Background: an optimization exercise with open tools, aiming at small area. Do not read the settings as production practice. Where RTL was checked, it was by simulation tests only, not by an equivalence proof against the original. Some runs may be left out. An edit can pass the tests and still lose a function that they never use. The RTL of run 7 was laid out without a check of its function.

[flow/design.v]
module ADC_I2C
(
	input				clk_in,
	input				rst_n_in,
	output				scl_out,
	input				sda_i,
	output				sda_o,
	output				sda_oe,
	output	reg			adc_done,
	output	[7:0]		adc_data
);
	localparam	IDLE	=	3'd0;
	localparam	MAIN	=	3'd1;
	localparam	START	=	3'd2;
	localparam	WRITE	=	3'd3;
	localparam	READ	=	3'd4;
	localparam	STOP	=	3'd5;
	reg		[5:0]		lfsr;
	reg					ph;
	wire				wrap = (lfsr == 6'b100000);
	wire				tick_400k = wrap && !ph;
	always@(posedge clk_in or negedge rst_n_in) begin
		if(!rst_n_in) begin
			lfsr <= 6'd0;
			ph <= 1'b0;
		end else begin
			lfsr <= {lfsr[4:0], ~(lfsr[5] ^ lfsr[4])};
			if(wrap) ph <= ~ph;
		end
	end
	reg		[7:0]		rx_data;
	reg					sda_out_r;
	reg		[3:0]		cnt_clk;
	reg		[3:0]		cnt_bit;
	reg		[1:0]		cnt_byte;
	reg		[2:0] 		state;
	reg     [3:0]       stable_count;
	reg					scl,sda_dir;
	reg     [1:0]       sda_sample;
	assign adc_data = rx_data;
	assign scl_out = (state == STOP && cnt_clk >= 4'd2) ? 1'b1 : scl;
	assign sda_o = sda_out_r;
	assign sda_oe = sda_dir;
	wire sda_out = sda_dir ? sda_out_r : sda_i;
	always @(posedge clk_in or negedge rst_n_in) begin
		if(!rst_n_in)
			sda_sample <= 2'b00;
		else if(tick_400k)
			sda_sample <= {sda_sample[0], sda_out};
	end
	wire sda_stable = (sda_sample[1] == sda_sample[0]);
	wire tx_bit = (cnt_byte != 2'd2) &&
	              (cnt_bit == 4'd0 || cnt_bit == 4'd3 || (cnt_bit == 4'd7 && cnt_byte == 2'd3));
	always @(posedge clk_in) begin
		if(tick_400k && state == READ && cnt_clk == 4'd4 && cnt_bit[3] == 1'b0 &&
		   (sda_stable || stable_count >= 4'd10))
			rx_data[~cnt_bit[2:0]] <= sda_sample[0];
	end
	always@(posedge clk_in or negedge rst_n_in) begin
		if(!rst_n_in) begin
			state <= IDLE;
			cnt_bit <= 4'd0;
			cnt_byte <= 2'd0;
			cnt_clk <= 4'd0;
			adc_done <= 1'b0;
			scl <= 1'b1;
			sda_dir <= 1'b1;
			sda_out_r <= 1'b1;
			stable_count <= 4'd0;
		end else if(tick_400k) begin
			case(state)
				IDLE: begin
					adc_done <= 1'b0;
					cnt_clk <= 4'd0;
					cnt_bit <= 4'd0;
					cnt_byte <= 2'd0;
					sda_dir <= 1'b1;
					sda_out_r <= 1'b1;
					scl <= 1'b1;
					state <= MAIN;
				end
				MAIN: begin
					cnt_byte <= cnt_byte + 1'b1;
					case(cnt_byte)
						2'd0: state <= START;
						2'd1: state <= WRITE;
						2'd2: state <= START;
						2'd3: begin state <= READ; cnt_byte <= 2'd3; end
					endcase
				end
				START: begin
					case(cnt_clk)
						4'd0: begin
							sda_dir <= 1'b1;
							sda_out_r <= 1'b1;
							scl <= 1'b1;
							cnt_clk <= cnt_clk + 1'b1;
						end
						4'd2: begin
							sda_out_r <= 1'b0;
							cnt_clk <= cnt_clk + 1'b1;
						end
						4'd4: begin
							scl <= 1'b0;
							cnt_clk <= 4'd0;
							state <= WRITE;
							cnt_bit <= 4'd0;
						end
						default: cnt_clk <= cnt_clk + 1'b1;
					endcase
				end
				WRITE: begin
					case(cnt_clk)
						4'd0: begin
							sda_dir <= 1'b1;
							if(cnt_bit <= 4'd7)
								sda_out_r <= tx_bit;
							else
								sda_dir <= 1'b0;
							cnt_clk <= cnt_clk + 1'b1;
						end
						4'd1: begin
							scl <= 1'b0;
							cnt_clk <= cnt_clk + 1'b1;
						end
						4'd3: begin
							scl <= 1'b1;
							cnt_clk <= cnt_clk + 1'b1;
						end
						4'd4: begin
							if((cnt_bit == 4'd8 && sda_stable && sda_sample[0] == 1'b0) || cnt_bit < 4'd8) begin
								cnt_clk <= cnt_clk + 1'b1;
							end else begin
								cnt_bit <= 4'd0;
								cnt_clk <= 4'd0;
								stable_count <= stable_count + 1'b1;
								if(stable_count >= 4'd5) begin
									state <= STOP;
									stable_count <= 4'd0;
								end
							end
						end
						4'd5: begin
							scl <= 1'b0;
							cnt_clk <= 4'd0;
							if(cnt_bit == 4'd8) begin
								cnt_bit <= 4'd0;
								state <= MAIN;
							end else
								cnt_bit <= cnt_bit + 1'b1;
						end
						default: cnt_clk <= cnt_clk + 1'b1;
					endcase
				end
				READ: begin
					case(cnt_clk)
						4'd0: begin
							sda_dir <= 1'b0;
							cnt_clk <= cnt_clk + 1'b1;
						end
						4'd1: begin
							scl <= 1'b0;
							cnt_clk <= cnt_clk + 1'b1;
						end
						4'd3: begin
							scl <= 1'b1;
							cnt_clk <= cnt_clk + 1'b1;
						end
						4'd4: begin
							if(cnt_bit <= 4'd7) begin
								if(sda_stable) begin
									cnt_clk <= cnt_clk + 1'b1;
								end else begin
									stable_count <= stable_count + 1'b1;
									if(stable_count >= 4'd10) begin
										cnt_clk <= cnt_clk + 1'b1;
										stable_count <= 4'd0;
									end
								end
							end else begin
								sda_dir <= 1'b1;
								sda_out_r <= 1'b1;
								cnt_clk <= cnt_clk + 1'b1;
							end
						end
						4'd5: begin
							scl <= 1'b0;
							cnt_clk <= 4'd0;
							if(cnt_bit == 4'd8) begin
								adc_done <= 1'b1;
								state <= STOP;
							end else
								cnt_bit <= cnt_bit + 1'b1;
						end
						default: cnt_clk <= cnt_clk + 1'b1;
					endcase
				end
				STOP: begin
					case(cnt_clk)
						4'd0: begin
							sda_dir <= 1'b1;
							sda_out_r <= 1'b0;
						end
						4'd1: scl <= 1'b0;
						4'd3: scl <= 1'b1;
						4'd5: sda_out_r <= 1'b1;
						default: ;
					endcase
					cnt_clk <= cnt_clk + 1'b1;
					if(cnt_clk == 4'd15)
						state <= IDLE;
				end
				default: state <= IDLE;
			endcase
		end
	end
endmodule
module voltage_convert(
    input wire clk,
    input wire rst_n,
    input wire [7:0] adc_data,
    input wire adc_data_valid,
    output reg [7:0] vcode
);
    reg [7:0] tcode;
    reg [2:0] fst;
    reg       first;
    wire [7:0] diff = adc_data - vcode;
    wire close = !first || diff == 8'd0 || diff == 8'd1 || diff == 8'hff;
    wire [7:0] c = adc_data;
    reg is_table;
    always @(*)
        case (c)
            8'd0, 8'd1, 8'd2, 8'd3, 8'd5, 8'd10, 8'd15, 8'd20,
            8'd25, 8'd30, 8'd35, 8'd40, 8'd45, 8'd50, 8'd55, 8'd60,
            8'd65, 8'd70, 8'd75, 8'd80, 8'd85, 8'd90, 8'd95, 8'd100,
            8'd105, 8'd110, 8'd115, 8'd120, 8'd125, 8'd126, 8'd127, 8'd128,
            8'd129, 8'd130, 8'd135, 8'd140, 8'd145, 8'd150, 8'd155, 8'd160,
            8'd165, 8'd170, 8'd175, 8'd180, 8'd185, 8'd190, 8'd195, 8'd200,
            8'd205, 8'd210, 8'd215, 8'd220, 8'd225, 8'd230, 8'd235, 8'd240,
            8'd245, 8'd246, 8'd247, 8'd248, 8'd249, 8'd250, 8'd251, 8'd252,
            8'd253, 8'd254, 8'd255:
                is_table = 1'b1;
            default: is_table = 1'b0;
        endcase
    always @(posedge clk or negedge rst_n) begin
        if (!rst_n) begin
            fst <= 3'd0;
            first <= 1'b1;
            vcode <= 8'd0;
            tcode <= 8'd0;
        end else if (!adc_data_valid) begin
            first <= 1'b1;
            if (fst == 3'd6) fst <= 3'd5;
        end else begin
            first <= 1'b0;
            if (close)
                fst <= (fst < 3'd4) ? fst + 3'd1 : 3'd6;
            else
                fst <= 3'd0;
            if (fst == 3'd6) begin
                if (is_table)
                    vcode <= adc_data;
                else begin
                    vcode <= tcode;
                    tcode <= adc_data;
                end
            end
        end
    end
endmodule
module lcd_1602(clk,rst_n,vcode,lcd_en,lcd_rw,lcd_rs,lcd_data);
input clk;
input rst_n;
input [7:0] vcode;
output lcd_en;
output lcd_rw;
output reg lcd_rs;
output reg [7:0] lcd_data;
reg [15:0] j;
reg h;
reg [5:0] step;
reg [7:0] cap;       
reg [3:0] dig0;      
reg [3:0] dig1;      
reg [2:0] dig2;      
wire jend = (j == 16'h3f60);
wire fb = ~(j[15] ^ j[14] ^ j[12] ^ j[3]) ^ jend;
wire wr = jend & h;
always @(posedge clk or negedge rst_n)
  if (!rst_n) begin
    j <= 16'hfd83;    
    h <= 1'b0;
    step <= 6'd0;
  end else begin
    j <= {j[14:0], fb};
    if (jend) h <= ~h;
    if (wr) step <= (step == 6'd49) ? 6'd16 : step + 6'd1;
  end
reg [1:0] delta;
always @(*)
  case (cap)
    8'd4: delta = 2'd1;
    8'd5: delta = 2'd3;
    8'd6: delta = 2'd1;
    8'd10: delta = 2'd3;
    8'd11: delta = 2'd1;
    8'd31: delta = 2'd1;
    8'd35: delta = 2'd3;
    8'd36: delta = 2'd1;
    8'd56: delta = 2'd1;
    8'd60: delta = 2'd3;
    8'd61: delta = 2'd1;
    8'd81: delta = 2'd1;
    8'd85: delta = 2'd3;
    8'd86: delta = 2'd1;
    8'd106: delta = 2'd1;
    8'd110: delta = 2'd3;
    8'd111: delta = 2'd1;
    8'd131: delta = 2'd1;
    8'd135: delta = 2'd3;
    8'd136: delta = 2'd1;
    8'd140: delta = 2'd3;
    8'd141: delta = 2'd1;
    8'd156: delta = 2'd1;
    8'd160: delta = 2'd3;
    8'd161: delta = 2'd1;
    8'd165: delta = 2'd3;
    8'd166: delta = 2'd1;
    8'd181: delta = 2'd1;
    8'd185: delta = 2'd3;
    8'd186: delta = 2'd1;
    8'd190: delta = 2'd3;
    8'd191: delta = 2'd1;
    8'd206: delta = 2'd1;
    8'd210: delta = 2'd3;
    8'd211: delta = 2'd1;
    8'd215: delta = 2'd3;
    8'd216: delta = 2'd1;
    8'd231: delta = 2'd1;
    default: delta = 2'd2;
  endcase
wire [3:0] s0 = dig0 + {2'b00, delta};
wire       c0 = (s0 >= 4'd10);
wire       c1 = c0 && (dig1 == 4'd9);
always @(posedge clk)
  if (wr && step == 6'd16) begin
    cap <= vcode;
    dig0 <= 4'd0;
    dig1 <= 4'd0;
    dig2 <= 3'd0;
  end else if (cap != 8'd0) begin
    cap <= cap - 8'd1;
    dig0 <= c0 ? s0 - 4'd10 : s0;
    if (c0) dig1 <= c1 ? 4'd0 : dig1 + 4'd1;
    if (c1) dig2 <= dig2 + 3'd1;
  end
assign lcd_en = (step < 6'd10) | ~h;
assign lcd_rw = 1'b0;
wire [10:0] digits = {dig2, dig1, dig0};
always @(*) begin
  lcd_rs = 1'b1;
  case (step)
    6'd11: begin lcd_rs = 1'b0; lcd_data = 8'h38; end
    6'd12: begin lcd_rs = 1'b0; lcd_data = 8'h08; end
    6'd13: begin lcd_rs = 1'b0; lcd_data = 8'h01; end
    6'd14: begin lcd_rs = 1'b0; lcd_data = 8'h06; end
    6'd15: begin lcd_rs = 1'b0; lcd_data = 8'h0C; end
    6'd16: begin lcd_rs = 1'b0; lcd_data = 8'h80; end
    6'd17: lcd_data = 8'h00;
    6'd18: lcd_data = "V";
    6'd19: lcd_data = "o";
    6'd20: lcd_data = "l";
    6'd21: lcd_data = "t";
    6'd22: lcd_data = "a";
    6'd23: lcd_data = "g";
    6'd24: lcd_data = "e";
    6'd25: lcd_data = " ";
    6'd26: lcd_data = {5'b00110, digits[10:8]};
    6'd27: lcd_data = ".";
    6'd28: lcd_data = {4'h3, digits[7:4]};
    6'd29: lcd_data = {4'h3, digits[3:0]};
    6'd30: lcd_data = "V";
    6'd31: lcd_data = " ";
    6'd32: lcd_data = " ";
    6'd33: begin lcd_rs = 1'b0; lcd_data = 8'hC0; end
    6'd34: lcd_data = 8'h00;
    6'd35: lcd_data = "A";
    6'd36: lcd_data = "D";
    6'd37: lcd_data = "C";
    6'd38: lcd_data = " ";
    6'd39: lcd_data = "P";
    6'd40: lcd_data = "C";
    6'd41: lcd_data = "F";
    6'd42: lcd_data = "8";
    6'd43: lcd_data = "5";
    6'd44: lcd_data = "9";
    6'd45: lcd_data = "1";
    6'd46: lcd_data = " ";
    6'd47: lcd_data = " ";
    6'd48: lcd_data = " ";
    6'd49: lcd_data = " ";
    default: begin lcd_rs = 1'b0; lcd_data = 8'h00; end
  endcase
end
endmodule
module main(
    input wire clk,
    input wire rst_n,
    output wire scl,
    input  wire sda_i,
    output wire sda_o,
    output wire sda_oe,
    output wire lcd_rs,
    output wire lcd_rw,
    output wire lcd_en,
    output wire [7:0] lcd_data
);
    wire [7:0] adc_data;
    wire       adc_data_valid;
    wire [7:0] vcode;
    ADC_I2C u_adc_i2c(
        .clk_in(clk),
        .rst_n_in(rst_n),
        .scl_out(scl),
        .sda_i(sda_i),
        .sda_o(sda_o),
        .sda_oe(sda_oe),
        .adc_done(adc_data_valid),
        .adc_data(adc_data)
    );
    voltage_convert u_voltage_convert(
        .clk(clk),
        .rst_n(rst_n),
        .adc_data(adc_data),
        .adc_data_valid(adc_data_valid),
        .vcode(vcode)
    );
    lcd_1602 u_lcd1602_display(
        .clk(clk),
        .rst_n(rst_n),
        .vcode(vcode),
        .lcd_rs(lcd_rs),
        .lcd_rw(lcd_rw),
        .lcd_en(lcd_en),
        .lcd_data(lcd_data)
    );
endmodule
[flow/run.sh]
#!/bin/bash
# synth_recipe.tcl (not shown) runs the flow's synth.tcl, then flattens the netlist and writes it again
# the make line also repeats each setting of config.mk as NAME=value (left out here)
make -C /OpenROAD-flow-scripts/flow DESIGN_CONFIG=/design/flow/config.mk WORK_HOME=/design/flow/orfs CLKGATE_MAP_FILE= SYNTH_SCRIPT=/design/flow/synth_recipe.tcl finish
[flow/config.mk]
export PLATFORM = sky130hd
export DESIGN_NAME = main
export DESIGN_NICKNAME = main
export VERILOG_FILES = /design/flow/design.v
export SDC_FILE = /design/flow/constraint.sdc
export NUM_CORES = 4
export LEC_CHECK = 0
export ABC_AREA = 1
export CAP_MARGIN = 20
export CORE_MARGIN = 2
export CORE_UTILIZATION = 40
export PLACE_DENSITY = 0.6
export SLEW_MARGIN = 20
[flow/constraint.sdc]
create_clock -name core_clock -period 50.0 [get_ports {clk}]
set_input_delay 10.0000 -clock core_clock [delete_from_list [all_inputs] [get_ports {clk}]]
set_output_delay 10.0000 -clock core_clock [all_outputs]
set_load 0.01 [all_outputs]
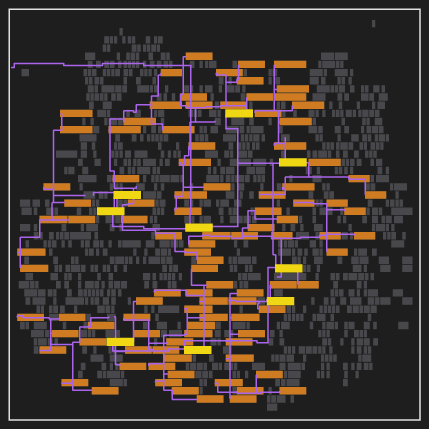
*Clock network drawn from the DEF, run 1*
Drawn at 3 px/um.
[orange] flip-flops | count: 101
[purple] clock wires | length: 1350 um
[yellow] cells driving clock nets | count: 9
routed clock nets: 10
setup clock skew after layout: 0.00688 ns
worst-skew pair later-pin latency: 0.35 ns

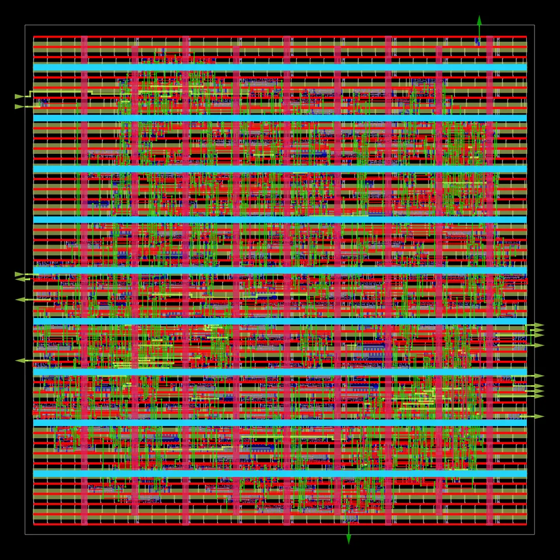
*The whole layout, all layers, run 1*
total I/O pin count: 17
Total Die Area: 18600 um2

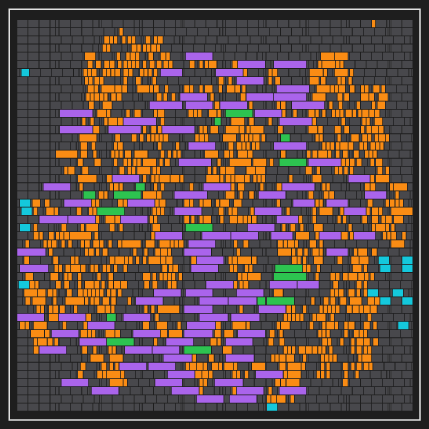
*Cell classes on the final placement, run 1*
Drawn at 3 px/um. Fill, decap, tap and diode cells in gray.
| color | class | cells |
|---|---|---|
| orange | all other logic | 837 |
| green | clock drivers and dummy loads | 16 |
| cyan | other buffers and delay cells | 15 |
| purple | flip-flops | 101 |
fraction of area in registers: 33.4%
row count: 48
Util after Layout: 44.6%

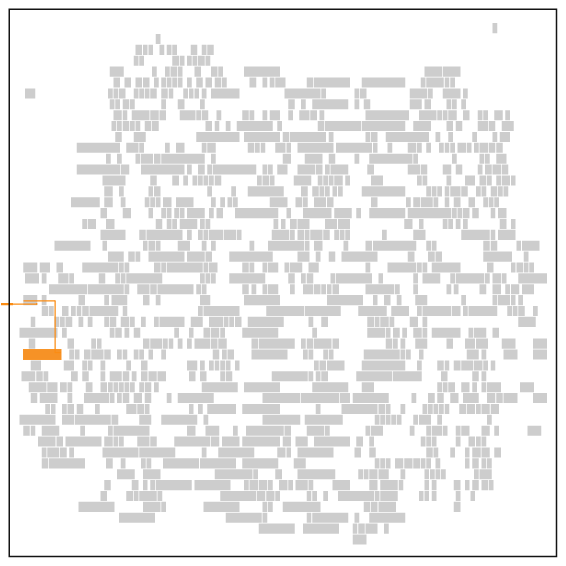
*Wires at chosen ports, followed through buffers, run 1*
Drawn at 4 px/um.
| color | port | bits | direction | edge | end cells | buffers | wire |
|---|---|---|---|---|---|---|---|
| orange | sda_o | 1 | output | left | 1 | 1 | 28.5 um |
port bufs: 15

==> Implementation_results.wiki, run 1 <==
{| class="wikitable"
! Metric !! Value
|-
| Delay of the slowest critical-path stage || 0.53 ns
|-
| Data required time at the worst endpoint || 40.00 ns
|-
| Number of distinct standard cells referenced by the synthesized netlist || 54
|-
| Number of tapcells || 225
|-
| GRT Total Usage || 18.1%
|-
| Non-filler instance count after layout || 1194
|-
| R2r setup slk || 45.96 ns
|-
| Antenna Diode Count || 0
|-
| Final worst path period need || 12.81 ns
|-
| Worst Hold Endpoint || u_lcd1602_display.j[15]$_DFF_PN1_
|-
| Yosys top cell by area || dfrtp_1
|-
| Die Span Y || 136 um
|-
| Number of standard cells after synthesis || 953
|-
| Multi-input gate area || 3820 um2
|-
| CP Launch Type || register
|-
| Clock root cell || clkbuf_16
|-
| H-tree level count || 3
|-
| Floorplan Core Area || 17200 um2
|-
| Non-Clock Buffer Area Fraction || 1.92%
|-
| Iteration-0 DRC Markers || 460
|-
| Worst hold-check path type || reg -> reg
|-
| Fill cells || 1749
|-
| Crit-path most repeated cell || inv_1
|-
| Worst setup startpoint || u_lcd1602_display.step[4]$_DFFE_PN0P_
|-
| RSZ-0062 raised after global routing || no
|-
| Kind of capture point of the worst setup path || output pin
|-
| Largest class || multi-input gates
|-
| Run status || finished clean
|-
| Die width || 136 um
|-
| Number of flip-flops in the largest register || 16
|-
| Fraction of post-synthesis cell area in the top cell type by area || 21.0%
|-
| Post-Route Setup TNS || 0 ns
|-
| Number of synthesized register bits || 101
|-
| Number of DRC violations after detailed routing || 0
|-
| Met3 layer usage reported by global route || 3.13%
|-
| Detail Route met3 WL || 467 um
|-
| Wl on met1 || 7690 um
|-
| Most common cell in the synthesized netlist || nand2_1
|-
| Post-synth design cell area || 7020 um2
|-
| Met2 routing resource usage after global routing || 29.6%
|-
| Cell types with the largest area share after synthesis || dfrtp_1 (21%), nand2_1 (11%), inv_1 (7.4%), ha_1 (7.3%), edfxtp_1 (6.8%)
|-
| Clock tree from TritonCTS || yes
|-
| Reg2reg path depth || 18
|-
| Number of signal-net inverters in the final layout || 149
|-
| PnR worst setup slack || 37.19 ns
|-
| CTS Buf Count || 9
|-
| Count of multi-input combinational gates || 688
|-
| Vias post-DR || 6106
|-
| WL final || 15700 um
|-
| Max-slew headroom || 38.1%
|-
| Top FF cell, synth || dfrtp_1
|-
| Number of flip-flops and latches || 101
|-
| Number of synthesized flops with an enable pin || 16
|-
| Placed instance area || 7370 um2
|-
| Number of buffers inserted to repair setup after CTS || 0
|-
| Largest reg by FF count || u_lcd1602_display.j
|}
==> run 1: cell usage in the layout, fill, tap and decap left out, drive strengths merged, types with 3 or more instances in the layout <==
cell type | synthesis | final
a2111oi | 5 | 5
a21oi | 38 | 38
a22oi | 3 | 3
a31oi | 7 | 7
clkbuf | 9 | 9
clkdlybuf4s50 | 0 | 14
clkinv | 2 | 4
dfrtp | 59 | 59
dfstp | 14 | 14
dfxtp | 12 | 12
edfxtp | 16 | 16
ha | 41 | 41
inv | 147 | 150
nand2 | 207 | 207
nand3 | 62 | 62
nand4 | 28 | 28
nor2 | 118 | 118
nor3 | 17 | 17
nor4 | 9 | 9
o2111ai | 4 | 4
o211ai | 12 | 12
o21a | 4 | 4
o21ai | 85 | 85
o22ai | 3 | 3
or2 | 5 | 5
xnor2 | 6 | 6
xor2 | 16 | 16
==> run 1: logic make-up after synthesis <==
logic type / Yosys count / share of synthesized area, %
other: 1 / 0.0534
AO/OA/AOI/OAI: 173 / 14.7
adder cells (fa/ha/maj): 43 / 7.88
XOR/XNOR: 22 / 2.75
flip-flops: 101 / 36.5
AND/OR/NAND/NOR: 449 / 29.1
buffers and inverters: 164 / 9.00
### Flops by top-level scope, run 1

Drawn at 3 px/um.
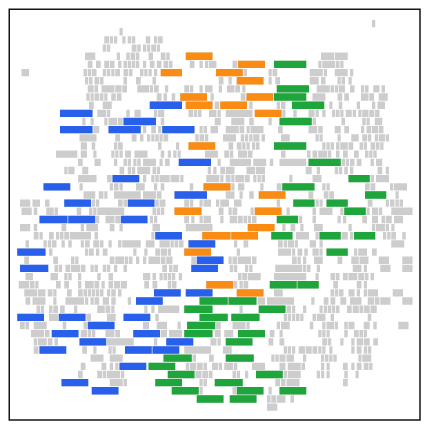

==> run 2: changes to the inputs <==
==> flow/flow/run.sh (new file) <==
#!/bin/bash
# Own layout flow: the standard synthesis, then its combinational logic
# re-mapped for area by ABC (registers untouched), then the standard layout.
set -euo pipefail
W=$PWD
R=$W/orfs/results/${FLOW_PLATFORM}/main/base
LIB=$FLOW_HOME/platforms/${FLOW_PLATFORM}/lib/sky130_fd_sc_hd__tt_025C_1v80.lib
YOSYS=yosys
if [[ -x $FLOW_HOME/../tools/install/yosys/bin/yosys ]]; then YOSYS=$FLOW_HOME/../tools/install/yosys/bin/yosys; fi

bash standard.sh synth > $W/standard_synth.log 2>&1
cp $R/1_2_yosys.v $W/std_1_2_yosys.v

IN=$W/std_1_2_yosys.v OUT=$W/resyn.v LIB=$LIB SCRIPT=$W/flow/deep.script \
  $YOSYS -c $W/flow/resyn.tcl > $W/resyn_yosys.log 2>&1

cp $W/resyn.v $R/1_2_yosys.v
rm -f $R/1_synth.odb $R/1_synth.sdc
bash standard.sh > $W/standard_layout.log 2>&1
==> flow/flow/deep.script (new file) <==
strash
&get -n
&deepsyn -T 60
&put
strash
dch
map -a
==> flow/flow/resyn.tcl (new file) <==
# Re-maps the combinational logic of the standard synthesis netlist with a
# stronger ABC script; flip-flops (blackboxed here) keep their cells and names.
# env: IN OUT LIB SCRIPT
yosys -import
set lib $::env(LIB)
read_liberty -ignore_miss_func $lib
foreach m [list sky130_fd_sc_hd__dfrtp_1 sky130_fd_sc_hd__dfrtp_2 sky130_fd_sc_hd__dfrtp_4 sky130_fd_sc_hd__dfstp_1 sky130_fd_sc_hd__dfstp_2 sky130_fd_sc_hd__dfstp_4 sky130_fd_sc_hd__dfxtp_1 sky130_fd_sc_hd__dfxtp_2 sky130_fd_sc_hd__dfxtp_4 sky130_fd_sc_hd__edfxtp_1 sky130_fd_sc_hd__dfrbp_1 sky130_fd_sc_hd__dfrbp_2 sky130_fd_sc_hd__dfsbp_1 sky130_fd_sc_hd__dfsbp_2 sky130_fd_sc_hd__dfxbp_1 sky130_fd_sc_hd__dfxbp_2 sky130_fd_sc_hd__edfxbp_1 sky130_fd_sc_hd__dfbbp_1 sky130_fd_sc_hd__dfbbn_1 sky130_fd_sc_hd__dfbbn_2 sky130_fd_sc_hd__dfrtn_1 sky130_fd_sc_hd__conb_1] {
  blackbox $m
}
read_verilog $::env(IN)
hierarchy -top main
flatten
opt -purge
abc -script $::env(SCRIPT) -liberty $lib -dont_use *lpflow* -dont_use *probe* -dont_use *_fa_* -dont_use *_ha_* -dont_use *_fah_* -dont_use *_bleeder*
opt_clean -purge
hilomap -singleton -hicell sky130_fd_sc_hd__conb_1 HI -locell sky130_fd_sc_hd__conb_1 LO
insbuf -buf sky130_fd_sc_hd__buf_4 A X
opt_clean -purge
tee -o $::env(OUT).stat stat -liberty $lib
write_verilog -noattr -nohex -nodec $::env(OUT)
==> flow/standard.sh (new file) <==
#!/bin/bash
# synth_recipe.tcl (not shown) runs the flow's synth.tcl, then flattens the netlist and writes it again
# the make line also repeats each setting of config.mk as NAME=value (left out here)
make -C /OpenROAD-flow-scripts/flow DESIGN_CONFIG=/design/flow/config.mk WORK_HOME=/design/flow/orfs CLKGATE_MAP_FILE= SYNTH_SCRIPT=/design/flow/synth_recipe.tcl "${@:-finish}"
removed: flow/run.sh
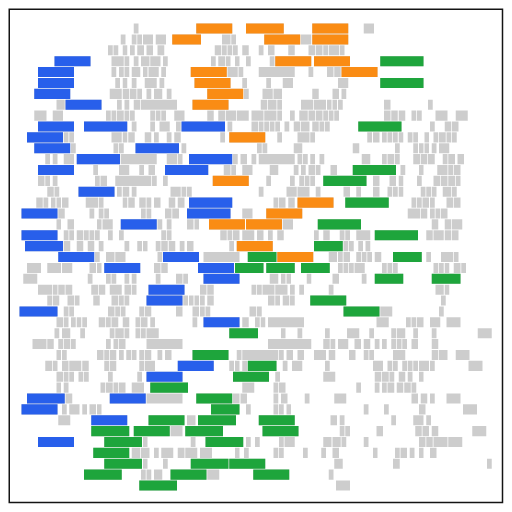
*Flops by top-level scope, run 2*
Drawn at 4 px/um.
| color | scope | sequential cells |
|---|---|---|
| green | u_lcd1602_display | 42 |
| blue | u_adc_i2c | 38 |
| orange | u_voltage_convert | 21 |
Util after Layout: 46.1%
Total Die Area: 15100 um2
non-filler instance count after layout: 975

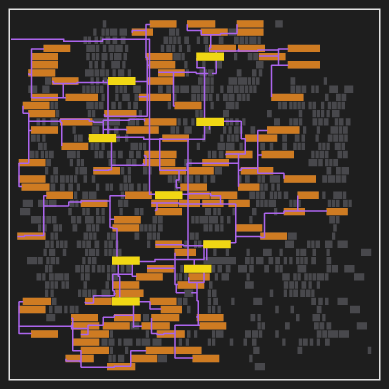
*Clock network drawn from the DEF, run 2*
Drawn at 3 px/um.
[orange] flip-flops | count: 101
[purple] clock wires | length: 1280 um
[yellow] cells driving clock nets | count: 9
flops lie: widely spread
routed clock nets: 10

==> run 2 against run 1 <==
Against the previous run: area after synthesis is 19% lower; die area shrank 19%; maximum frequency fell by 4.9%; register-to-register slack improved by 0.11 ns; critical path depth increased by 4; global-route usage grew 2.2 points; final cell count decreased by 18%; setup slack got worse by 0.66 ns; flip-flop and latch count unchanged; critical path type unchanged; critical endpoint is now lcd_data[0].
==> Implementation_results.wiki, run 2 <==
{| class="wikitable"
! Metric !! Value
|-
| Run status || finished clean
|-
| Endpoint arrival time on the critical path || 3.47 ns
|-
| GRT Total Usage || 20.3%
|-
| CP Launch Type || register
|-
| Non-Clock Buffer Area Fraction || 2.67%
|-
| Total I/O pin count || 17
|-
| Worst setup startpoint || u_lcd1602_display.step[4]$_DFFE_PN0P_
|-
| R2r setup slk || 46.07 ns
|-
| Commonest non-fill, non-tap cell in the layout || nor2_1
|-
| Worst hold-check path type || reg -> reg
|-
| Number of tapcells || 180
|-
| Data required time at the worst endpoint || 40.00 ns
|-
| Worst-skew pair later-pin latency || 0.34 ns
|-
| Number of DRC violations after detailed routing || 0
|-
| Max-slew headroom || 39.1%
|-
| Number of flip-flops and latches || 101
|-
| Delay of the slowest critical-path stage || 0.48 ns
|-
| Crit-path most repeated cell || clkinv_1
|-
| Clock tree from TritonCTS || yes
|-
| Reg2reg path depth || 21
|-
| WL final || 14100 um
|-
| Post-synth design cell area || 5660 um2
|-
| Setup clock skew after layout || 0.00632 ns
|-
| CTS Buf Count || 9
|-
| Total grt overflow || 0
|-
| Clock root cell || clkbuf_16
|-
| Fraction of area in registers || 40.3%
|-
| Antenna Diode Count || 0
|-
| RSZ-0062 raised after global routing || no
|-
| Largest reg by FF count || u_lcd1602_display.j
|-
| Count of multi-input combinational gates || 542
|-
| Port bufs || 15
|-
| Pre-CTS WS || 36.95 ns
|-
| Fill cells || 1391
|-
| Multi-input gate area || 2650 um2
|-
| Die width || 123 um
|-
| PnR worst setup slack || 36.53 ns
|-
| H-tree level count || 3
|-
| Number of signal-net inverters in the final layout || 118
|-
| Commonest cells after routing, fill and taps aside || nor2_1 (168), clkinv_1 (118), nand2_1 (92), o21ai_0 (77), dfrtp_1 (59)
|-
| Iteration-0 DRC Markers || 415
|-
| Number of flip-flops in the largest register || 16
|-
| Kind of capture point of the worst setup path || output pin
|-
| Final worst path period need || 13.47 ns
|-
| Number of buffers inserted to repair setup after CTS || 0
|-
| Post-Route Setup TNS || 0 ns
|}
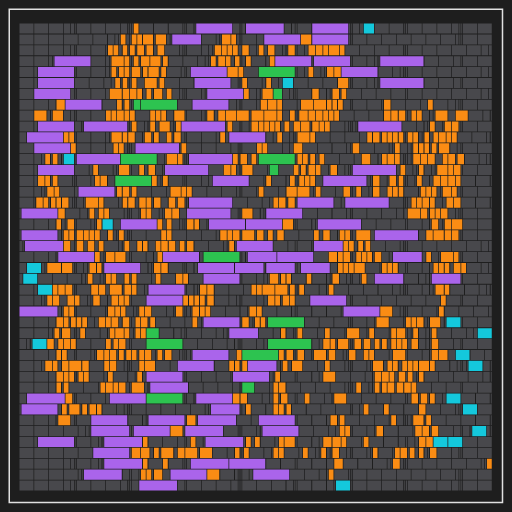
*Cell classes on the final placement, run 2*
Drawn at 4 px/um. Fill, decap, tap and diode cells in gray.
| color | class | cells |
|---|---|---|
| green | clock drivers and dummy loads | 16 |
| cyan | other buffers and delay cells | 18 |
| purple | flip-flops | 101 |
| orange | all other logic | 660 |
row count: 43
Floorplan Core Area: 13800 um2

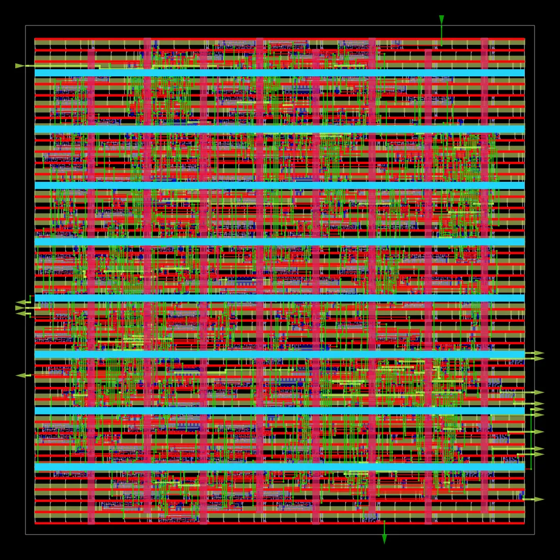
*The whole layout, all layers, run 2*
Die Span Y: 123 um
Final Instance Area: 6370 um2

-- run 2: worst min-delay path by stage --
stage | end | slack [ns] | cells past startpoint
after floorplan | u_lcd1602_display.j[10]$_DFF_PN1_ | 0.35 | 0
after global placement | u_lcd1602_display.j[10]$_DFF_PN1_ | 0.35 | 0
after detailed placement | u_lcd1602_display.j[1]$_DFF_PN1_ | 0.36 | 0
after CTS | u_lcd1602_display.j[1]$_DFF_PN1_ | 0.37 | 0
after global routing | u_lcd1602_display.j[1]$_DFF_PN1_ | 0.38 | 0
final | u_lcd1602_display.j[1]$_DFF_PN1_ | 0.37 | 0
-- run 2: worst max-delay path, delay by kind of cell (launching register included) --
family / cells / cell delay, ns
DFF: 1 / 0.47
buffers and inverters: 4 / 1.01
and+or+nand+nor: 4 / 0.70
AOI/OAI and AO/OA: 5 / 0.93
-- run 2: layer usage --
metal  up-vias  track usage [%]  part of all wire, %
met1      2453             28.0                   48
li1       2642                -                    -
met5         -                0                    0
met2       116             32.5                   47
met4         0             7.61                  1.9
met3        21             2.86                  3.4
### Wires at chosen ports, followed through buffers, run 2

Drawn at 4 px/um.
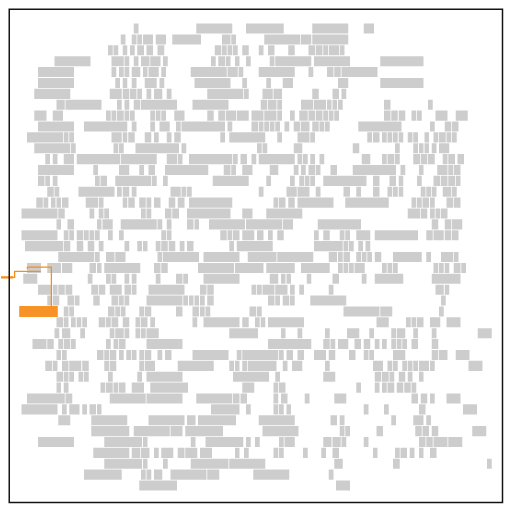

==> run 3: changes to the inputs <==
--- a/flow/design.v
+++ b/flow/design.v
@@ -6,7 +6,7 @@
 	input				sda_i,
 	output				sda_o,
 	output				sda_oe,
-	output	reg			adc_done,
+	output				adc_done,
 	output	[7:0]		adc_data
 );
 	localparam	IDLE	=	3'd0;
@@ -38,6 +38,7 @@
 	reg					scl,sda_dir;
 	reg     [1:0]       sda_sample;
 	assign adc_data = rx_data;
+	assign adc_done = (state == STOP || state == IDLE) && cnt_bit[3];
 	assign scl_out = (state == STOP && cnt_clk >= 4'd2) ? 1'b1 : scl;
 	assign sda_o = sda_out_r;
 	assign sda_oe = sda_dir;
@@ -54,7 +55,7 @@
 	always @(posedge clk_in) begin
 		if(tick_400k && state == READ && cnt_clk == 4'd4 && cnt_bit[3] == 1'b0 &&
 		   (sda_stable || stable_count >= 4'd10))
-			rx_data[~cnt_bit[2:0]] <= sda_sample[0];
+			rx_data <= {rx_data[6:0], sda_sample[0]};	 
 	end
 	always@(posedge clk_in or negedge rst_n_in) begin
 		if(!rst_n_in) begin
@@ -62,7 +63,6 @@
 			cnt_bit <= 4'd0;
 			cnt_byte <= 2'd0;
 			cnt_clk <= 4'd0;
-			adc_done <= 1'b0;
 			scl <= 1'b1;
 			sda_dir <= 1'b1;
 			sda_out_r <= 1'b1;
@@ -70,7 +70,6 @@
 		end else if(tick_400k) begin
 			case(state)
 				IDLE: begin
-					adc_done <= 1'b0;
 					cnt_clk <= 4'd0;
 					cnt_bit <= 4'd0;
 					cnt_byte <= 2'd0;
@@ -187,7 +186,6 @@
 							scl <= 1'b0;
 							cnt_clk <= 4'd0;
 							if(cnt_bit == 4'd8) begin
-								adc_done <= 1'b1;
 								state <= STOP;
 							end else
 								cnt_bit <= cnt_bit + 1'b1;
--- a/flow/flow/run.sh
+++ b/flow/flow/run.sh
@@ -11,9 +11,12 @@
 bash standard.sh synth > $W/standard_synth.log 2>&1
 cp $R/1_2_yosys.v $W/std_1_2_yosys.v
 
-IN=$W/std_1_2_yosys.v OUT=$W/resyn.v LIB=$LIB SCRIPT=$W/flow/deep.script \
-  $YOSYS -c $W/flow/resyn.tcl > $W/resyn_yosys.log 2>&1
-
-cp $W/resyn.v $R/1_2_yosys.v
+if IN=$W/std_1_2_yosys.v OUT=$W/resyn.v LIB=$LIB SCRIPT=$W/flow/deep.script \
+  $YOSYS -c $W/flow/resyn.tcl > $W/resyn_yosys.log 2>&1 && [[ -s $W/resyn.v ]]; then
+  cp $W/resyn.v $R/1_2_yosys.v
+fi
 rm -f $R/1_synth.odb $R/1_synth.sdc
-bash standard.sh > $W/standard_layout.log 2>&1
+# port buffers: the smallest buffer; clock tree: small buffers, no dummy loads
+bash standard.sh "BUFFER_PORTS_ARGS=-buffer_cell sky130_fd_sc_hd__buf_1" \
+  "CTS_ARGS=-sink_clustering_enable -repair_clock_nets -dont_use_dummy_load -buf_list sky130_fd_sc_hd__clkbuf_8 -sink_clustering_size 30 -sink_clustering_max_diameter 100" \
+  finish > $W/standard_layout.log 2>&1
==> flow/flow/deep.script (replaced) <==
strash
&get -n
&deepsyn -T 60
&put
strash
dch
amap
--- a/flow/config.mk
+++ b/flow/config.mk
@@ -8,6 +8,6 @@
 export ABC_AREA = 1
 export CAP_MARGIN = 20
 export CORE_MARGIN = 2
-export CORE_UTILIZATION = 40
-export PLACE_DENSITY = 0.6
+export CORE_UTILIZATION = 70
+export PLACE_DENSITY = 0.85
 export SLEW_MARGIN = 20
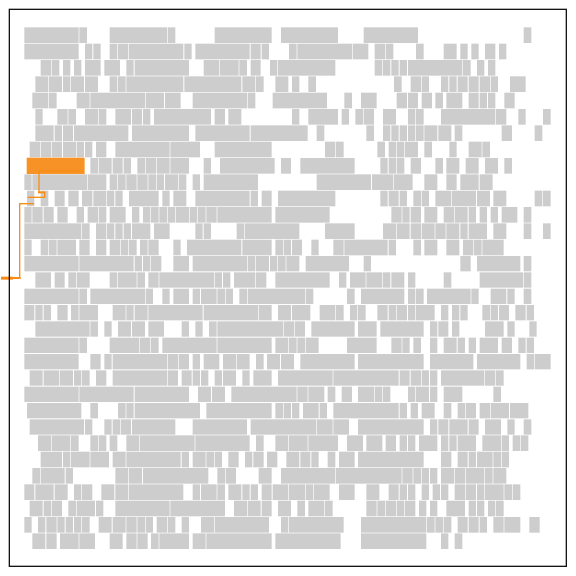
*Wires at chosen ports, followed through buffers, run 3*
Drawn at 6 px/um.

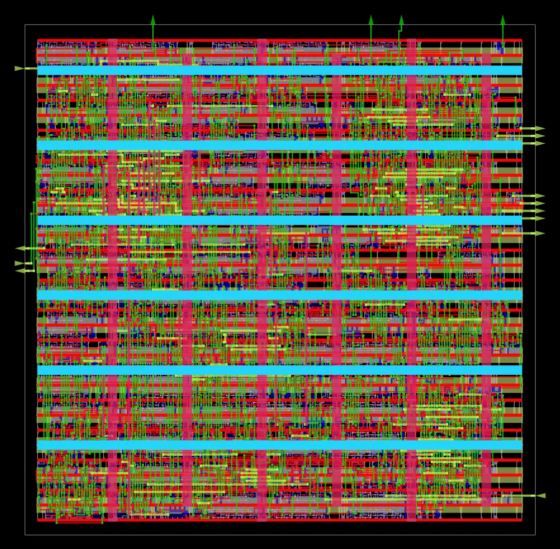
*The whole layout, all layers, run 3*
row count: 32
die width: 92.6 um

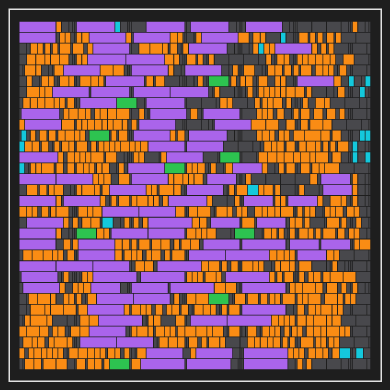
*Cell classes on the final placement, run 3*
Drawn at 4 px/um. Fill, decap, tap and diode cells in gray.
| color | class | cells |
|---|---|---|
| green | cells driving clock nets | 9 |
| purple | flip-flops | 100 |
| orange | all other logic | 592 |
| cyan | other buffers and delay cells | 18 |
Floorplan Core Area: 7650 um2
fraction of area in registers: 43.5%
Util after Layout: 76.3%
Final Instance Area: 5830 um2

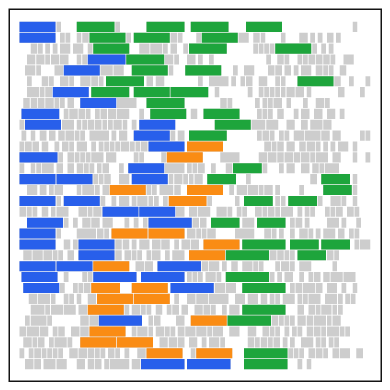
*Flops by top-level scope, run 3*
Drawn at 4 px/um.
| color | scope | sequential cells |
|---|---|---|
| orange | u_voltage_convert | 21 |
| green | u_lcd1602_display | 42 |
| blue | u_adc_i2c | 37 |
non-filler instance count after layout: 821
Total Die Area: 8580 um2

==> run 3 against run 2 <==
Against the previous run: still clean on timing, DRC and antenna; flip-flop and latch count fell by 1; wire length fell by 9.4%; die area fell by 43%; maximum frequency fell by 4.4%; area after synthesis fell by 2.9%; highest routed layer unchanged.
==> Implementation_results.wiki, run 3 <==
{| class="wikitable"
! Metric !! Value
|-
| Run status || finished clean
|-
| Number of DRC violations after detailed routing || 0
|-
| Worst setup startpoint || u_lcd1602_display.step[4]$_DFFE_PN0P_
|-
| Commonest non-fill, non-tap cell in the layout || nor2_1
|-
| RSZ-0062 raised after global routing || no
|-
| Antenna Diode Count || 0
|-
| H-tree level count || 3
|-
| Number of standard cells after synthesis || 692
|-
| Final worst path period need || 14.09 ns
|-
| WL final || 12800 um
|-
| R2r setup slk || 45.04 ns
|-
| Number of nets in the final layout || 724
|-
| Commonest cells after routing, fill and taps aside || nor2_1 (143), clkinv_1 (109), dfrtp_1 (58), o22ai_1 (52), nand2_1 (49)
|-
| Worst-skew pair later-pin latency || 0.37 ns
|-
| Kind of capture point of the worst setup path || output pin
|-
| Number of placed cells counting well taps || 812
|-
| Min-Delay Path Depth || 0
|-
| Worst Hold Endpoint || u_lcd1602_display.j[8]$_DFF_PN1_
|-
| Clock root cell || clkbuf_8
|-
| Endpoint arrival time on the critical path || 4.09 ns
|-
| GRT Total Usage || 31.5%
|-
| Post-Route Setup TNS || 0 ns
|-
| Clock tree from TritonCTS || yes
|-
| Port bufs || 15
|-
| Vias post-DR || 5265
|-
| Worst hold-check path type || reg -> reg
|-
| Total I/O pin count || 17
|-
| Number of flip-flops in the largest register || 16
|-
| Total grt overflow || 0
|-
| Reg2reg path depth || 17
|-
| Post-synth design cell area || 5500 um2
|-
| Iteration-0 DRC Markers || 374
|-
| CP Launch Type || register
|-
| Max-slew headroom || 30.8%
|-
| Data required time at the worst endpoint || 40.00 ns
|-
| Largest reg by FF count || u_lcd1602_display.j
|-
| Setup clock skew after layout || 0.0295 ns
|}
[run 3: area by class of cell]
type                    instances  area (um2)
multi-input cells             483        2550
repair buffers                 18        80.1
clock buffers                   9         124
flip-flops and latches        100        2540
inverters                     109         409
fillers                       563        1810
well taps                     102         128
[run 3: per-stage QoR]
step	area (um2)	worst slack (ns)	util, %
after detailed placement	5700	36.35	74.6
after floorplan	5500	36.89	-
after CTS	5830	35.95	76.2
after global routing	5830	35.66	76.3
final	5830	35.91	76.3
after global placement	5700	36.39	74.6
[run 3: worst max-delay path: stages (launching register included)]
cell and delay [ns]:
dfrtp_1 0.41, clkinv_1 0.14, nor2_1 0.37, clkinv_1 0.32
or3_1 0.46, nand3_1 0.16, nor2_1 0.06, o211ai_1 0.12
nor3_1 0.09, or2_0 0.21, or3_1 0.34, or3_1 0.43
nor2_1 0.14, a31o_1 0.14, nor4_1 0.07, o211ai_1 0.10
buf_1 0.17
[run 3: metal layers]
metal	track usage (%)	share of wire [%]
met2	53.5	49
met3	4.31	7.0
met1	41.4	42
met4	11.8	2.2
met5	0	0
==> run 4: changes to the inputs <==
--- a/flow/flow/run.sh
+++ b/flow/flow/run.sh
@@ -18,5 +18,5 @@
 rm -f $R/1_synth.odb $R/1_synth.sdc
 # port buffers: the smallest buffer; clock tree: small buffers, no dummy loads
 bash standard.sh "BUFFER_PORTS_ARGS=-buffer_cell sky130_fd_sc_hd__buf_1" \
-  "CTS_ARGS=-sink_clustering_enable -repair_clock_nets -dont_use_dummy_load -buf_list sky130_fd_sc_hd__clkbuf_8 -sink_clustering_size 30 -sink_clustering_max_diameter 100" \
+  "CTS_ARGS=-sink_clustering_enable -repair_clock_nets -dont_use_dummy_load -buf_list sky130_fd_sc_hd__clkbuf_8 -sink_clustering_size 50 -sink_clustering_max_diameter 200" \
   finish > $W/standard_layout.log 2>&1
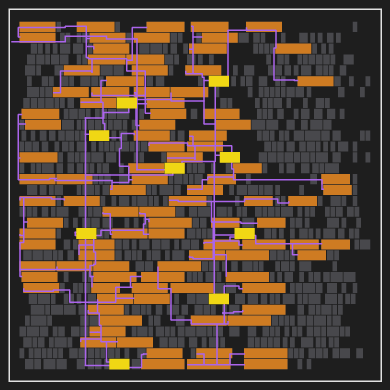
*Clock network drawn from the DEF, run 4*
Drawn at 4 px/um.
[orange] flip-flops | count: 100
[yellow] cells driving clock nets | count: 9
[purple] clock wires | length: 1080 um
flops lie: widely spread
setup clock skew after layout: 0.0295 ns

==> run 4 against run 3 <==
Against the previous run: still clean; sequential share of layout area unchanged; setup slack unchanged; clock skew unchanged; critical path depth unchanged; final cell count unchanged; via count unchanged; design area unchanged; utilization unchanged; largest cell class unchanged.
==> Implementation_results.wiki, run 4 <==
{| class="wikitable"
! Metric !! Value
|-
| Run status || finished clean
|-
| Number of placed cells counting well taps || 812
|-
| Fraction of met1 tracks used by global routing || 41.4%
|-
| Worst hold-check path type || reg -> reg
|-
| CTS Buf Count || 9
|-
| Port bufs || 15
|-
| WL final || 12800 um
|-
| Clock root cell || clkbuf_8
|-
| Commonest cells after routing, fill and taps aside || nor2_1 (143), clkinv_1 (109), dfrtp_1 (58), o22ai_1 (52), nand2_1 (49)
|-
| Pre-CTS WS || 36.35 ns
|-
| Endpoint arrival time on the critical path || 4.09 ns
|-
| Worst-skew pair later-pin latency || 0.37 ns
|-
| Clock tree from TritonCTS || yes
|-
| Cell breakdown of the critical path || clkinv_1 -> nor2_1 -> clkinv_1 -> or3_1 -> nand3_1 -> nor2_1 -> o211ai_1 -> nor3_1 -> or2_0 -> or3_1 -> or3_1 -> nor2_1 -> a31o_1 -> nor4_1 -> o211ai_1 -> buf_1
|-
| Post-Route Setup TNS || 0 ns
|-
| Reg2reg path depth || 17
|-
| Register cell area after layout || 2540 um2
|-
| Util after Layout || 76.3%
|-
| GRT Total Usage || 31.5%
|-
| Placed instance area || 5700 um2
|-
| Number of standard cells after synthesis || 692
|-
| Crit path max-delay family || simple AND/OR/NAND/NOR gates
|-
| Non-filler instance count after layout || 821
|-
| Fill cells || 563
|-
| Commonest non-fill, non-tap cell in the layout || nor2_1
|-
| Iteration-0 DRC Markers || 374
|-
| RSZ-0062 raised after global routing || no
|-
| CP Launch Type || register
|-
| Row count || 32
|-
| Vias post-DR || 5265
|-
| Met3 layer usage reported by global route || 4.31%
|-
| Number of flip-flops in the largest register || 16
|-
| Post-synth design cell area || 5500 um2
|-
| Total grt overflow || 0
|-
| Highest routed layer || met4
|-
| Antenna Diode Count || 0
|-
| Min-Delay Path Depth || 0
|-
| Die width || 92.6 um
|-
| Largest reg by FF count || u_lcd1602_display.j
|-
| Kind of capture point of the worst setup path || output pin
|-
| H-tree level count || 3
|-
| Number of buffers inserted to repair setup after CTS || 0
|}
[run 4: area by class of cell]
type | instances | area share (%)
Sequential cell | 100 | 43.5
Tap cell | 102 | 2.19
Timing Repair Buffer | 18 | 1.37
Clock buffer | 9 | 2.12
Inverter | 109 | 7.01
Multi-Input combinational cell | 483 | 43.8
[run 4: path summary, 6_finish.rpt]
| kind | from | to |
|---|---|---|
| max reg2reg | u_adc_i2c.cnt_clk[1]$_DFFE_PN0P_ | u_voltage_convert.is_table$_DFF_P_ |
| min | u_lcd1602_display.j[7]$_DFF_PN1_ | u_lcd1602_display.j[8]$_DFF_PN1_ |
| min reg2reg | u_lcd1602_display.j[7]$_DFF_PN1_ | u_lcd1602_display.j[8]$_DFF_PN1_ |
| min in group asynchronous | rst_n | u_voltage_convert.vcode[6]$_DFFE_PN0P_ |
| max in group asynchronous | rst_n | u_voltage_convert.fst[0]$_DFFE_PN0P_ |
| max | u_lcd1602_display.step[4]$_DFFE_PN0P_ | lcd_rs |
==> run 5: changes to the inputs <==
--- a/flow/flow/run.sh
+++ b/flow/flow/run.sh
@@ -18,5 +18,5 @@
 rm -f $R/1_synth.odb $R/1_synth.sdc
 # port buffers: the smallest buffer; clock tree: small buffers, no dummy loads
 bash standard.sh "BUFFER_PORTS_ARGS=-buffer_cell sky130_fd_sc_hd__buf_1" \
-  "CTS_ARGS=-sink_clustering_enable -repair_clock_nets -dont_use_dummy_load -buf_list sky130_fd_sc_hd__clkbuf_8 -sink_clustering_size 50 -sink_clustering_max_diameter 200" \
+  "CTS_ARGS=-sink_clustering_enable -repair_clock_nets -dont_use_dummy_load -buf_list sky130_fd_sc_hd__clkbuf_8" \
   finish > $W/standard_layout.log 2>&1
==> run 5 against run 4 <==
Against the previous run: count of clock-buffer cells in the layout is the same; first-iteration DRC count is the same; flip-flop and latch count is the same; register-to-register slack is essentially flat; still clean; worst hold slack is the same; clock skew is the same; maximum frequency is the same; largest cell class unchanged; sequential share of layout area is the same; utilization is the same.
==> Implementation_results.wiki, run 5 <==
{| class="wikitable"
! Metric !! Value
|-
| GRT Total Usage || 31.5%
|-
| R2r startpoint || u_adc_i2c.cnt_clk[1]$_DFFE_PN0P_
|-
| Antenna Diode Count || 0
|-
| Cell breakdown of the critical path || clkinv_1 -> nor2_1 -> clkinv_1 -> or3_1 -> nand3_1 -> nor2_1 -> o211ai_1 -> nor3_1 -> or2_0 -> or3_1 -> or3_1 -> nor2_1 -> a31o_1 -> nor4_1 -> o211ai_1 -> buf_1
|-
| Number of flip-flops in the largest register || 16
|-
| Largest reg by FF count || u_lcd1602_display.j
|-
| Total Die Area || 8580 um2
|-
| Kind of capture point of the worst setup path || output pin
|-
| Crit path max-delay family || simple AND/OR/NAND/NOR gates
|-
| Delay of the slowest critical-path stage || 0.46 ns
|-
| Die Span Y || 92.6 um
|-
| Max-slew headroom || 30.8%
|-
| CP Launch Type || register
|-
| Pre-CTS WS || 36.35 ns
|-
| Run status || finished clean
|-
| Commonest cells after routing, fill and taps aside || nor2_1 (143), clkinv_1 (109), dfrtp_1 (58), o22ai_1 (52), nand2_1 (49)
|-
| Placed instance area || 5700 um2
|-
| Floorplan Core Area || 7650 um2
|-
| Number of placed cells counting well taps || 812
|-
| Post-synth design cell area || 5500 um2
|-
| Worst reg2reg endpoint || u_voltage_convert.is_table$_DFF_P_
|-
| Iteration-0 DRC Markers || 374
|-
| Slowest CP cell || or3_1
|-
| Final Instance Area || 5830 um2
|-
| Number of standard cells after synthesis || 692
|-
| Number of buffers inserted to repair setup after CTS || 0
|-
| H-tree level count || 3
|-
| Clock tree from TritonCTS || yes
|-
| Setup clock skew after layout || 0.0295 ns
|-
| Commonest non-fill, non-tap cell in the layout || nor2_1
|-
| WP buf/inv || 3
|-
| RSZ-0062 raised after global routing || no
|-
| Worst hold-check path type || reg -> reg
|-
| Start point of the worst min-delay path || u_lcd1602_display.j[7]$_DFF_PN1_
|-
| Non-filler instance count after layout || 821
|-
| Min-Delay Path Depth || 0
|-
| Endpoint arrival time on the critical path || 4.09 ns
|-
| R2r setup slk || 45.04 ns
|-
| Die width || 92.6 um
|-
| Port bufs || 15
|-
| Clock root cell || clkbuf_8
|-
| CTS Buf Count || 9
|-
| WL final || 12800 um
|-
| Data required time at the worst endpoint || 40.00 ns
|-
| Worst setup startpoint || u_lcd1602_display.step[4]$_DFFE_PN0P_
|-
| Worst Hold Endpoint || u_lcd1602_display.j[8]$_DFF_PN1_
|-
| Fill cells || 563
|-
| Final worst path period need || 14.09 ns
|-
| Total grt overflow || 0
|-
| Worst-skew pair later-pin latency || 0.37 ns
|}
## run 5: cell counts in the layout (fill, tap and decap cells not counted)
No cell type changed its count.
## run 5: worst max path at each step
stage	end	slack, ns	cells past startpoint
after global placement	lcd_rs	36.39	16
final	lcd_rs	35.91	16
after CTS	lcd_rs	35.95	16
after floorplan	lcd_data[6]	36.89	15
after detailed placement	lcd_rs	36.35	16
after global routing	lcd_rs	35.66	16
## run 5: layout make-up
cell class | count | area, um2 | area share, %
multi-input combinational | 483 | 2550 | 43.8
tap | 102 | 128 | 2.19
timing repair buffer | 18 | 80.1 | 1.37
clock buffer | 9 | 124 | 2.12
inverter | 109 | 409 | 7.01
sequential | 100 | 2540 | 43.5
## run 5: layer usage
| layer | GRT usage [%] | wire length (um) | vias to the layer above |
|---|---|---|---|
| met2 | 53.5 | 6260 | 256 |
| met1 | 41.4 | 5380 | 2419 |
| met5 | 0 | 0 | - |
| li1 | - | - | 2557 |
| met3 | 4.31 | 897 | 33 |
| met4 | 11.8 | 282 | 0 |
==> run 6: changes to the inputs <==
==> flow/flow/run.sh (replaced) <==
#!/bin/bash
# Own layout flow: the standard synthesis, then its combinational logic
# re-mapped for area by ABC (registers untouched; several random seeds of
# ABC's &deepsyn, keeping the smallest netlist), then the standard layout
# with small port buffers and a clock tree without dummy loads.
set -euo pipefail
W=$PWD
R=$W/orfs/results/${FLOW_PLATFORM}/main/base
LIB=$FLOW_HOME/platforms/${FLOW_PLATFORM}/lib/sky130_fd_sc_hd__tt_025C_1v80.lib
YOSYS=yosys
if [[ -x $FLOW_HOME/../tools/install/yosys/bin/yosys ]]; then YOSYS=$FLOW_HOME/../tools/install/yosys/bin/yosys; fi

bash standard.sh synth > $W/standard_synth.log 2>&1
cp $R/1_2_yosys.v $W/std_1_2_yosys.v

resyn() {
  local s=$1
  printf 'strash\n&get -n\n&deepsyn -T 10 -S %d\n&put\nstrash\ndch\namap\n' $s > $W/deep_$s.script
  IN=$W/std_1_2_yosys.v OUT=$W/resyn_$s.v LIB=$LIB SCRIPT=$W/deep_$s.script \
    $YOSYS -c $W/flow/resyn.tcl > $W/resyn_yosys_$s.log 2>&1 || true
}
for batch in "0 1 2 3" "4 5 6 7" "8 9 10 11" "12 13 14 15"; do
  for s in $batch; do resyn $s & done
  wait
done

best=""; best_area=""
for s in $(seq 0 15); do
  if [[ -s $W/resyn_$s.v && -s $W/resyn_$s.v.stat ]]; then
    a=$(awk '/Chip area for module/{print $NF}' $W/resyn_$s.v.stat)
    echo "seed $s area $a" >> $W/resyn_choice.log
    if [[ -z "$best" ]] || awk "BEGIN{exit !($a < $best_area)}"; then best=$s; best_area=$a; fi
  fi
done
echo "chosen seed ${best:-none} area ${best_area:-none}" >> $W/resyn_choice.log
if [[ -n "$best" ]]; then
  cp $W/resyn_$best.v $R/1_2_yosys.v
fi
rm -f $R/1_synth.odb $R/1_synth.sdc

# port buffers: the smallest buffer; clock tree: no dummy loads
bash standard.sh "BUFFER_PORTS_ARGS=-buffer_cell sky130_fd_sc_hd__buf_1" \
  "CTS_ARGS=-sink_clustering_enable -repair_clock_nets -dont_use_dummy_load -buf_list sky130_fd_sc_hd__clkbuf_8" \
  finish > $W/standard_layout.log 2>&1
removed: flow/flow/deep.script
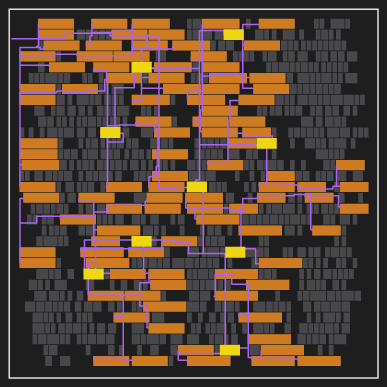
*Clock network drawn from the DEF, run 6*
Drawn at 4 px/um.
[yellow] cells driving clock nets | count: 9
[purple] clock wires | length: 1030 um
[orange] flip-flops | count: 100
routed clock nets: 10
setup clock skew after layout: 0.0284 ns
worst-skew pair later-pin latency: 0.38 ns

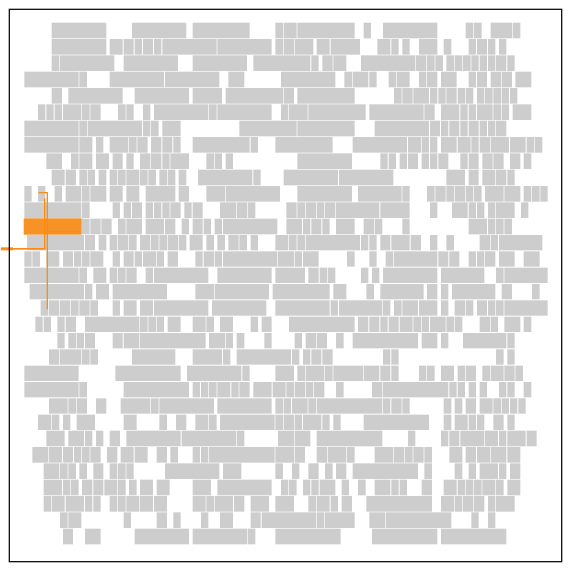
*Wires at chosen ports, followed through buffers, run 6*
Drawn at 6 px/um.

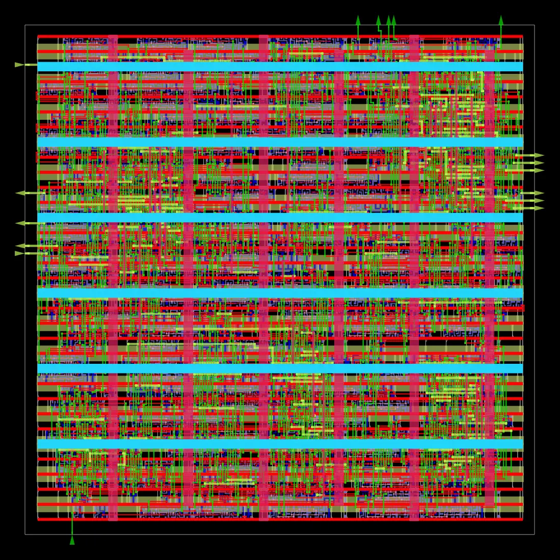
*The whole layout, all layers, run 6*
Util after Layout: 75.5%
Total Die Area: 8430 um2

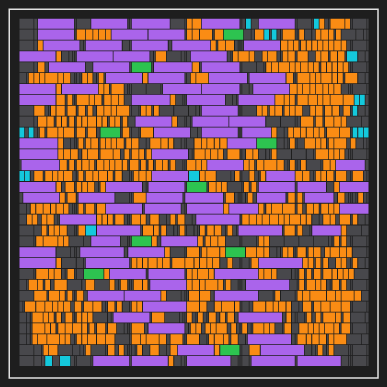
*Cell classes on the final placement, run 6*
Drawn at 4 px/um. Fill, decap, tap and diode cells in gray.
| color | class | cells |
|---|---|---|
| green | cells driving clock nets | 9 |
| purple | flip-flops | 100 |
| orange | all other logic | 587 |
| cyan | other buffers and delay cells | 19 |
Floorplan Core Area: 7610 um2
fraction of area in registers: 44.2%
Final Instance Area: 5740 um2

==> run 6 against run 5 <==
Against the previous run: count of clock-buffer cells in the layout stayed put; setup slack better by 0.82 ns; final cell count fell by 0.49%; flip-flop and latch count is the same; critical path type unchanged.
==> Implementation_results.wiki, run 6 <==
{| class="wikitable"
! Metric !! Value
|-
| CP Launch Type || register
|-
| Pre-CTS WS || 37.25 ns
|-
| PnR worst setup slack || 36.73 ns
|-
| Kind of capture point of the worst setup path || output pin
|-
| Post-synth design cell area || 5400 um2
|-
| Clock tree from TritonCTS || yes
|-
| Vias post-DR || 5122
|-
| DP Wirelength || 8650 um
|-
| Number of DRC violations after detailed routing || 0
|-
| Number of flip-flops in the largest register || 16
|-
| Die width || 91.8 um
|-
| Die Span Y || 91.8 um
|-
| Detail Route met3 WL || 761 um
|-
| H-tree level count || 3
|-
| Data required time at the worst endpoint || 40.00 ns
|-
| Commonest cells after routing, fill and taps aside || nor2_1 (151), clkinv_1 (99), nand2_1 (69), dfrtp_1 (58), o21ai_0 (44)
|-
| Number of standard cells after synthesis || 687
|-
| Wl on met1 || 5000 um
|-
| CTS Buf Count || 9
|-
| Total I/O pin count || 17
|-
| Non-filler instance count after layout || 817
|-
| Count of warnings emitted by yosys || 3
|-
| Antenna Diode Count || 0
|-
| Post-Route Setup TNS || 0 ns
|-
| Commonest non-fill, non-tap cell in the layout || nor2_1
|-
| Number of placed cells counting well taps || 808
|-
| R2r setup slk || 45.02 ns
|-
| WL final || 11700 um
|-
| RSZ-0062 raised after global routing || no
|-
| Row count || 32
|-
| WP buf/inv || 4
|-
| Run status || finished clean
|-
| Global-route layer with the greatest usage || met2
|-
| Port bufs || 15
|-
| Max-slew headroom || 37.4%
|-
| Highest routed layer || met4
|-
| Met2 wire length || 5490 um
|-
| Crit path max-delay family || simple AND/OR/NAND/NOR gates
|-
| Worst hold-check path type || reg -> reg
|-
| Max Slew Vio Count || 0
|-
| Largest reg by FF count || u_lcd1602_display.j
|-
| Fraction of met1 tracks used by global routing || 38.7%
|-
| Signed area change from the synthesized netlist to the final layout || 6.37%
|-
| Met2 routing resource usage after global routing || 47.7%
|-
| Number of nets in the final layout || 720
|-
| Slowest CP cell || dfrtp_1
|-
| Delay of the slowest critical-path stage || 0.43 ns
|-
| Top achievable clock speed || 75.3 MHz
|-
| Iteration-0 DRC Markers || 387
|-
| Final worst path period need || 13.27 ns
|-
| Number of buffers inserted to repair setup after CTS || 0
|-
| Met3 layer usage reported by global route || 5.51%
|}
run 6: final timing paths:
check,depth (start not counted),start,endpoint
max,14,u_lcd1602_display.step[4]$_DFFE_PN0P_,lcd_data[0]
min,0,u_lcd1602_display.j[11]$_DFF_PN1_,u_lcd1602_display.j[12]$_DFF_PN1_
max reg2reg,20,u_adc_i2c.state[0]$_DFFE_PN0P_,u_voltage_convert.is_table$_DFF_P_
min reg2reg,0,u_lcd1602_display.j[11]$_DFF_PN1_,u_lcd1602_display.j[12]$_DFF_PN1_
max in group asynchronous,2,rst_n,u_lcd1602_display.step[4]$_DFFE_PN0P_
min in group asynchronous,2,rst_n,u_voltage_convert.tcode[4]$_DFFE_PN0P_
run 6: area by class of cell:
class	instances	area (um2)
clock buffers	9	124
fillers	558	1860
inverters	99	372
multi-input cells	488	2490
flip-flops and latches	100	2540
well taps	102	128
repair buffers	19	87.6
### Flops by top-level scope, run 6

Drawn at 4 px/um.
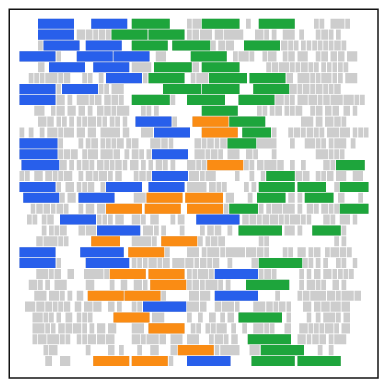

==> run 7: changes to the inputs <==
--- a/flow/design.v
+++ b/flow/design.v
@@ -7,6 +7,7 @@
 	output				sda_o,
 	output				sda_oe,
 	output				adc_done,
+	output				adc_first,	 
 	output	[7:0]		adc_data
 );
 	localparam	IDLE	=	3'd0;
@@ -39,6 +40,7 @@
 	reg     [1:0]       sda_sample;
 	assign adc_data = rx_data;
 	assign adc_done = (state == STOP || state == IDLE) && cnt_bit[3];
+	assign adc_first = (state == STOP) && (cnt_clk == 4'd0) && ph && (lfsr == 6'd0);
 	assign scl_out = (state == STOP && cnt_clk >= 4'd2) ? 1'b1 : scl;
 	assign sda_o = sda_out_r;
 	assign sda_oe = sda_dir;
@@ -218,40 +220,24 @@
     input wire rst_n,
     input wire [7:0] adc_data,
     input wire adc_data_valid,
+    input wire adc_data_first,      
     output reg [7:0] vcode
 );
     reg [7:0] tcode;
     reg [2:0] fst;
-    reg       first;
     wire [7:0] diff = adc_data - vcode;
-    wire close = !first || diff == 8'd0 || diff == 8'd1 || diff == 8'hff;
+    wire close = !adc_data_first || diff == 8'd0 || diff == 8'd1 || diff == 8'hff;
     wire [7:0] c = adc_data;
-    reg is_table;
-    always @(*)
-        case (c)
-            8'd0, 8'd1, 8'd2, 8'd3, 8'd5, 8'd10, 8'd15, 8'd20,
-            8'd25, 8'd30, 8'd35, 8'd40, 8'd45, 8'd50, 8'd55, 8'd60,
-            8'd65, 8'd70, 8'd75, 8'd80, 8'd85, 8'd90, 8'd95, 8'd100,
-            8'd105, 8'd110, 8'd115, 8'd120, 8'd125, 8'd126, 8'd127, 8'd128,
-            8'd129, 8'd130, 8'd135, 8'd140, 8'd145, 8'd150, 8'd155, 8'd160,
-            8'd165, 8'd170, 8'd175, 8'd180, 8'd185, 8'd190, 8'd195, 8'd200,
-            8'd205, 8'd210, 8'd215, 8'd220, 8'd225, 8'd230, 8'd235, 8'd240,
-            8'd245, 8'd246, 8'd247, 8'd248, 8'd249, 8'd250, 8'd251, 8'd252,
-            8'd253, 8'd254, 8'd255:
-                is_table = 1'b1;
-            default: is_table = 1'b0;
-        endcase
+    wire [255:0] table_codes = 256'hffe10842108421084210842108421087e108421084210842108421084210842f;
+    wire is_table = table_codes[c];
     always @(posedge clk or negedge rst_n) begin
         if (!rst_n) begin
             fst <= 3'd0;
-            first <= 1'b1;
             vcode <= 8'd0;
             tcode <= 8'd0;
         end else if (!adc_data_valid) begin
-            first <= 1'b1;
             if (fst == 3'd6) fst <= 3'd5;
         end else begin
-            first <= 1'b0;
             if (close)
                 fst <= (fst < 3'd4) ? fst + 3'd1 : 3'd6;
             else
@@ -416,6 +402,7 @@
 );
     wire [7:0] adc_data;
     wire       adc_data_valid;
+    wire       adc_data_first;
     wire [7:0] vcode;
     ADC_I2C u_adc_i2c(
         .clk_in(clk),
@@ -425,6 +412,7 @@
         .sda_o(sda_o),
         .sda_oe(sda_oe),
         .adc_done(adc_data_valid),
+        .adc_first(adc_data_first),
         .adc_data(adc_data)
     );
     voltage_convert u_voltage_convert(
@@ -432,6 +420,7 @@
         .rst_n(rst_n),
         .adc_data(adc_data),
         .adc_data_valid(adc_data_valid),
+        .adc_data_first(adc_data_first),
         .vcode(vcode)
     );
     lcd_1602 u_lcd1602_display(
--- a/flow/flow/run.sh
+++ b/flow/flow/run.sh
@@ -40,5 +40,5 @@
 
 # port buffers: the smallest buffer; clock tree: no dummy loads
 bash standard.sh "BUFFER_PORTS_ARGS=-buffer_cell sky130_fd_sc_hd__buf_1" \
-  "CTS_ARGS=-sink_clustering_enable -repair_clock_nets -dont_use_dummy_load -buf_list sky130_fd_sc_hd__clkbuf_8" \
+  "CTS_ARGS=-sink_clustering_enable -repair_clock_nets -dont_use_dummy_load -buf_list sky130_fd_sc_hd__clkbuf_16 -sink_clustering_size 50 -sink_clustering_max_diameter 300" \
   finish > $W/standard_layout.log 2>&1
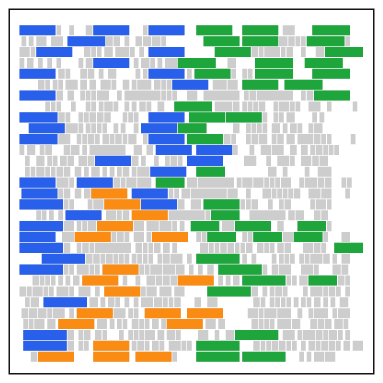
*Flops by top-level scope, run 7*
Drawn at 4 px/um.
| color | scope | sequential cells |
|---|---|---|
| green | u_lcd1602_display | 42 |
| orange | u_voltage_convert | 19 |
| blue | u_adc_i2c | 37 |
Total Die Area: 8240 um2
non-filler instance count after layout: 784
Util after Layout: 78.5%

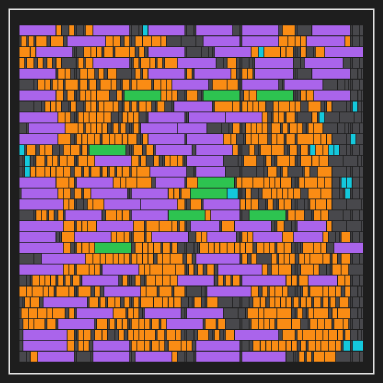
*Cell classes on the final placement, run 7*
Drawn at 4 px/um. Fill, decap, tap and diode cells in gray.
| color | class | cells |
|---|---|---|
| purple | flip-flops | 98 |
| orange | all other logic | 561 |
| cyan | other buffers and delay cells | 17 |
| green | cells driving clock nets | 9 |
Final Instance Area: 5700 um2
Floorplan Core Area: 7250 um2
row count: 31
fraction of area in registers: 43.8%

==> run 7 against run 6 <==
Against the previous run: clock skew down 0.0031 ns; flip-flop and latch count down 2; final cell count down 4.0%; setup slack better by 0.65 ns; still clean; register-to-register slack better by 0.35 ns; design area down 0.83%; critical path type unchanged; non-clock buffer count down 2; count of clock-buffer cells in the layout unchanged.
==> Implementation_results.wiki, run 7 <==
{| class="wikitable"
! Metric !! Value
|-
| Count of warnings emitted by yosys || 3
|-
| Commonest non-fill, non-tap cell in the layout || nor2_1
|-
| Data required time at the worst endpoint || 40.00 ns
|-
| Largest reg by FF count || u_lcd1602_display.j
|-
| Worst reg2reg endpoint || u_lcd1602_display.dig2[2]$_SDFFE_PP0P_
|-
| Port bufs || 15
|-
| Cell breakdown of the critical path || clkinv_1 -> nor2_1 -> clkinv_1 -> nor2_1 -> clkinv_1 -> nor3_1 -> a22oi_1 -> o221ai_1 -> buf_1
|-
| Setup clock skew after layout || 0.0253 ns
|-
| CP Launch Type || register
|-
| Number of flip-flops in the largest register || 16
|-
| Kind of capture point of the worst setup path || output pin
|-
| Endpoint arrival time on the critical path || 2.63 ns
|-
| Post-synth design cell area || 5270 um2
|-
| Number of nets in the final layout || 690
|-
| RSZ-0062 raised after global routing || no
|-
| Start point of the worst min-delay path || u_lcd1602_display.j[7]$_DFF_PN1_
|-
| Termination of the worst setup path || lcd_data[1]
|-
| Top achievable clock speed || 79.2 MHz
|-
| Delay of the slowest critical-path stage || 0.41 ns
|-
| Number of buffers inserted to repair setup after CTS || 0
|-
| Crit-path most repeated cell || clkinv_1
|-
| GRT Total Usage || 32.8%
|-
| Run status || finished clean
|-
| Final worst path period need || 12.63 ns
|}
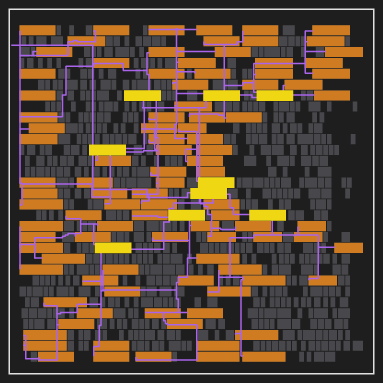
*Clock network drawn from the DEF, run 7*
Drawn at 4 px/um.
worst-skew pair later-pin latency: 0.34 ns

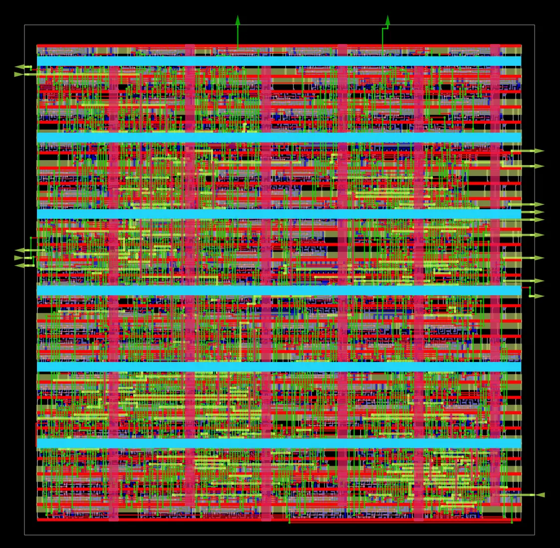
*The whole layout, all layers, run 7*
die width: 90.8 um
WL final: 12900 um
Die Span Y: 90.8 um

[run 7: layout make-up]
cell class                 instances  share of cell area [%]
tap                               99                    2.17
timing repair buffer              17                    1.27
inverter                         111                    7.31
multi-input combinational        450                    41.5
sequential                        98                    43.8
clock buffer                       9                    3.95
[run 7: worst max-delay path: cells and delay by family (launching register included)]
| kind | cells | cell delay (ns) |
|---|---|---|
| buffers and inverters | 4 | 0.82 |
| AND/OR/NAND/NOR | 3 | 0.81 |
| flip-flops | 1 | 0.41 |
| AO/OA/AOI/OAI | 2 | 0.26 |
[run 7: per-layer routing]
layer  global-route usage (%)  part of all wire (%)  vias up  wire length (um)
met5                        0                     0        -                 0
met4                     9.74                   2.5        0               325
met3                     5.84                   8.5       42              1100
met2                     53.3                    48      311              6180
met1                     45.5                    41     2320              5310
li1                         -                     -     2401                 -
### Wires at chosen ports, followed through buffers, run 7

Drawn at 6 px/um.
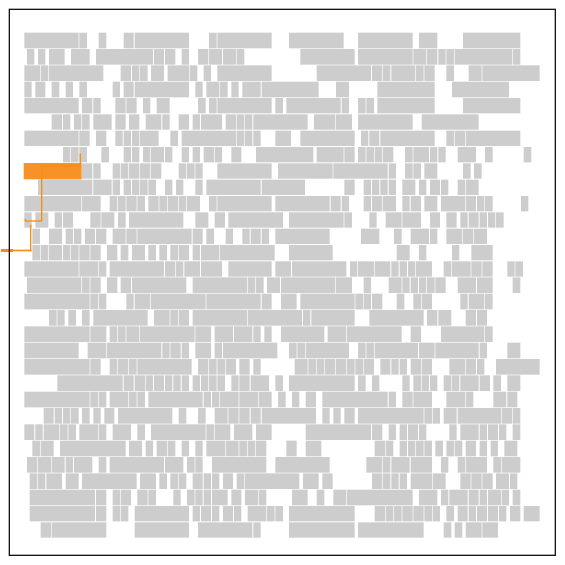

==> run 8: changes to the inputs <==
--- a/flow/design.v
+++ b/flow/design.v
@@ -41,7 +41,7 @@
 	assign adc_data = rx_data;
 	assign adc_done = (state == STOP || state == IDLE) && cnt_bit[3];
 	assign adc_first = (state == STOP) && (cnt_clk == 4'd0) && ph && (lfsr == 6'd0);
-	assign scl_out = (state == STOP && cnt_clk >= 4'd2) ? 1'b1 : scl;
+	assign scl_out = scl;
 	assign sda_o = sda_out_r;
 	assign sda_oe = sda_dir;
 	wire sda_out = sda_dir ? sda_out_r : sda_i;
@@ -201,8 +201,7 @@
 							sda_dir <= 1'b1;
 							sda_out_r <= 1'b0;
 						end
-						4'd1: scl <= 1'b0;
-						4'd3: scl <= 1'b1;
+						4'd1: scl <= 1'b1;
 						4'd5: sda_out_r <= 1'b1;
 						default: ;
 					endcase
--- a/flow/flow/run.sh
+++ b/flow/flow/run.sh
@@ -40,5 +40,5 @@
 
 # port buffers: the smallest buffer; clock tree: no dummy loads
 bash standard.sh "BUFFER_PORTS_ARGS=-buffer_cell sky130_fd_sc_hd__buf_1" \
-  "CTS_ARGS=-sink_clustering_enable -repair_clock_nets -dont_use_dummy_load -buf_list sky130_fd_sc_hd__clkbuf_16 -sink_clustering_size 50 -sink_clustering_max_diameter 300" \
+  "CTS_ARGS=-repair_clock_nets -dont_use_dummy_load -buf_list sky130_fd_sc_hd__clkbuf_8" \
   finish > $W/standard_layout.log 2>&1
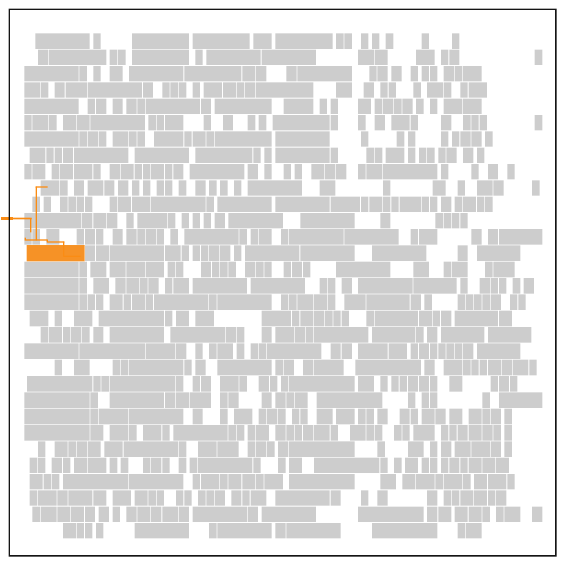
*Wires at chosen ports, followed through buffers, run 8*
Drawn at 6 px/um.
| color | port | bits | direction | edge | end cells | buffers | wire |
|---|---|---|---|---|---|---|---|
| orange | sda_o | 1 | output | left | 1 | 1 | 28.1 um |

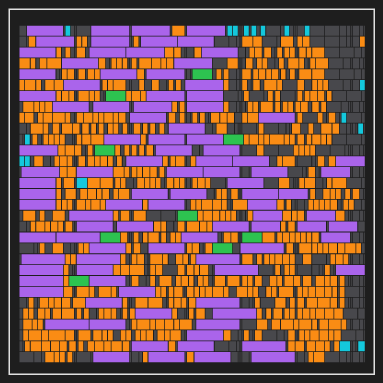
*Cell classes on the final placement, run 8*
Drawn at 4 px/um. Fill, decap, tap and diode cells in gray.
Final Instance Area: 5600 um2
Util after Layout: 76.8%
fraction of area in registers: 44.5%
Floorplan Core Area: 7290 um2

==> run 8 against run 7 <==
Against the previous run: still clean on timing, DRC and antenna; non-clock buffer count unchanged; first-iteration DRC count increased by 2.6%; utilization is 1.7 points lower; highest routed layer unchanged; register-to-register slack improved by 0.28 ns; largest cell class unchanged; critical path type unchanged; sequential share of layout area rose by 0.74 points.
==> Implementation_results.wiki, run 8 <==
{| class="wikitable"
! Metric !! Value
|-
| Run status || finished clean
|-
| Post-Route Setup TNS || 0 ns
|-
| Number of placed cells counting well taps || 777
|-
| Wl on met1 || 5360 um
|-
| Termination of the worst setup path || lcd_data[5]
|-
| Die width || 90.9 um
|-
| Clock root cell || clkbuf_8
|-
| R2r startpoint || u_lcd1602_display.cap[5]$_DFFE_PP_
|-
| Count of warnings emitted by yosys || 3
|-
| Die Span Y || 90.9 um
|-
| Final worst path period need || 12.29 ns
|-
| Worst setup startpoint || u_lcd1602_display.step[1]$_DFFE_PN0P_
|-
| Top achievable clock speed || 81.4 MHz
|-
| Number of DRC violations after detailed routing || 0
|-
| Start point of the worst min-delay path || u_lcd1602_display.j[14]$_DFF_PN1_
|-
| DP Wirelength || 9510 um
|-
| Number of buffers inserted to repair setup after CTS || 0
|-
| Clock tree from TritonCTS || yes
|-
| Max-slew headroom || 40.2%
|-
| Kind of capture point of the worst setup path || output pin
|-
| Row count || 31
|-
| WL final || 13000 um
|-
| Post-synth design cell area || 5280 um2
|-
| Number of flip-flops in the largest register || 16
|-
| GRT Total Usage || 32.4%
|-
| Endpoint arrival time on the critical path || 2.29 ns
|-
| H-tree level count || 3
|-
| Largest reg by FF count || u_lcd1602_display.j
|-
| CTS Buf Count || 9
|-
| Fraction of met1 tracks used by global routing || 43.1%
|-
| Met3 layer usage reported by global route || 5.43%
|-
| Commonest non-fill, non-tap cell in the layout || nor2_1
|-
| Worst Hold Endpoint || u_lcd1602_display.j[15]$_DFF_PN1_
|-
| Antenna Diode Count || 0
|-
| Reg2reg path depth || 26
|-
| Placed instance area || 5480 um2
|-
| Met2 routing resource usage after global routing || 54.5%
|-
| Max Slew Vio Count || 0
|-
| Iteration-0 DRC Markers || 471
|-
| Commonest cells after routing, fill and taps aside || nor2_1 (145), clkinv_1 (93), nand2_1 (60), dfrtp_1 (58), o21ai_0 (40)
|-
| Vias post-DR || 5201
|-
| Signed area change from the synthesized netlist to the final layout || 6.06%
|-
| R2r setup slk || 45.65 ns
|-
| CP Launch Type || register
|-
| Number of standard cells after synthesis || 661
|-
| Data required time at the worst endpoint || 40.00 ns
|-
| Global-route layer with the greatest usage || met2
|}
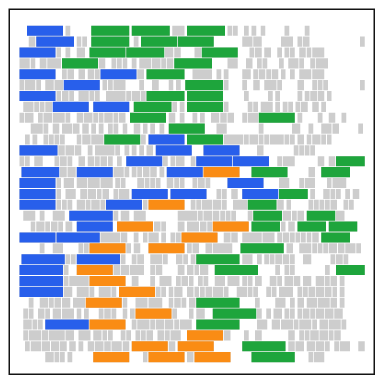
*Flops by top-level scope, run 8*
Drawn at 4 px/um.
| color | scope | sequential cells |
|---|---|---|
| blue | u_adc_i2c | 37 |
| orange | u_voltage_convert | 19 |
| green | u_lcd1602_display | 42 |
Total Die Area: 8260 um2
non-filler instance count after layout: 786

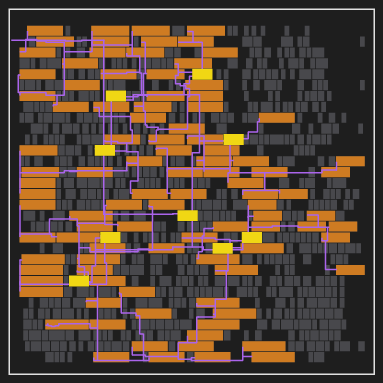
*Clock network drawn from the DEF, run 8*
Drawn at 4 px/um.
[yellow] cells driving clock nets | count: 9
[orange] flip-flops | count: 98
[purple] clock wires | length: 1060 um
flops lie: widely spread
setup clock skew after layout: 0.0190 ns
worst-skew pair later-pin latency: 0.36 ns

## run 8: final cells by class
type	instances	area [um2]	area share, %
Multi-Input combinational cell	470	2440	43.5
Sequential cell	98	2490	44.5
Inverter	93	349	6.23
Tap cell	99	124	2.21
Clock buffer	9	124	2.21
Timing Repair Buffer	17	72.6	1.30
## run 8: worst max-delay path, stage by stage, from the launching register on
cell,delay [ns]
dfrtp_1,0.44
clkinv_1,0.27
nor2_1,0.32
clkinv_1,0.18
nor3_1,0.31
a2111oi_0,0.13
o21ai_0,0.12
buf_1,0.17
## run 8: through the flow
stage          worst slack, ns
2_1_floorplan            38.50
3_3_place_gp             38.17
3_5_place_dp             38.19
4_1_cts                  37.77
5_1_grt                  37.55
6_report                 37.71
==> run 9: changes to the inputs <==
--- a/flow/flow/run.sh
+++ b/flow/flow/run.sh
@@ -40,5 +40,5 @@
 
 # port buffers: the smallest buffer; clock tree: no dummy loads
 bash standard.sh "BUFFER_PORTS_ARGS=-buffer_cell sky130_fd_sc_hd__buf_1" \
-  "CTS_ARGS=-repair_clock_nets -dont_use_dummy_load -buf_list sky130_fd_sc_hd__clkbuf_8" \
+  "CTS_ARGS=-sink_clustering_enable -repair_clock_nets -dont_use_dummy_load -buf_list sky130_fd_sc_hd__clkbuf_8" \
   finish > $W/standard_layout.log 2>&1
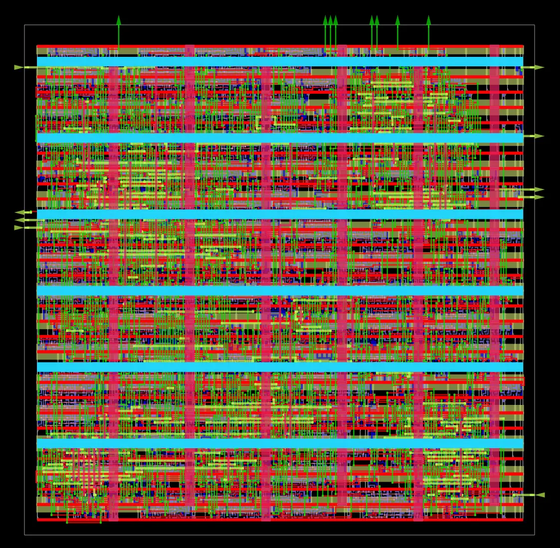
*The whole layout, all layers, run 9*
Die Span Y: 90.9 um
die width: 90.9 um
WL final: 13000 um

==> run 9 against run 8 <==
Against the previous run: still clean on timing, DRC and antenna; non-clock buffer count stayed put; clock skew stayed put; final cell count stayed put; critical endpoint unchanged.
==> Implementation_results.wiki, run 9 <==
{| class="wikitable"
! Metric !! Value
|-
| Run status || finished clean
|-
| Multi-input gate area || 2440 um2
|-
| Crit-path most repeated cell || clkinv_1
|-
| Max-slew headroom || 40.2%
|-
| Global-route layer with the greatest usage || met2
|-
| Wl on met1 || 5360 um
|-
| Number of flip-flops in the largest register || 16
|-
| Post-Route Setup TNS || 0 ns
|-
| CP Launch Type || register
|-
| Total I/O pin count || 17
|-
| Highest routed layer || met4
|-
| Fill cells || 530
|-
| Slowest CP cell || dfrtp_1
|-
| Crit path max-delay family || simple AND/OR/NAND/NOR gates
|-
| Top achievable clock speed || 81.4 MHz
|-
| Number of nets in the final layout || 692
|-
| Floorplan Core Area || 7290 um2
|-
| Largest class || registers
|-
| Count of warnings emitted by yosys || 3
|-
| Number of tapcells || 99
|-
| R2r startpoint || u_lcd1602_display.cap[5]$_DFFE_PP_
|-
| WP buf/inv || 3
|-
| Register cell area after layout || 2490 um2
|-
| Post-synth design cell area || 5280 um2
|-
| Total grt overflow || 0
|-
| Port bufs || 15
|-
| Iteration-0 DRC Markers || 471
|-
| Commonest non-fill, non-tap cell in the layout || nor2_1
|-
| GRT Total Usage || 32.4%
|-
| Vias post-DR || 5201
|-
| Signed area change from the synthesized netlist to the final layout || 6.06%
|-
| Kind of capture point of the worst setup path || output pin
|-
| Count of buffers not belonging to the clock network in the layout || 17
|-
| Number of flip-flops and latches || 98
|-
| Count of multi-input combinational gates || 470
|-
| Clock tree from TritonCTS || yes
|-
| Worst setup startpoint || u_lcd1602_display.step[1]$_DFFE_PN0P_
|-
| Fraction of area in registers || 44.5%
|-
| Number of buffers inserted to repair setup after CTS || 0
|-
| Cell breakdown of the critical path || clkinv_1 -> nor2_1 -> clkinv_1 -> nor3_1 -> a2111oi_0 -> o21ai_0 -> buf_1
|-
| Fraction of met1 tracks used by global routing || 43.1%
|-
| Worst hold-check path type || reg -> reg
|-
| Total Die Area || 8260 um2
|}
[run 9: cell counts in the layout (fill, tap and decap cells not counted)]
Identical to the previous run, type by type.
[run 9: stage by stage]
step	cells	hold slack, ns	utilization [%]	setup slack [ns]
after floorplan	661	0.351	-	38.50
after global placement	777	0.352	75.1	38.17
after detailed placement	777	0.357	75.1	38.19
after CTS	786	0.357	76.8	37.77
after global routing	786	0.362	76.8	37.55
final	786	0.358	76.8	37.71
[run 9: worst paths after layout]
path | end | slack [ns] | cells after the start
max in group asynchronous | u_lcd1602_display.j[9]$_DFF_PN0_ | 39.56 | 2
hold reg to reg | u_lcd1602_display.j[15]$_DFF_PN1_ | 0.36 | 0
hold / removal | u_lcd1602_display.j[15]$_DFF_PN1_ | 0.36 | 0
setup / recovery | lcd_data[5] | 37.71 | 7
min in group asynchronous | u_voltage_convert.vcode[5]$_DFFE_PN0P_ | 9.84 | 2
setup reg to reg | u_lcd1602_display.dig2[2]$_SDFFE_PP0P_ | 45.65 | 26
==> run 10: changes to the inputs <==
--- a/flow/design.v
+++ b/flow/design.v
@@ -10,12 +10,12 @@
 	output				adc_first,	 
 	output	[7:0]		adc_data
 );
-	localparam	IDLE	=	3'd0;
-	localparam	MAIN	=	3'd1;
-	localparam	START	=	3'd2;
-	localparam	WRITE	=	3'd3;
-	localparam	READ	=	3'd4;
-	localparam	STOP	=	3'd5;
+	localparam IDLE = 3'd0;
+	localparam MAIN = 3'd1;
+	localparam START = 3'd3;
+	localparam WRITE = 3'd2;
+	localparam READ = 3'd6;
+	localparam STOP = 3'd4;
 	reg		[5:0]		lfsr;
 	reg					ph;
 	wire				wrap = (lfsr == 6'b100000);
--- a/flow/flow/run.sh
+++ b/flow/flow/run.sh
@@ -19,13 +19,13 @@
   IN=$W/std_1_2_yosys.v OUT=$W/resyn_$s.v LIB=$LIB SCRIPT=$W/deep_$s.script \
     $YOSYS -c $W/flow/resyn.tcl > $W/resyn_yosys_$s.log 2>&1 || true
 }
-for batch in "0 1 2 3" "4 5 6 7" "8 9 10 11" "12 13 14 15"; do
+for batch in "0 1 2 3" "4 5 6 7" "8 9 10 11" "12 13 14 15" "16 17 18 19" "20 21 22 23"; do
   for s in $batch; do resyn $s & done
   wait
 done
 
 best=""; best_area=""
-for s in $(seq 0 15); do
+for s in $(seq 0 23); do
   if [[ -s $W/resyn_$s.v && -s $W/resyn_$s.v.stat ]]; then
     a=$(awk '/Chip area for module/{print $NF}' $W/resyn_$s.v.stat)
     echo "seed $s area $a" >> $W/resyn_choice.log
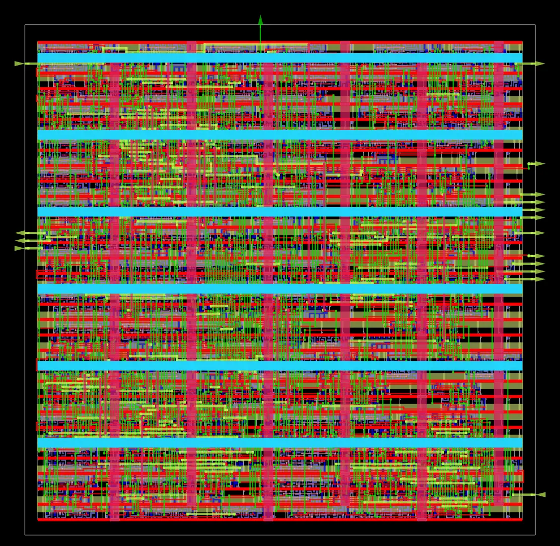
*The whole layout, all layers, run 10*
die width: 90.2 um
Die Span Y: 90.2 um

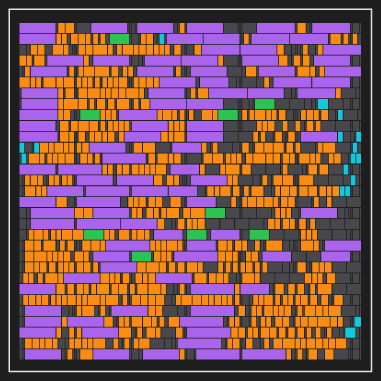
*Cell classes on the final placement, run 10*
Drawn at 4 px/um. Fill, decap, tap and diode cells in gray.
| color | class | cells |
|---|---|---|
| orange | all other logic | 547 |
| purple | flip-flops | 98 |
| green | cells driving clock nets | 9 |
| cyan | other buffers and delay cells | 17 |
Util after Layout: 76.5%
Final Instance Area: 5520 um2

==> run 10 against run 9 <==
Against the previous run: global-route usage barely moved; sequential share of layout area rose by 0.67 points; flip-flop and latch count did not move; final cell count fell by 2.0%.
==> Implementation_results.wiki, run 10 <==
{| class="wikitable"
! Metric !! Value
|-
| Data required time at the worst endpoint || 40.00 ns
|-
| RSZ-0062 raised after global routing || no
|-
| GRT Total Usage || 32.3%
|-
| Final worst path period need || 12.53 ns
|-
| Fill cells || 521
|-
| PnR worst setup slack || 37.47 ns
|-
| Reg2reg path depth || 21
|-
| Row count || 31
|-
| Slowest CP cell || nor4_1
|-
| Wl on met1 || 5370 um
|-
| Count of warnings emitted by yosys || 3
|-
| Max Slew Vio Count || 0
|-
| Signed area change from the synthesized netlist to the final layout || 6.16%
|-
| Worst hold-check path type || reg -> reg
|-
| Number of standard cells after synthesis || 645
|-
| Clock root cell || clkbuf_8
|-
| CTS Buf Count || 9
|-
| Commonest cells after routing, fill and taps aside || nor2_1 (125), clkinv_1 (84), nand2_1 (68), dfrtp_1 (58), nor3_1 (46)
|-
| Number of placed cells counting well taps || 761
|-
| Kind of capture point of the worst setup path || output pin
|-
| Run status || finished clean
|-
| Number of nets in the final layout || 676
|-
| Antenna Diode Count || 0
|-
| Endpoint arrival time on the critical path || 2.53 ns
|-
| Cell breakdown of the critical path || clkinv_1 -> nand2_1 -> nor4_1 -> a21oi_1 -> o21ai_0 -> nor2_1 -> or4_1 -> buf_1
|-
| WP buf/inv || 2
|-
| Placed instance area || 5400 um2
|-
| Clock tree from TritonCTS || yes
|-
| Non-filler instance count after layout || 770
|-
| Commonest non-fill, non-tap cell in the layout || nor2_1
|-
| DP Wirelength || 9340 um
|-
| Detail Route met3 WL || 1000 um
|-
| Floorplan Core Area || 7210 um2
|-
| Fraction of met1 tracks used by global routing || 44.9%
|-
| Total I/O pin count || 17
|-
| Worst-skew pair later-pin latency || 0.36 ns
|-
| Number of buffers inserted to repair setup after CTS || 0
|-
| Met2 routing resource usage after global routing || 51.7%
|-
| Fin Hold WS || 0.372 ns
|-
| Crit path max-delay family || simple AND/OR/NAND/NOR gates
|-
| Number of flip-flops in the largest register || 16
|-
| Number of DRC violations after detailed routing || 0
|-
| Largest reg by FF count || u_lcd1602_display.j
|-
| Top achievable clock speed || 79.8 MHz
|-
| Met3 layer usage reported by global route || 5.36%
|-
| Highest routed layer || met4
|-
| Crit. path cell count || 8
|-
| Total grt overflow || 0
|-
| Pre-CTS WS || 37.94 ns
|-
| H-tree level count || 3
|}
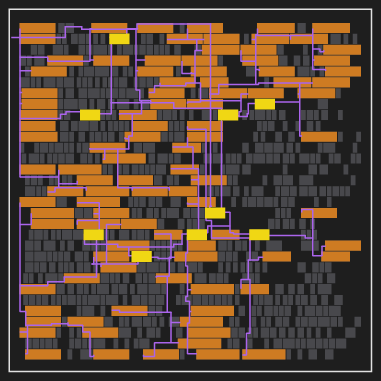
*Clock network drawn from the DEF, run 10*
Drawn at 4 px/um.
[orange] flip-flops | count: 98
[purple] clock wires | length: 1080 um
[yellow] cells driving clock nets | count: 9
routed clock nets: 10
setup clock skew after layout: 0.0228 ns

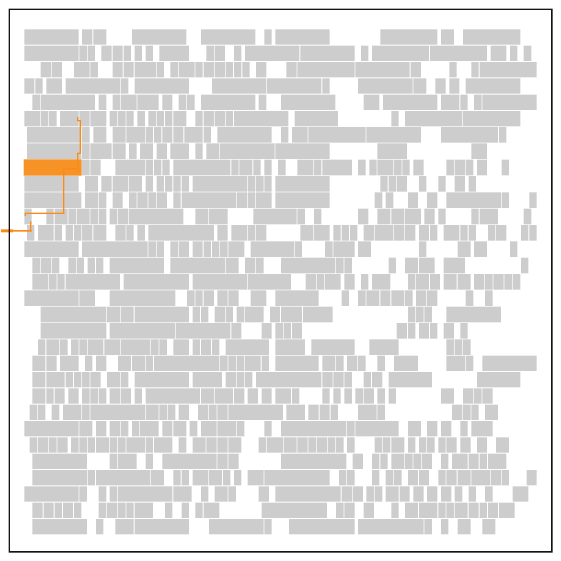
*Wires at chosen ports, followed through buffers, run 10*
Drawn at 6 px/um.
| color | port | bits | direction | edge | end cells | buffers | wire |
|---|---|---|---|---|---|---|---|
| orange | sda_o | 1 | output | left | 1 | 1 | 31.6 um |

## run 10: path summary, 6_finish.rpt
kind,startpoint,to,slack [ns]
max,u_lcd1602_display.step[5]$_DFFE_PN0P_,lcd_data[0],37.47
max in group asynchronous,rst_n,u_voltage_convert.vcode[4]$_DFFE_PN0P_,39.56
min in group asynchronous,rst_n,u_lcd1602_display.step[4]$_DFFE_PN0P_,9.84
min reg2reg,u_lcd1602_display.j[11]$_DFF_PN1_,u_lcd1602_display.j[12]$_DFF_PN1_,0.37
min,u_lcd1602_display.j[11]$_DFF_PN1_,u_lcd1602_display.j[12]$_DFF_PN1_,0.37
max reg2reg,u_lcd1602_display.cap[5]$_DFFE_PP_,u_lcd1602_display.dig2[2]$_SDFFE_PP0P_,45.70
## run 10: layout make-up
type | instances | area (um2) | area share (%)
Clock buffer | 9 | 124 | 2.24
Inverter | 84 | 315 | 5.71
Multi-Input combinational cell | 463 | 2390 | 43.3
Sequential cell | 98 | 2490 | 45.2
Tap cell | 99 | 124 | 2.24
Timing Repair Buffer | 17 | 72.6 | 1.31
### Flops by top-level scope, run 10

Drawn at 4 px/um.
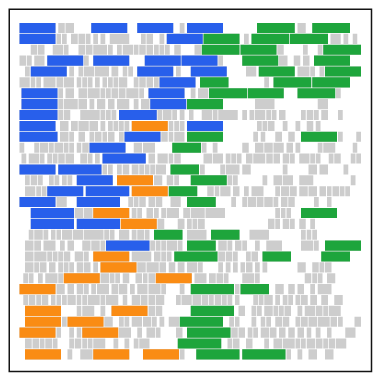

==> run 11: changes to the inputs <==
--- a/flow/design.v
+++ b/flow/design.v
@@ -224,11 +224,19 @@
 );
     reg [7:0] tcode;
     reg [2:0] fst;
-    wire [7:0] diff = adc_data - vcode;
-    wire close = !adc_data_first || diff == 8'd0 || diff == 8'd1 || diff == 8'hff;
+    wire [7:0] x = adc_data ^ vcode;
+    wire [8:0] xx = {1'b0, x};
+    wire lowmask = (x & (x + 8'd1)) == 8'd0;
+    wire [6:0] eqn = ~(vcode[7:1] ^ vcode[6:0]);      
+    wire uniform = &(~xx[8:2] | eqn);
+    wire topdiff = &(~(xx[7:1] & ~xx[8:2]) | ~eqn);
+    wire close = !adc_data_first || (lowmask && uniform && (topdiff || x == 8'hff));
     wire [7:0] c = adc_data;
-    wire [255:0] table_codes = 256'hffe10842108421084210842108421087e108421084210842108421084210842f;
-    wire is_table = table_codes[c];
+    wire [4:0] nsum = {1'b0, c[7:4]} + {1'b0, c[3:0]};
+    wire m5 = (nsum == 5'd0) || (nsum == 5'd5) || (nsum == 5'd10) || (nsum == 5'd15) ||
+              (nsum == 5'd20) || (nsum == 5'd25) || (nsum == 5'd30);
+    wire is_table = (c >= 8'd245) || (c <= 8'd3) || (c >= 8'd125 && c <= 8'd130) ||
+                    (c <= 8'd240 && m5);
     always @(posedge clk or negedge rst_n) begin
         if (!rst_n) begin
             fst <= 3'd0;
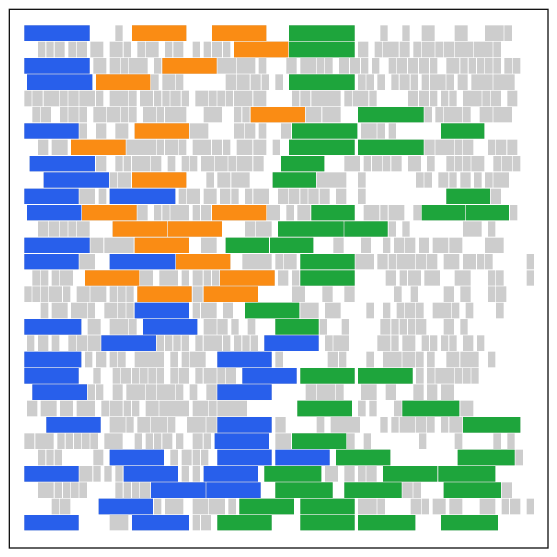
*Flops by top-level scope, run 11*
Drawn at 6 px/um.
| color | scope | sequential cells |
|---|---|---|
| orange | u_voltage_convert | 19 |
| green | u_lcd1602_display | 42 |
| blue | u_adc_i2c | 37 |
non-filler instance count after layout: 745
Total Die Area: 8020 um2

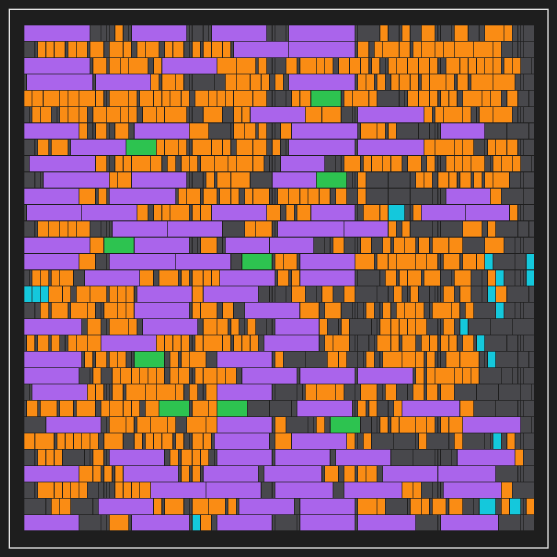
*Cell classes on the final placement, run 11*
Drawn at 6 px/um. Fill, decap, tap and diode cells in gray.
| color | class | cells |
|---|---|---|
| orange | all other logic | 522 |
| purple | flip-flops | 98 |
| green | cells driving clock nets | 9 |
| cyan | other buffers and delay cells | 17 |
Util after Layout: 75.8%
Floorplan Core Area: 7180 um2
Final Instance Area: 5440 um2
fraction of area in registers: 45.8%

==> run 11 against run 10 <==
Against the previous run: clock skew up 0.0080 ns; register-to-register slack better by 0.05 ns; wire length down 2.8%; count of clock-buffer cells in the layout unchanged.
==> Implementation_results.wiki, run 11 <==
{| class="wikitable"
! Metric !! Value
|-
| Fill cells || 519
|-
| RSZ-0062 raised after global routing || no
|-
| Post-Route Setup TNS || 0 ns
|-
| Run status || finished clean
|-
| Worst Hold Endpoint || u_lcd1602_display.j[5]$_DFF_PN0_
|-
| Endpoint arrival time on the critical path || 2.78 ns
|-
| Vias post-DR || 4806
|-
| Total grt overflow || 0
|-
| Max Slew Vio Count || 0
|-
| Clock root cell || clkbuf_8
|-
| Fin Hold WS || 0.369 ns
|-
| Placed instance area || 5320 um2
|-
| Final worst path period need || 12.78 ns
|-
| Worst setup startpoint || u_lcd1602_display.step[1]$_DFFE_PN0P_
|-
| Number of DRC violations after detailed routing || 0
|-
| Detail Route met3 WL || 997 um
|-
| Worst-skew pair later-pin latency || 0.36 ns
|-
| R2r setup slk || 45.75 ns
|-
| Worst hold-check path type || reg -> reg
|-
| Post-synth design cell area || 5120 um2
|-
| Start point of the worst min-delay path || u_lcd1602_display.j[4]$_DFF_PN0_
|-
| CP Launch Type || register
|-
| Kind of capture point of the worst setup path || output pin
|-
| Commonest non-fill, non-tap cell in the layout || nor2_1
|-
| R2r startpoint || u_lcd1602_display.cap[5]$_DFFE_PP_
|-
| Count of warnings emitted by yosys || 3
|-
| Min-Delay Path Depth || 0
|-
| Cell breakdown of the critical path || clkinv_1 -> nor2_1 -> a21oi_1 -> o22a_1 -> o22ai_1 -> nand3_1 -> nor2_1 -> clkinv_1 -> o221ai_1 -> buf_1
|-
| GRT Total Usage || 31.5%
|-
| Total I/O pin count || 17
|-
| Signed area change from the synthesized netlist to the final layout || 6.25%
|-
| Number of nets in the final layout || 651
|-
| Highest routed layer || met4
|-
| Top achievable clock speed || 78.2 MHz
|-
| Worst reg2reg endpoint || u_lcd1602_display.dig2[1]$_SDFFE_PP0P_
|-
| PnR worst setup slack || 37.22 ns
|-
| Number of placed cells counting well taps || 736
|-
| H-tree level count || 3
|-
| DP Wirelength || 9050 um
|-
| Largest reg by FF count || u_lcd1602_display.j
|-
| CTS Buf Count || 9
|}
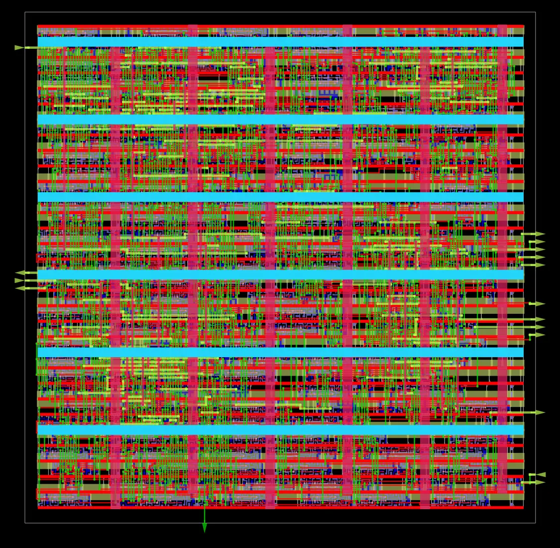
*The whole layout, all layers, run 11*
Die Span Y: 89.5 um
WL final: 12200 um
die width: 89.5 um

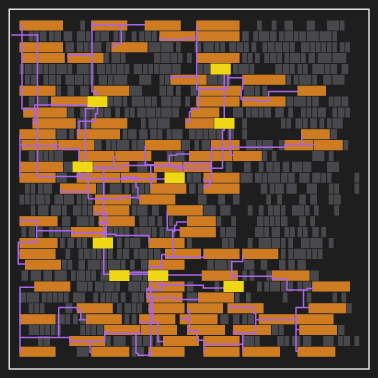
*Clock network drawn from the DEF, run 11*
Drawn at 4 px/um.
[yellow] cells driving clock nets | count: 9
[orange] flip-flops | count: 98
[purple] clock wires | length: 1010 um
routed clock nets: 10
setup clock skew after layout: 0.0308 ns

[run 11: changes by cell type in the layout (fill, tap and decap cells not counted), sizes merged, moves of 4 or more]
cell    previous run  this run
nor2             125       129
a211oi            14        10
nand2             68        54
or3                8         3
nor3              46        30
a22oi              3         9
nand3             14        10
clkinv            84        80
a221oi             0         4
[run 11: layer usage]
metal  vias to the layer above  global-route usage, %
li1                       2299                      -
met1                      2214                   42.3
met2                       254                   51.8
met3                        39                   5.08
met4                         0                   12.2
met5                         -                      0
[run 11: area by class of cell]
| class | count | area (um2) | share of cell area, % |
|---|---|---|---|
| well taps | 99 | 124 | 2.28 |
| clock buffers | 9 | 124 | 2.28 |
| repair buffers | 17 | 72.6 | 1.33 |
| flip-flops and latches | 98 | 2490 | 45.8 |
| multi-input cells | 442 | 2330 | 42.8 |
| inverters | 80 | 300 | 5.52 |
[run 11: critical path, delay by kind of cell (launching register included)]
| kind | cells | cell delay (ns) |
|---|---|---|
| AOI/OAI and AO/OA | 4 | 0.64 |
| buffers and inverters | 3 | 0.70 |
| DFF | 1 | 0.51 |
| and+or+nand+nor | 3 | 0.60 |
### Wires at chosen ports, followed through buffers, run 11

Drawn at 6 px/um.
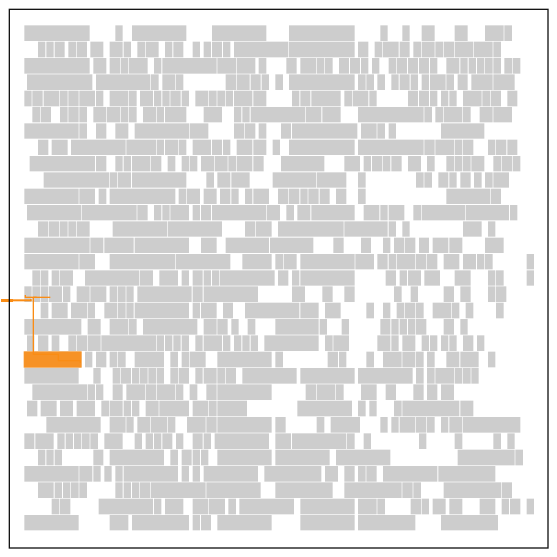

==> run 12: changes to the inputs <==
--- a/flow/flow/run.sh
+++ b/flow/flow/run.sh
@@ -40,5 +40,5 @@
 
 # port buffers: the smallest buffer; clock tree: no dummy loads
 bash standard.sh "BUFFER_PORTS_ARGS=-buffer_cell sky130_fd_sc_hd__buf_1" \
-  "CTS_ARGS=-sink_clustering_enable -repair_clock_nets -dont_use_dummy_load -buf_list sky130_fd_sc_hd__clkbuf_8" \
+  "CTS_ARGS=-sink_clustering_enable -repair_clock_nets -dont_use_dummy_load -buf_list sky130_fd_sc_hd__clkbuf_16 -sink_clustering_levels 1 -sink_clustering_size 40 -sink_clustering_max_diameter 400" \
   finish > $W/standard_layout.log 2>&1
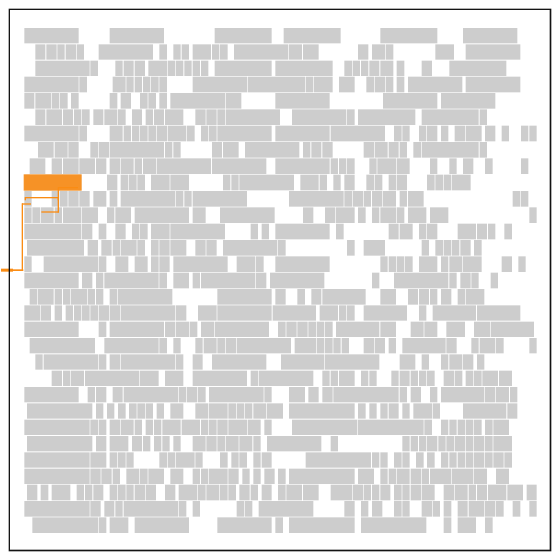
*Wires at chosen ports, followed through buffers, run 12*
Drawn at 6 px/um.
| color | port | bits | direction | edge | end cells | buffers | wire |
|---|---|---|---|---|---|---|---|
| orange | sda_o | 1 | output | left | 1 | 1 | 30.3 um |

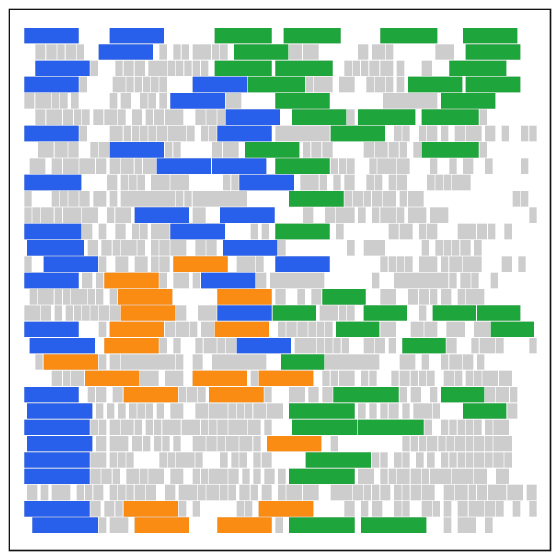
*Flops by top-level scope, run 12*
Drawn at 6 px/um.
| color | scope | sequential cells |
|---|---|---|
| orange | u_voltage_convert | 19 |
| blue | u_adc_i2c | 37 |
| green | u_lcd1602_display | 42 |
Total Die Area: 8090 um2
Util after Layout: 77.6%

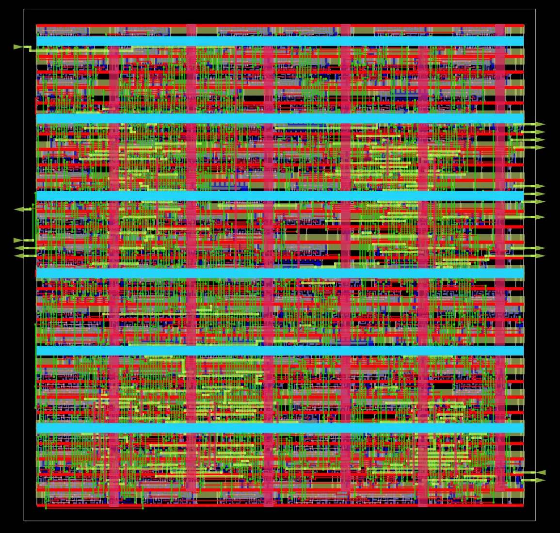
*The whole layout, all layers, run 12*
non-filler instance count after layout: 770
Die Span Y: 90.0 um
die width: 90.0 um
WL final: 12800 um
Final Instance Area: 5600 um2

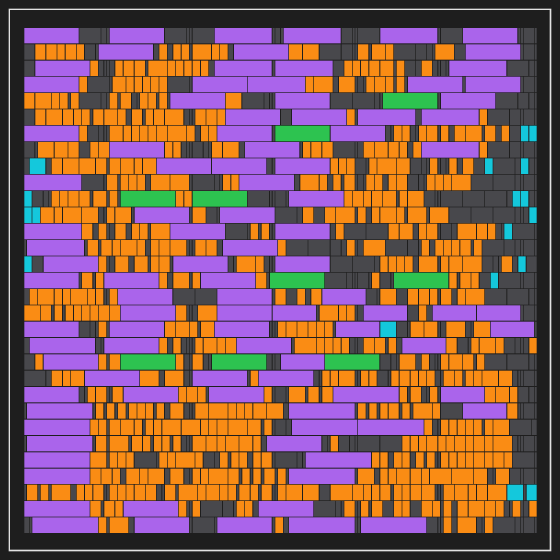
*Cell classes on the final placement, run 12*
Drawn at 6 px/um. Fill, decap, tap and diode cells in gray.
| color | class | cells |
|---|---|---|
| green | cells driving clock nets | 9 |
| orange | all other logic | 546 |
| cyan | other buffers and delay cells | 18 |
| purple | flip-flops | 98 |
fraction of area in registers: 44.5%
Floorplan Core Area: 7210 um2

==> run 12 against run 11 <==
Against the previous run: maximum frequency is 1.5% lower; worst hold slack worse by 0.020 ns; sequential share of layout area down 1.3 points; register-to-register slack got worse by 0.85 ns; clock skew shrank 0.013 ns; setup slack worse by 0.19 ns; first-iteration DRC count increased by 29%; global-route usage rose by 1.5 points; die area up 0.93%.
==> Implementation_results.wiki, run 12 <==
{| class="wikitable"
! Metric !! Value
|-
| Run status || finished clean
|-
| Worst setup startpoint || u_lcd1602_display.step[5]$_DFFE_PN0P_
|-
| Largest class || registers
|-
| H-tree level count || 3
|-
| Area fraction of clock buffers and clock inverters || 4.02%
|-
| Clock tree from TritonCTS || yes
|-
| Count of warnings emitted by yosys || 3
|-
| Number of DRC violations after detailed routing || 0
|-
| Start point of the worst min-delay path || u_lcd1602_display.j[11]$_DFF_PN1_
|-
| Share of cell area taken by multi-input logic gates || 41.9%
|-
| Multi-input gate area || 2350 um2
|-
| Port bufs || 15
|-
| Fill cells || 490
|-
| Number of nets in the final layout || 676
|-
| Worst-skew pair later-pin latency || 0.33 ns
|-
| Iteration-0 DRC Markers || 547
|-
| Post-synth design cell area || 5170 um2
|-
| CP Launch Type || register
|-
| Total I/O pin count || 17
|-
| Top achievable clock speed || 77.1 MHz
|-
| Signed area change from the synthesized netlist to the final layout || 8.30%
|-
| Max Slew Vio Count || 0
|-
| Min-Delay Path Depth || 0
|-
| Number of standard cells after synthesis || 644
|-
| Largest reg by FF count || u_lcd1602_display.j
|-
| Crit-path most repeated cell || clkinv_1
|}
run 12: worst max path at each step:
stage / to / slack (ns) / cells after the start
2_1_floorplan: lcd_data[1] / 37.96 / 11
3_3_place_gp: lcd_data[1] / 37.44 / 12
3_5_place_dp: lcd_data[1] / 37.48 / 12
4_1_cts: lcd_data[1] / 37.09 / 12
5_1_grt: lcd_data[1] / 36.70 / 12
6_report: lcd_data[2] / 37.03 / 12
run 12: layer usage:
metal / vias up / track usage, % / part of all wire (%)
met1: 2363 / 45.6 / 42
met3: 52 / 6.20 / 8.7
met2: 326 / 55.2 / 48
met4: 0 / 7.69 / 1.9
li1: 2355 / - / -
met5: - / 0 / 0
run 12: metrics by stage:
step,utilization [%],setup slack (ns),hold slack (ns),instance area (um2),std cells
2_1_floorplan,-,37.96,0.346,5170,644
3_3_place_gp,74.5,37.44,0.353,5380,761
3_5_place_dp,74.5,37.48,0.358,5380,761
4_1_cts,77.6,37.09,0.350,5600,770
5_1_grt,77.6,36.70,0.353,5600,770
6_report,77.6,37.03,0.349,5600,770
### Clock network drawn from the DEF, run 12

Drawn at 4 px/um.
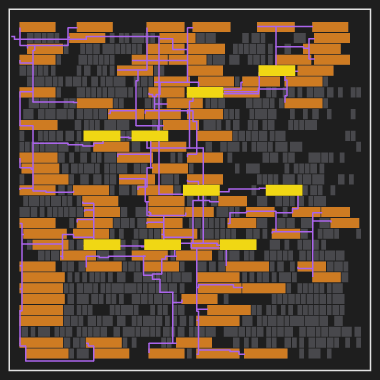

==> run 13: changes to the inputs <==
--- a/flow/flow/run.sh
+++ b/flow/flow/run.sh
@@ -40,5 +40,5 @@
 
 # port buffers: the smallest buffer; clock tree: no dummy loads
 bash standard.sh "BUFFER_PORTS_ARGS=-buffer_cell sky130_fd_sc_hd__buf_1" \
-  "CTS_ARGS=-sink_clustering_enable -repair_clock_nets -dont_use_dummy_load -buf_list sky130_fd_sc_hd__clkbuf_16 -sink_clustering_levels 1 -sink_clustering_size 40 -sink_clustering_max_diameter 400" \
+  "CTS_ARGS=-sink_clustering_enable -repair_clock_nets -dont_use_dummy_load -buf_list sky130_fd_sc_hd__clkbuf_8 -sink_buffer_max_cap_derate 1.0" \
   finish > $W/standard_layout.log 2>&1
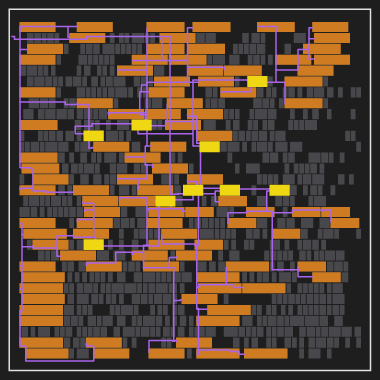
*Clock network drawn from the DEF, run 13*
Drawn at 4 px/um.
worst-skew pair later-pin latency: 0.35 ns
setup clock skew after layout: 0.0253 ns

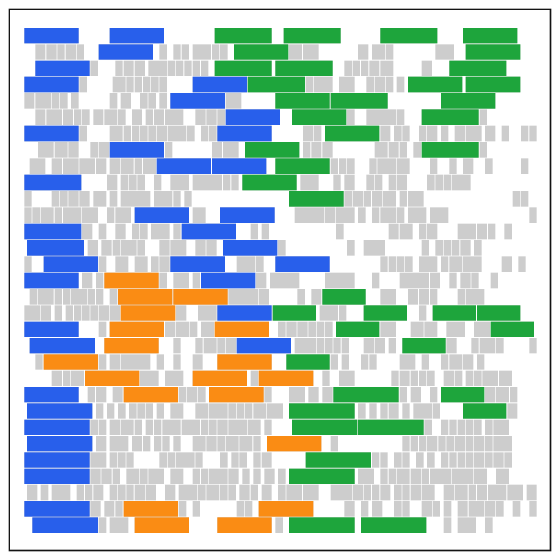
*Flops by top-level scope, run 13*
Drawn at 6 px/um.
| color | scope | sequential cells |
|---|---|---|
| green | u_lcd1602_display | 42 |
| orange | u_voltage_convert | 19 |
| blue | u_adc_i2c | 37 |
Util after Layout: 76.2%

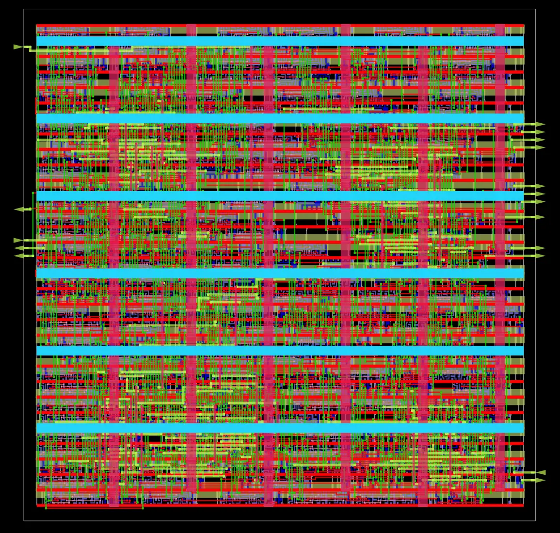
*The whole layout, all layers, run 13*
Final Instance Area: 5500 um2
WL final: 12600 um

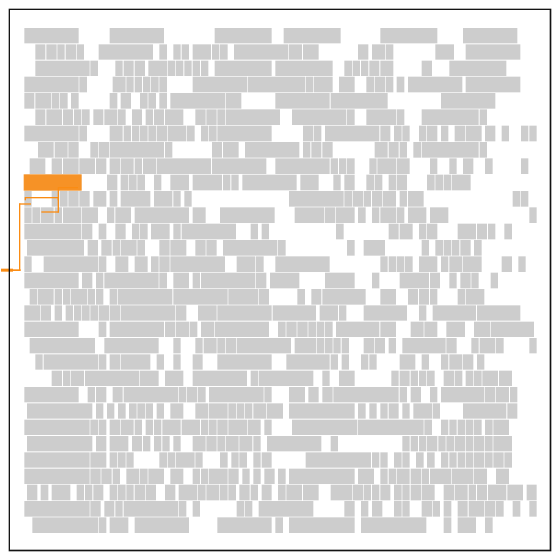
*Wires at chosen ports, followed through buffers, run 13*
Drawn at 6 px/um.
| color | port | bits | direction | edge | end cells | buffers | wire |
|---|---|---|---|---|---|---|---|
| orange | sda_o | 1 | output | left | 1 | 1 | 30.3 um |

==> run 13 against run 12 <==
Against the previous run: still clean on timing, DRC and antenna; setup slack got worse by 0.018 ns; global-route usage decreased by 0.49 points; utilization decreased by 1.4 points; wire length decreased by 2.3%; critical path type unchanged; highest routed layer unchanged.
==> Implementation_results.wiki, run 13 <==
{| class="wikitable"
! Metric !! Value
|-
| Start point of the worst min-delay path || u_lcd1602_display.j[11]$_DFF_PN1_
|-
| Run status || finished clean
|-
| Pre-CTS WS || 37.48 ns
|-
| Worst hold-check path type || reg -> reg
|-
| Termination of the worst setup path || lcd_data[1]
|-
| Die Span Y || 90.0 um
|-
| Met2 routing resource usage after global routing || 54.0%
|-
| Data required time at the worst endpoint || 40.00 ns
|-
| Fraction of met1 tracks used by global routing || 44.8%
|-
| Number of nets in the final layout || 676
|-
| Commonest non-fill, non-tap cell in the layout || nor2_1
|-
| Clock root cell || clkbuf_8
|-
| Row count || 31
|-
| Number of buffers inserted to repair setup after CTS || 0
|-
| Post-synth design cell area || 5170 um2
|-
| CP Launch Type || register
|-
| Global-route layer with the greatest usage || met2
|-
| DP Wirelength || 9170 um
|-
| Antenna Diode Count || 0
|-
| Number of flip-flops in the largest register || 16
|-
| Kind of capture point of the worst setup path || output pin
|-
| Clock tree from TritonCTS || yes
|-
| PnR worst setup slack || 37.01 ns
|-
| Signed area change from the synthesized netlist to the final layout || 6.34%
|-
| Worst Hold Endpoint || u_lcd1602_display.j[12]$_DFF_PN1_
|-
| Die width || 90.0 um
|-
| Floorplan Core Area || 7210 um2
|-
| Total Die Area || 8090 um2
|-
| R2r setup slk || 44.92 ns
|-
| Final worst path period need || 12.99 ns
|-
| Endpoint arrival time on the critical path || 2.99 ns
|-
| Worst setup startpoint || u_lcd1602_display.step[5]$_DFFE_PN0P_
|-
| Fill cells || 511
|}
[run 13: area by class of cell]
cell class	instances	area, um2	area share (%)
clock buffer	9	124	2.25
inverter	88	330	6.01
multi-input combinational	458	2350	42.7
sequential	98	2490	45.3
tap	99	124	2.25
timing repair buffer	18	80.1	1.46
[run 13: metal layers]
metal	part of all wire, %	wire length, um
met5	0	0
met4	2.5	310
met2	47	5900
met3	8.3	1040
met1	42	5300
[run 13: critical path: cells and delay by family, from the launching register on]
family	cells	cell delay, ns
buffers and inverters	4	0.53
flip-flops	1	0.50
AO/OA/AOI/OAI	5	0.85
AND/OR/NAND/NOR	3	0.74
[run 13: metrics by stage]
stage | util (%) | cells | hold slack, ns | instance area (um2)
4_1_cts | 76.2 | 770 | 0.346 | 5500
5_1_grt | 76.2 | 770 | 0.348 | 5500
6_report | 76.2 | 770 | 0.340 | 5500
3_3_place_gp | 74.5 | 761 | 0.353 | 5380
3_5_place_dp | 74.5 | 761 | 0.358 | 5380
2_1_floorplan | - | 644 | 0.346 | 5170
### Cell classes on the final placement, run 13

Drawn at 6 px/um. Fill, decap, tap and diode cells in gray.
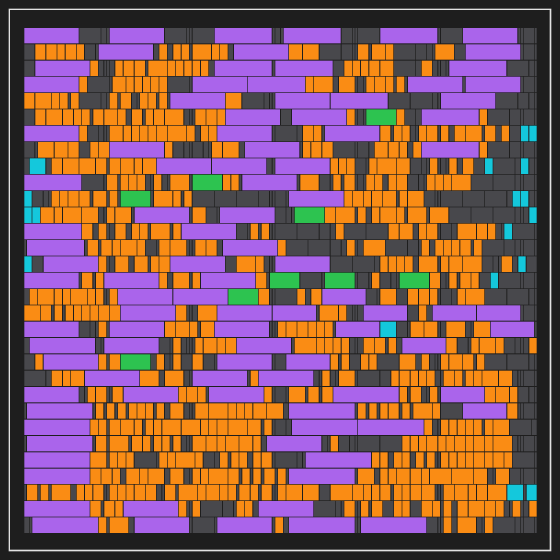

==> run 14: changes to the inputs <==
--- a/flow/flow/run.sh
+++ b/flow/flow/run.sh
@@ -15,17 +15,17 @@
 
 resyn() {
   local s=$1
-  printf 'strash\n&get -n\n&deepsyn -T 10 -S %d\n&put\nstrash\ndch\namap\n' $s > $W/deep_$s.script
+  printf 'strash\n&get -n\n&deepsyn -T 6 -S %d\n&put\nstrash\ndch\namap\n' $s > $W/deep_$s.script
   IN=$W/std_1_2_yosys.v OUT=$W/resyn_$s.v LIB=$LIB SCRIPT=$W/deep_$s.script \
     $YOSYS -c $W/flow/resyn.tcl > $W/resyn_yosys_$s.log 2>&1 || true
 }
-for batch in "0 1 2 3" "4 5 6 7" "8 9 10 11" "12 13 14 15" "16 17 18 19" "20 21 22 23"; do
-  for s in $batch; do resyn $s & done
+for b in $(seq 0 9); do
+  for s in $(seq $((b*4)) $((b*4+3))); do resyn $s & done
   wait
 done
 
 best=""; best_area=""
-for s in $(seq 0 23); do
+for s in $(seq 0 39); do
   if [[ -s $W/resyn_$s.v && -s $W/resyn_$s.v.stat ]]; then
     a=$(awk '/Chip area for module/{print $NF}' $W/resyn_$s.v.stat)
     echo "seed $s area $a" >> $W/resyn_choice.log
@@ -40,5 +40,5 @@
 
 # port buffers: the smallest buffer; clock tree: no dummy loads
 bash standard.sh "BUFFER_PORTS_ARGS=-buffer_cell sky130_fd_sc_hd__buf_1" \
-  "CTS_ARGS=-sink_clustering_enable -repair_clock_nets -dont_use_dummy_load -buf_list sky130_fd_sc_hd__clkbuf_8 -sink_buffer_max_cap_derate 1.0" \
+  "CTS_ARGS=-sink_clustering_enable -repair_clock_nets -dont_use_dummy_load -buf_list sky130_fd_sc_hd__clkbuf_8" \
   finish > $W/standard_layout.log 2>&1
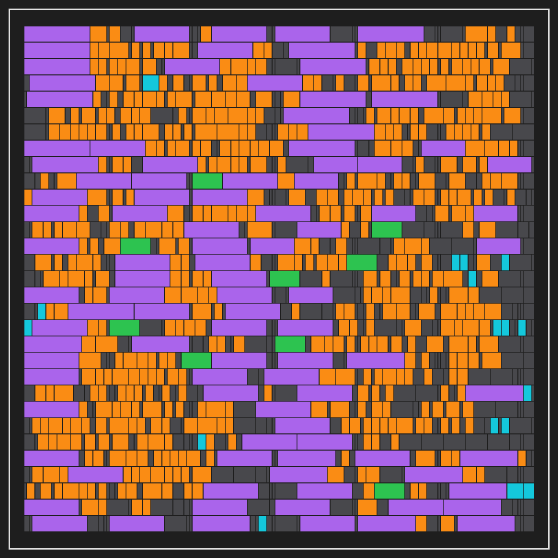
*Cell classes on the final placement, run 14*
Drawn at 6 px/um. Fill, decap, tap and diode cells in gray.
| color | class | cells |
|---|---|---|
| cyan | other buffers and delay cells | 17 |
| green | cells driving clock nets | 9 |
| orange | all other logic | 527 |
| purple | flip-flops | 98 |
Floorplan Core Area: 7180 um2
Util after Layout: 76.1%
fraction of area in registers: 45.7%

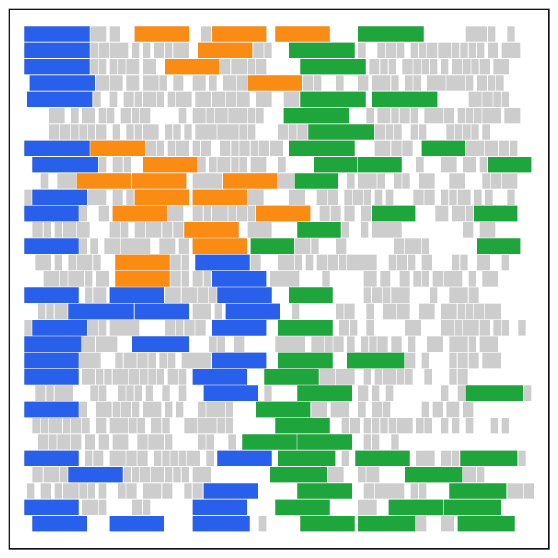
*Flops by top-level scope, run 14*
Drawn at 6 px/um.
Total Die Area: 8040 um2
non-filler instance count after layout: 750

==> run 14 against run 13 <==
Against the previous run: still clean; critical path depth is 1 lower; register-to-register slack better by 0.91 ns; design area is 0.71% lower; critical endpoint is now lcd_data[2].
==> Implementation_results.wiki, run 14 <==
{| class="wikitable"
! Metric !! Value
|-
| Run status || finished clean
|-
| Non-Clock Buffer Area Fraction || 1.33%
|-
| Clock root cell || clkbuf_8
|-
| CTS Buf Count || 9
|-
| Max Slew Vio Count || 0
|-
| Number of standard cells after synthesis || 625
|-
| Vias post-DR || 4860
|-
| Crit path max-delay family || simple AND/OR/NAND/NOR gates
|-
| Endpoint arrival time on the critical path || 2.80 ns
|-
| Die Span Y || 89.7 um
|-
| Number of flip-flops in the largest register || 16
|-
| Number of buffers inserted to repair setup after CTS || 0
|-
| Worst reg2reg endpoint || u_lcd1602_display.dig2[2]$_SDFFE_PP0P_
|-
| Final Instance Area || 5460 um2
|}
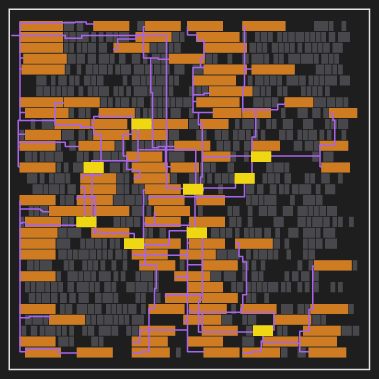
*Clock network drawn from the DEF, run 14*
Drawn at 4 px/um.
setup clock skew after layout: 0.0264 ns

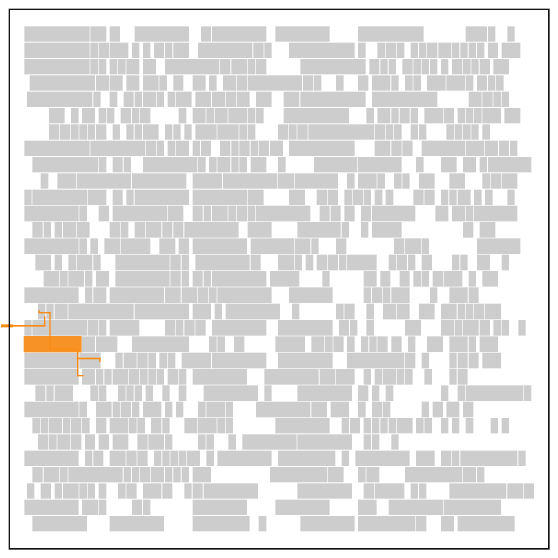
*Wires at chosen ports, followed through buffers, run 14*
Drawn at 6 px/um.
| color | port | bits | direction | edge | end cells | buffers | wire |
|---|---|---|---|---|---|---|---|
| orange | sda_o | 1 | output | left | 1 | 1 | 29.2 um |

[run 14: cell count changes in the layout (fill, tap and decap cells not counted), moves of 5 or more]
cell / before / now
nand3_1: 7 / 16
a22oi_1: 5 / 14
o21a_1: 7 / 13
nand2_1: 65 / 50
a21oi_1: 27 / 37
or2_0: 1 / 6
o21ai_0: 54 / 40
nor2_1: 144 / 138
a2111oi_0: 5 / 0
clkinv_1: 88 / 75
[run 14: metal layers]
layer	track usage (%)	wire length, um	vias to the layer above
met5	0	0	-
li1	-	-	2312
met1	43.7	5130	2223
met2	49.4	5640	284
met4	11.3	291	0
met3	5.76	947	41

==> separate check: timing with driven ports <==
The flow's constraints put no driver on any port. The routed layouts listed below were extracted and timed again, unchanged, in two steps. Step 1 sets driving cells, clkbuf_16 on the clock port and buf_2 on the other inputs (assumed; they add their load-dependent delay and slew). Step 2 also shifts input and output timing later by t, the mid clock arrival at the registers, as if the neighbouring blocks saw the same clock. Three values: ideal, step 1, step 2; two values: the first two.
run | t (ns) | slack for setup (ns) | worst hold slack (ns) | cell pins on the clock port's net
run 1 | 0.390 | 37.188 / 37.146 / 37.535 | 0.367 / 0.367 / 0.367 | 1
run 2 | 0.377 | 36.533 / 36.494 / 36.871 | 0.372 / 0.372 / 0.372 | 1
run 3 | 0.390 | 35.906 / 35.874 / 36.264 | 0.352 / 0.352 / 0.352 | 1
run 4 | 0.390 | 35.906 / 35.874 / 36.264 | 0.352 / 0.352 / 0.352 | 1
run 5 | 0.390 | 35.906 / 35.874 / 36.264 | 0.352 / 0.352 / 0.352 | 1
run 6 | 0.393 | 36.728 / 36.696 / 37.090 | 0.352 / 0.352 / 0.352 | 1
run 7 | 0.366 | 37.374 / 37.335 / 37.701 | 0.366 / 0.366 / 0.366 | 1
run 8 | 0.381 | 37.710 / 37.676 / 38.057 | 0.358 / 0.358 / 0.358 | 1
run 9 | 0.381 | 37.710 / 37.676 / 38.057 | 0.358 / 0.358 / 0.358 | 1
run 10 | 0.381 | 37.475 / 37.440 / 37.821 | 0.372 / 0.372 / 0.372 | 1
run 11 | 0.376 | 37.216 / 37.184 / 37.560 | 0.369 / 0.369 / 0.369 | 1
run 12 | 0.362 | 37.028 / 36.990 / 37.352 | 0.349 / 0.349 / 0.349 | 1
run 13 | 0.369 | 37.009 / 36.978 / 37.347 | 0.340 / 0.340 / 0.340 | 1
run 14 | 0.373 | 37.201 / 37.168 / 37.541 | 0.361 / 0.361 / 0.361 | 1
After both steps every run listed still meets setup and hold.
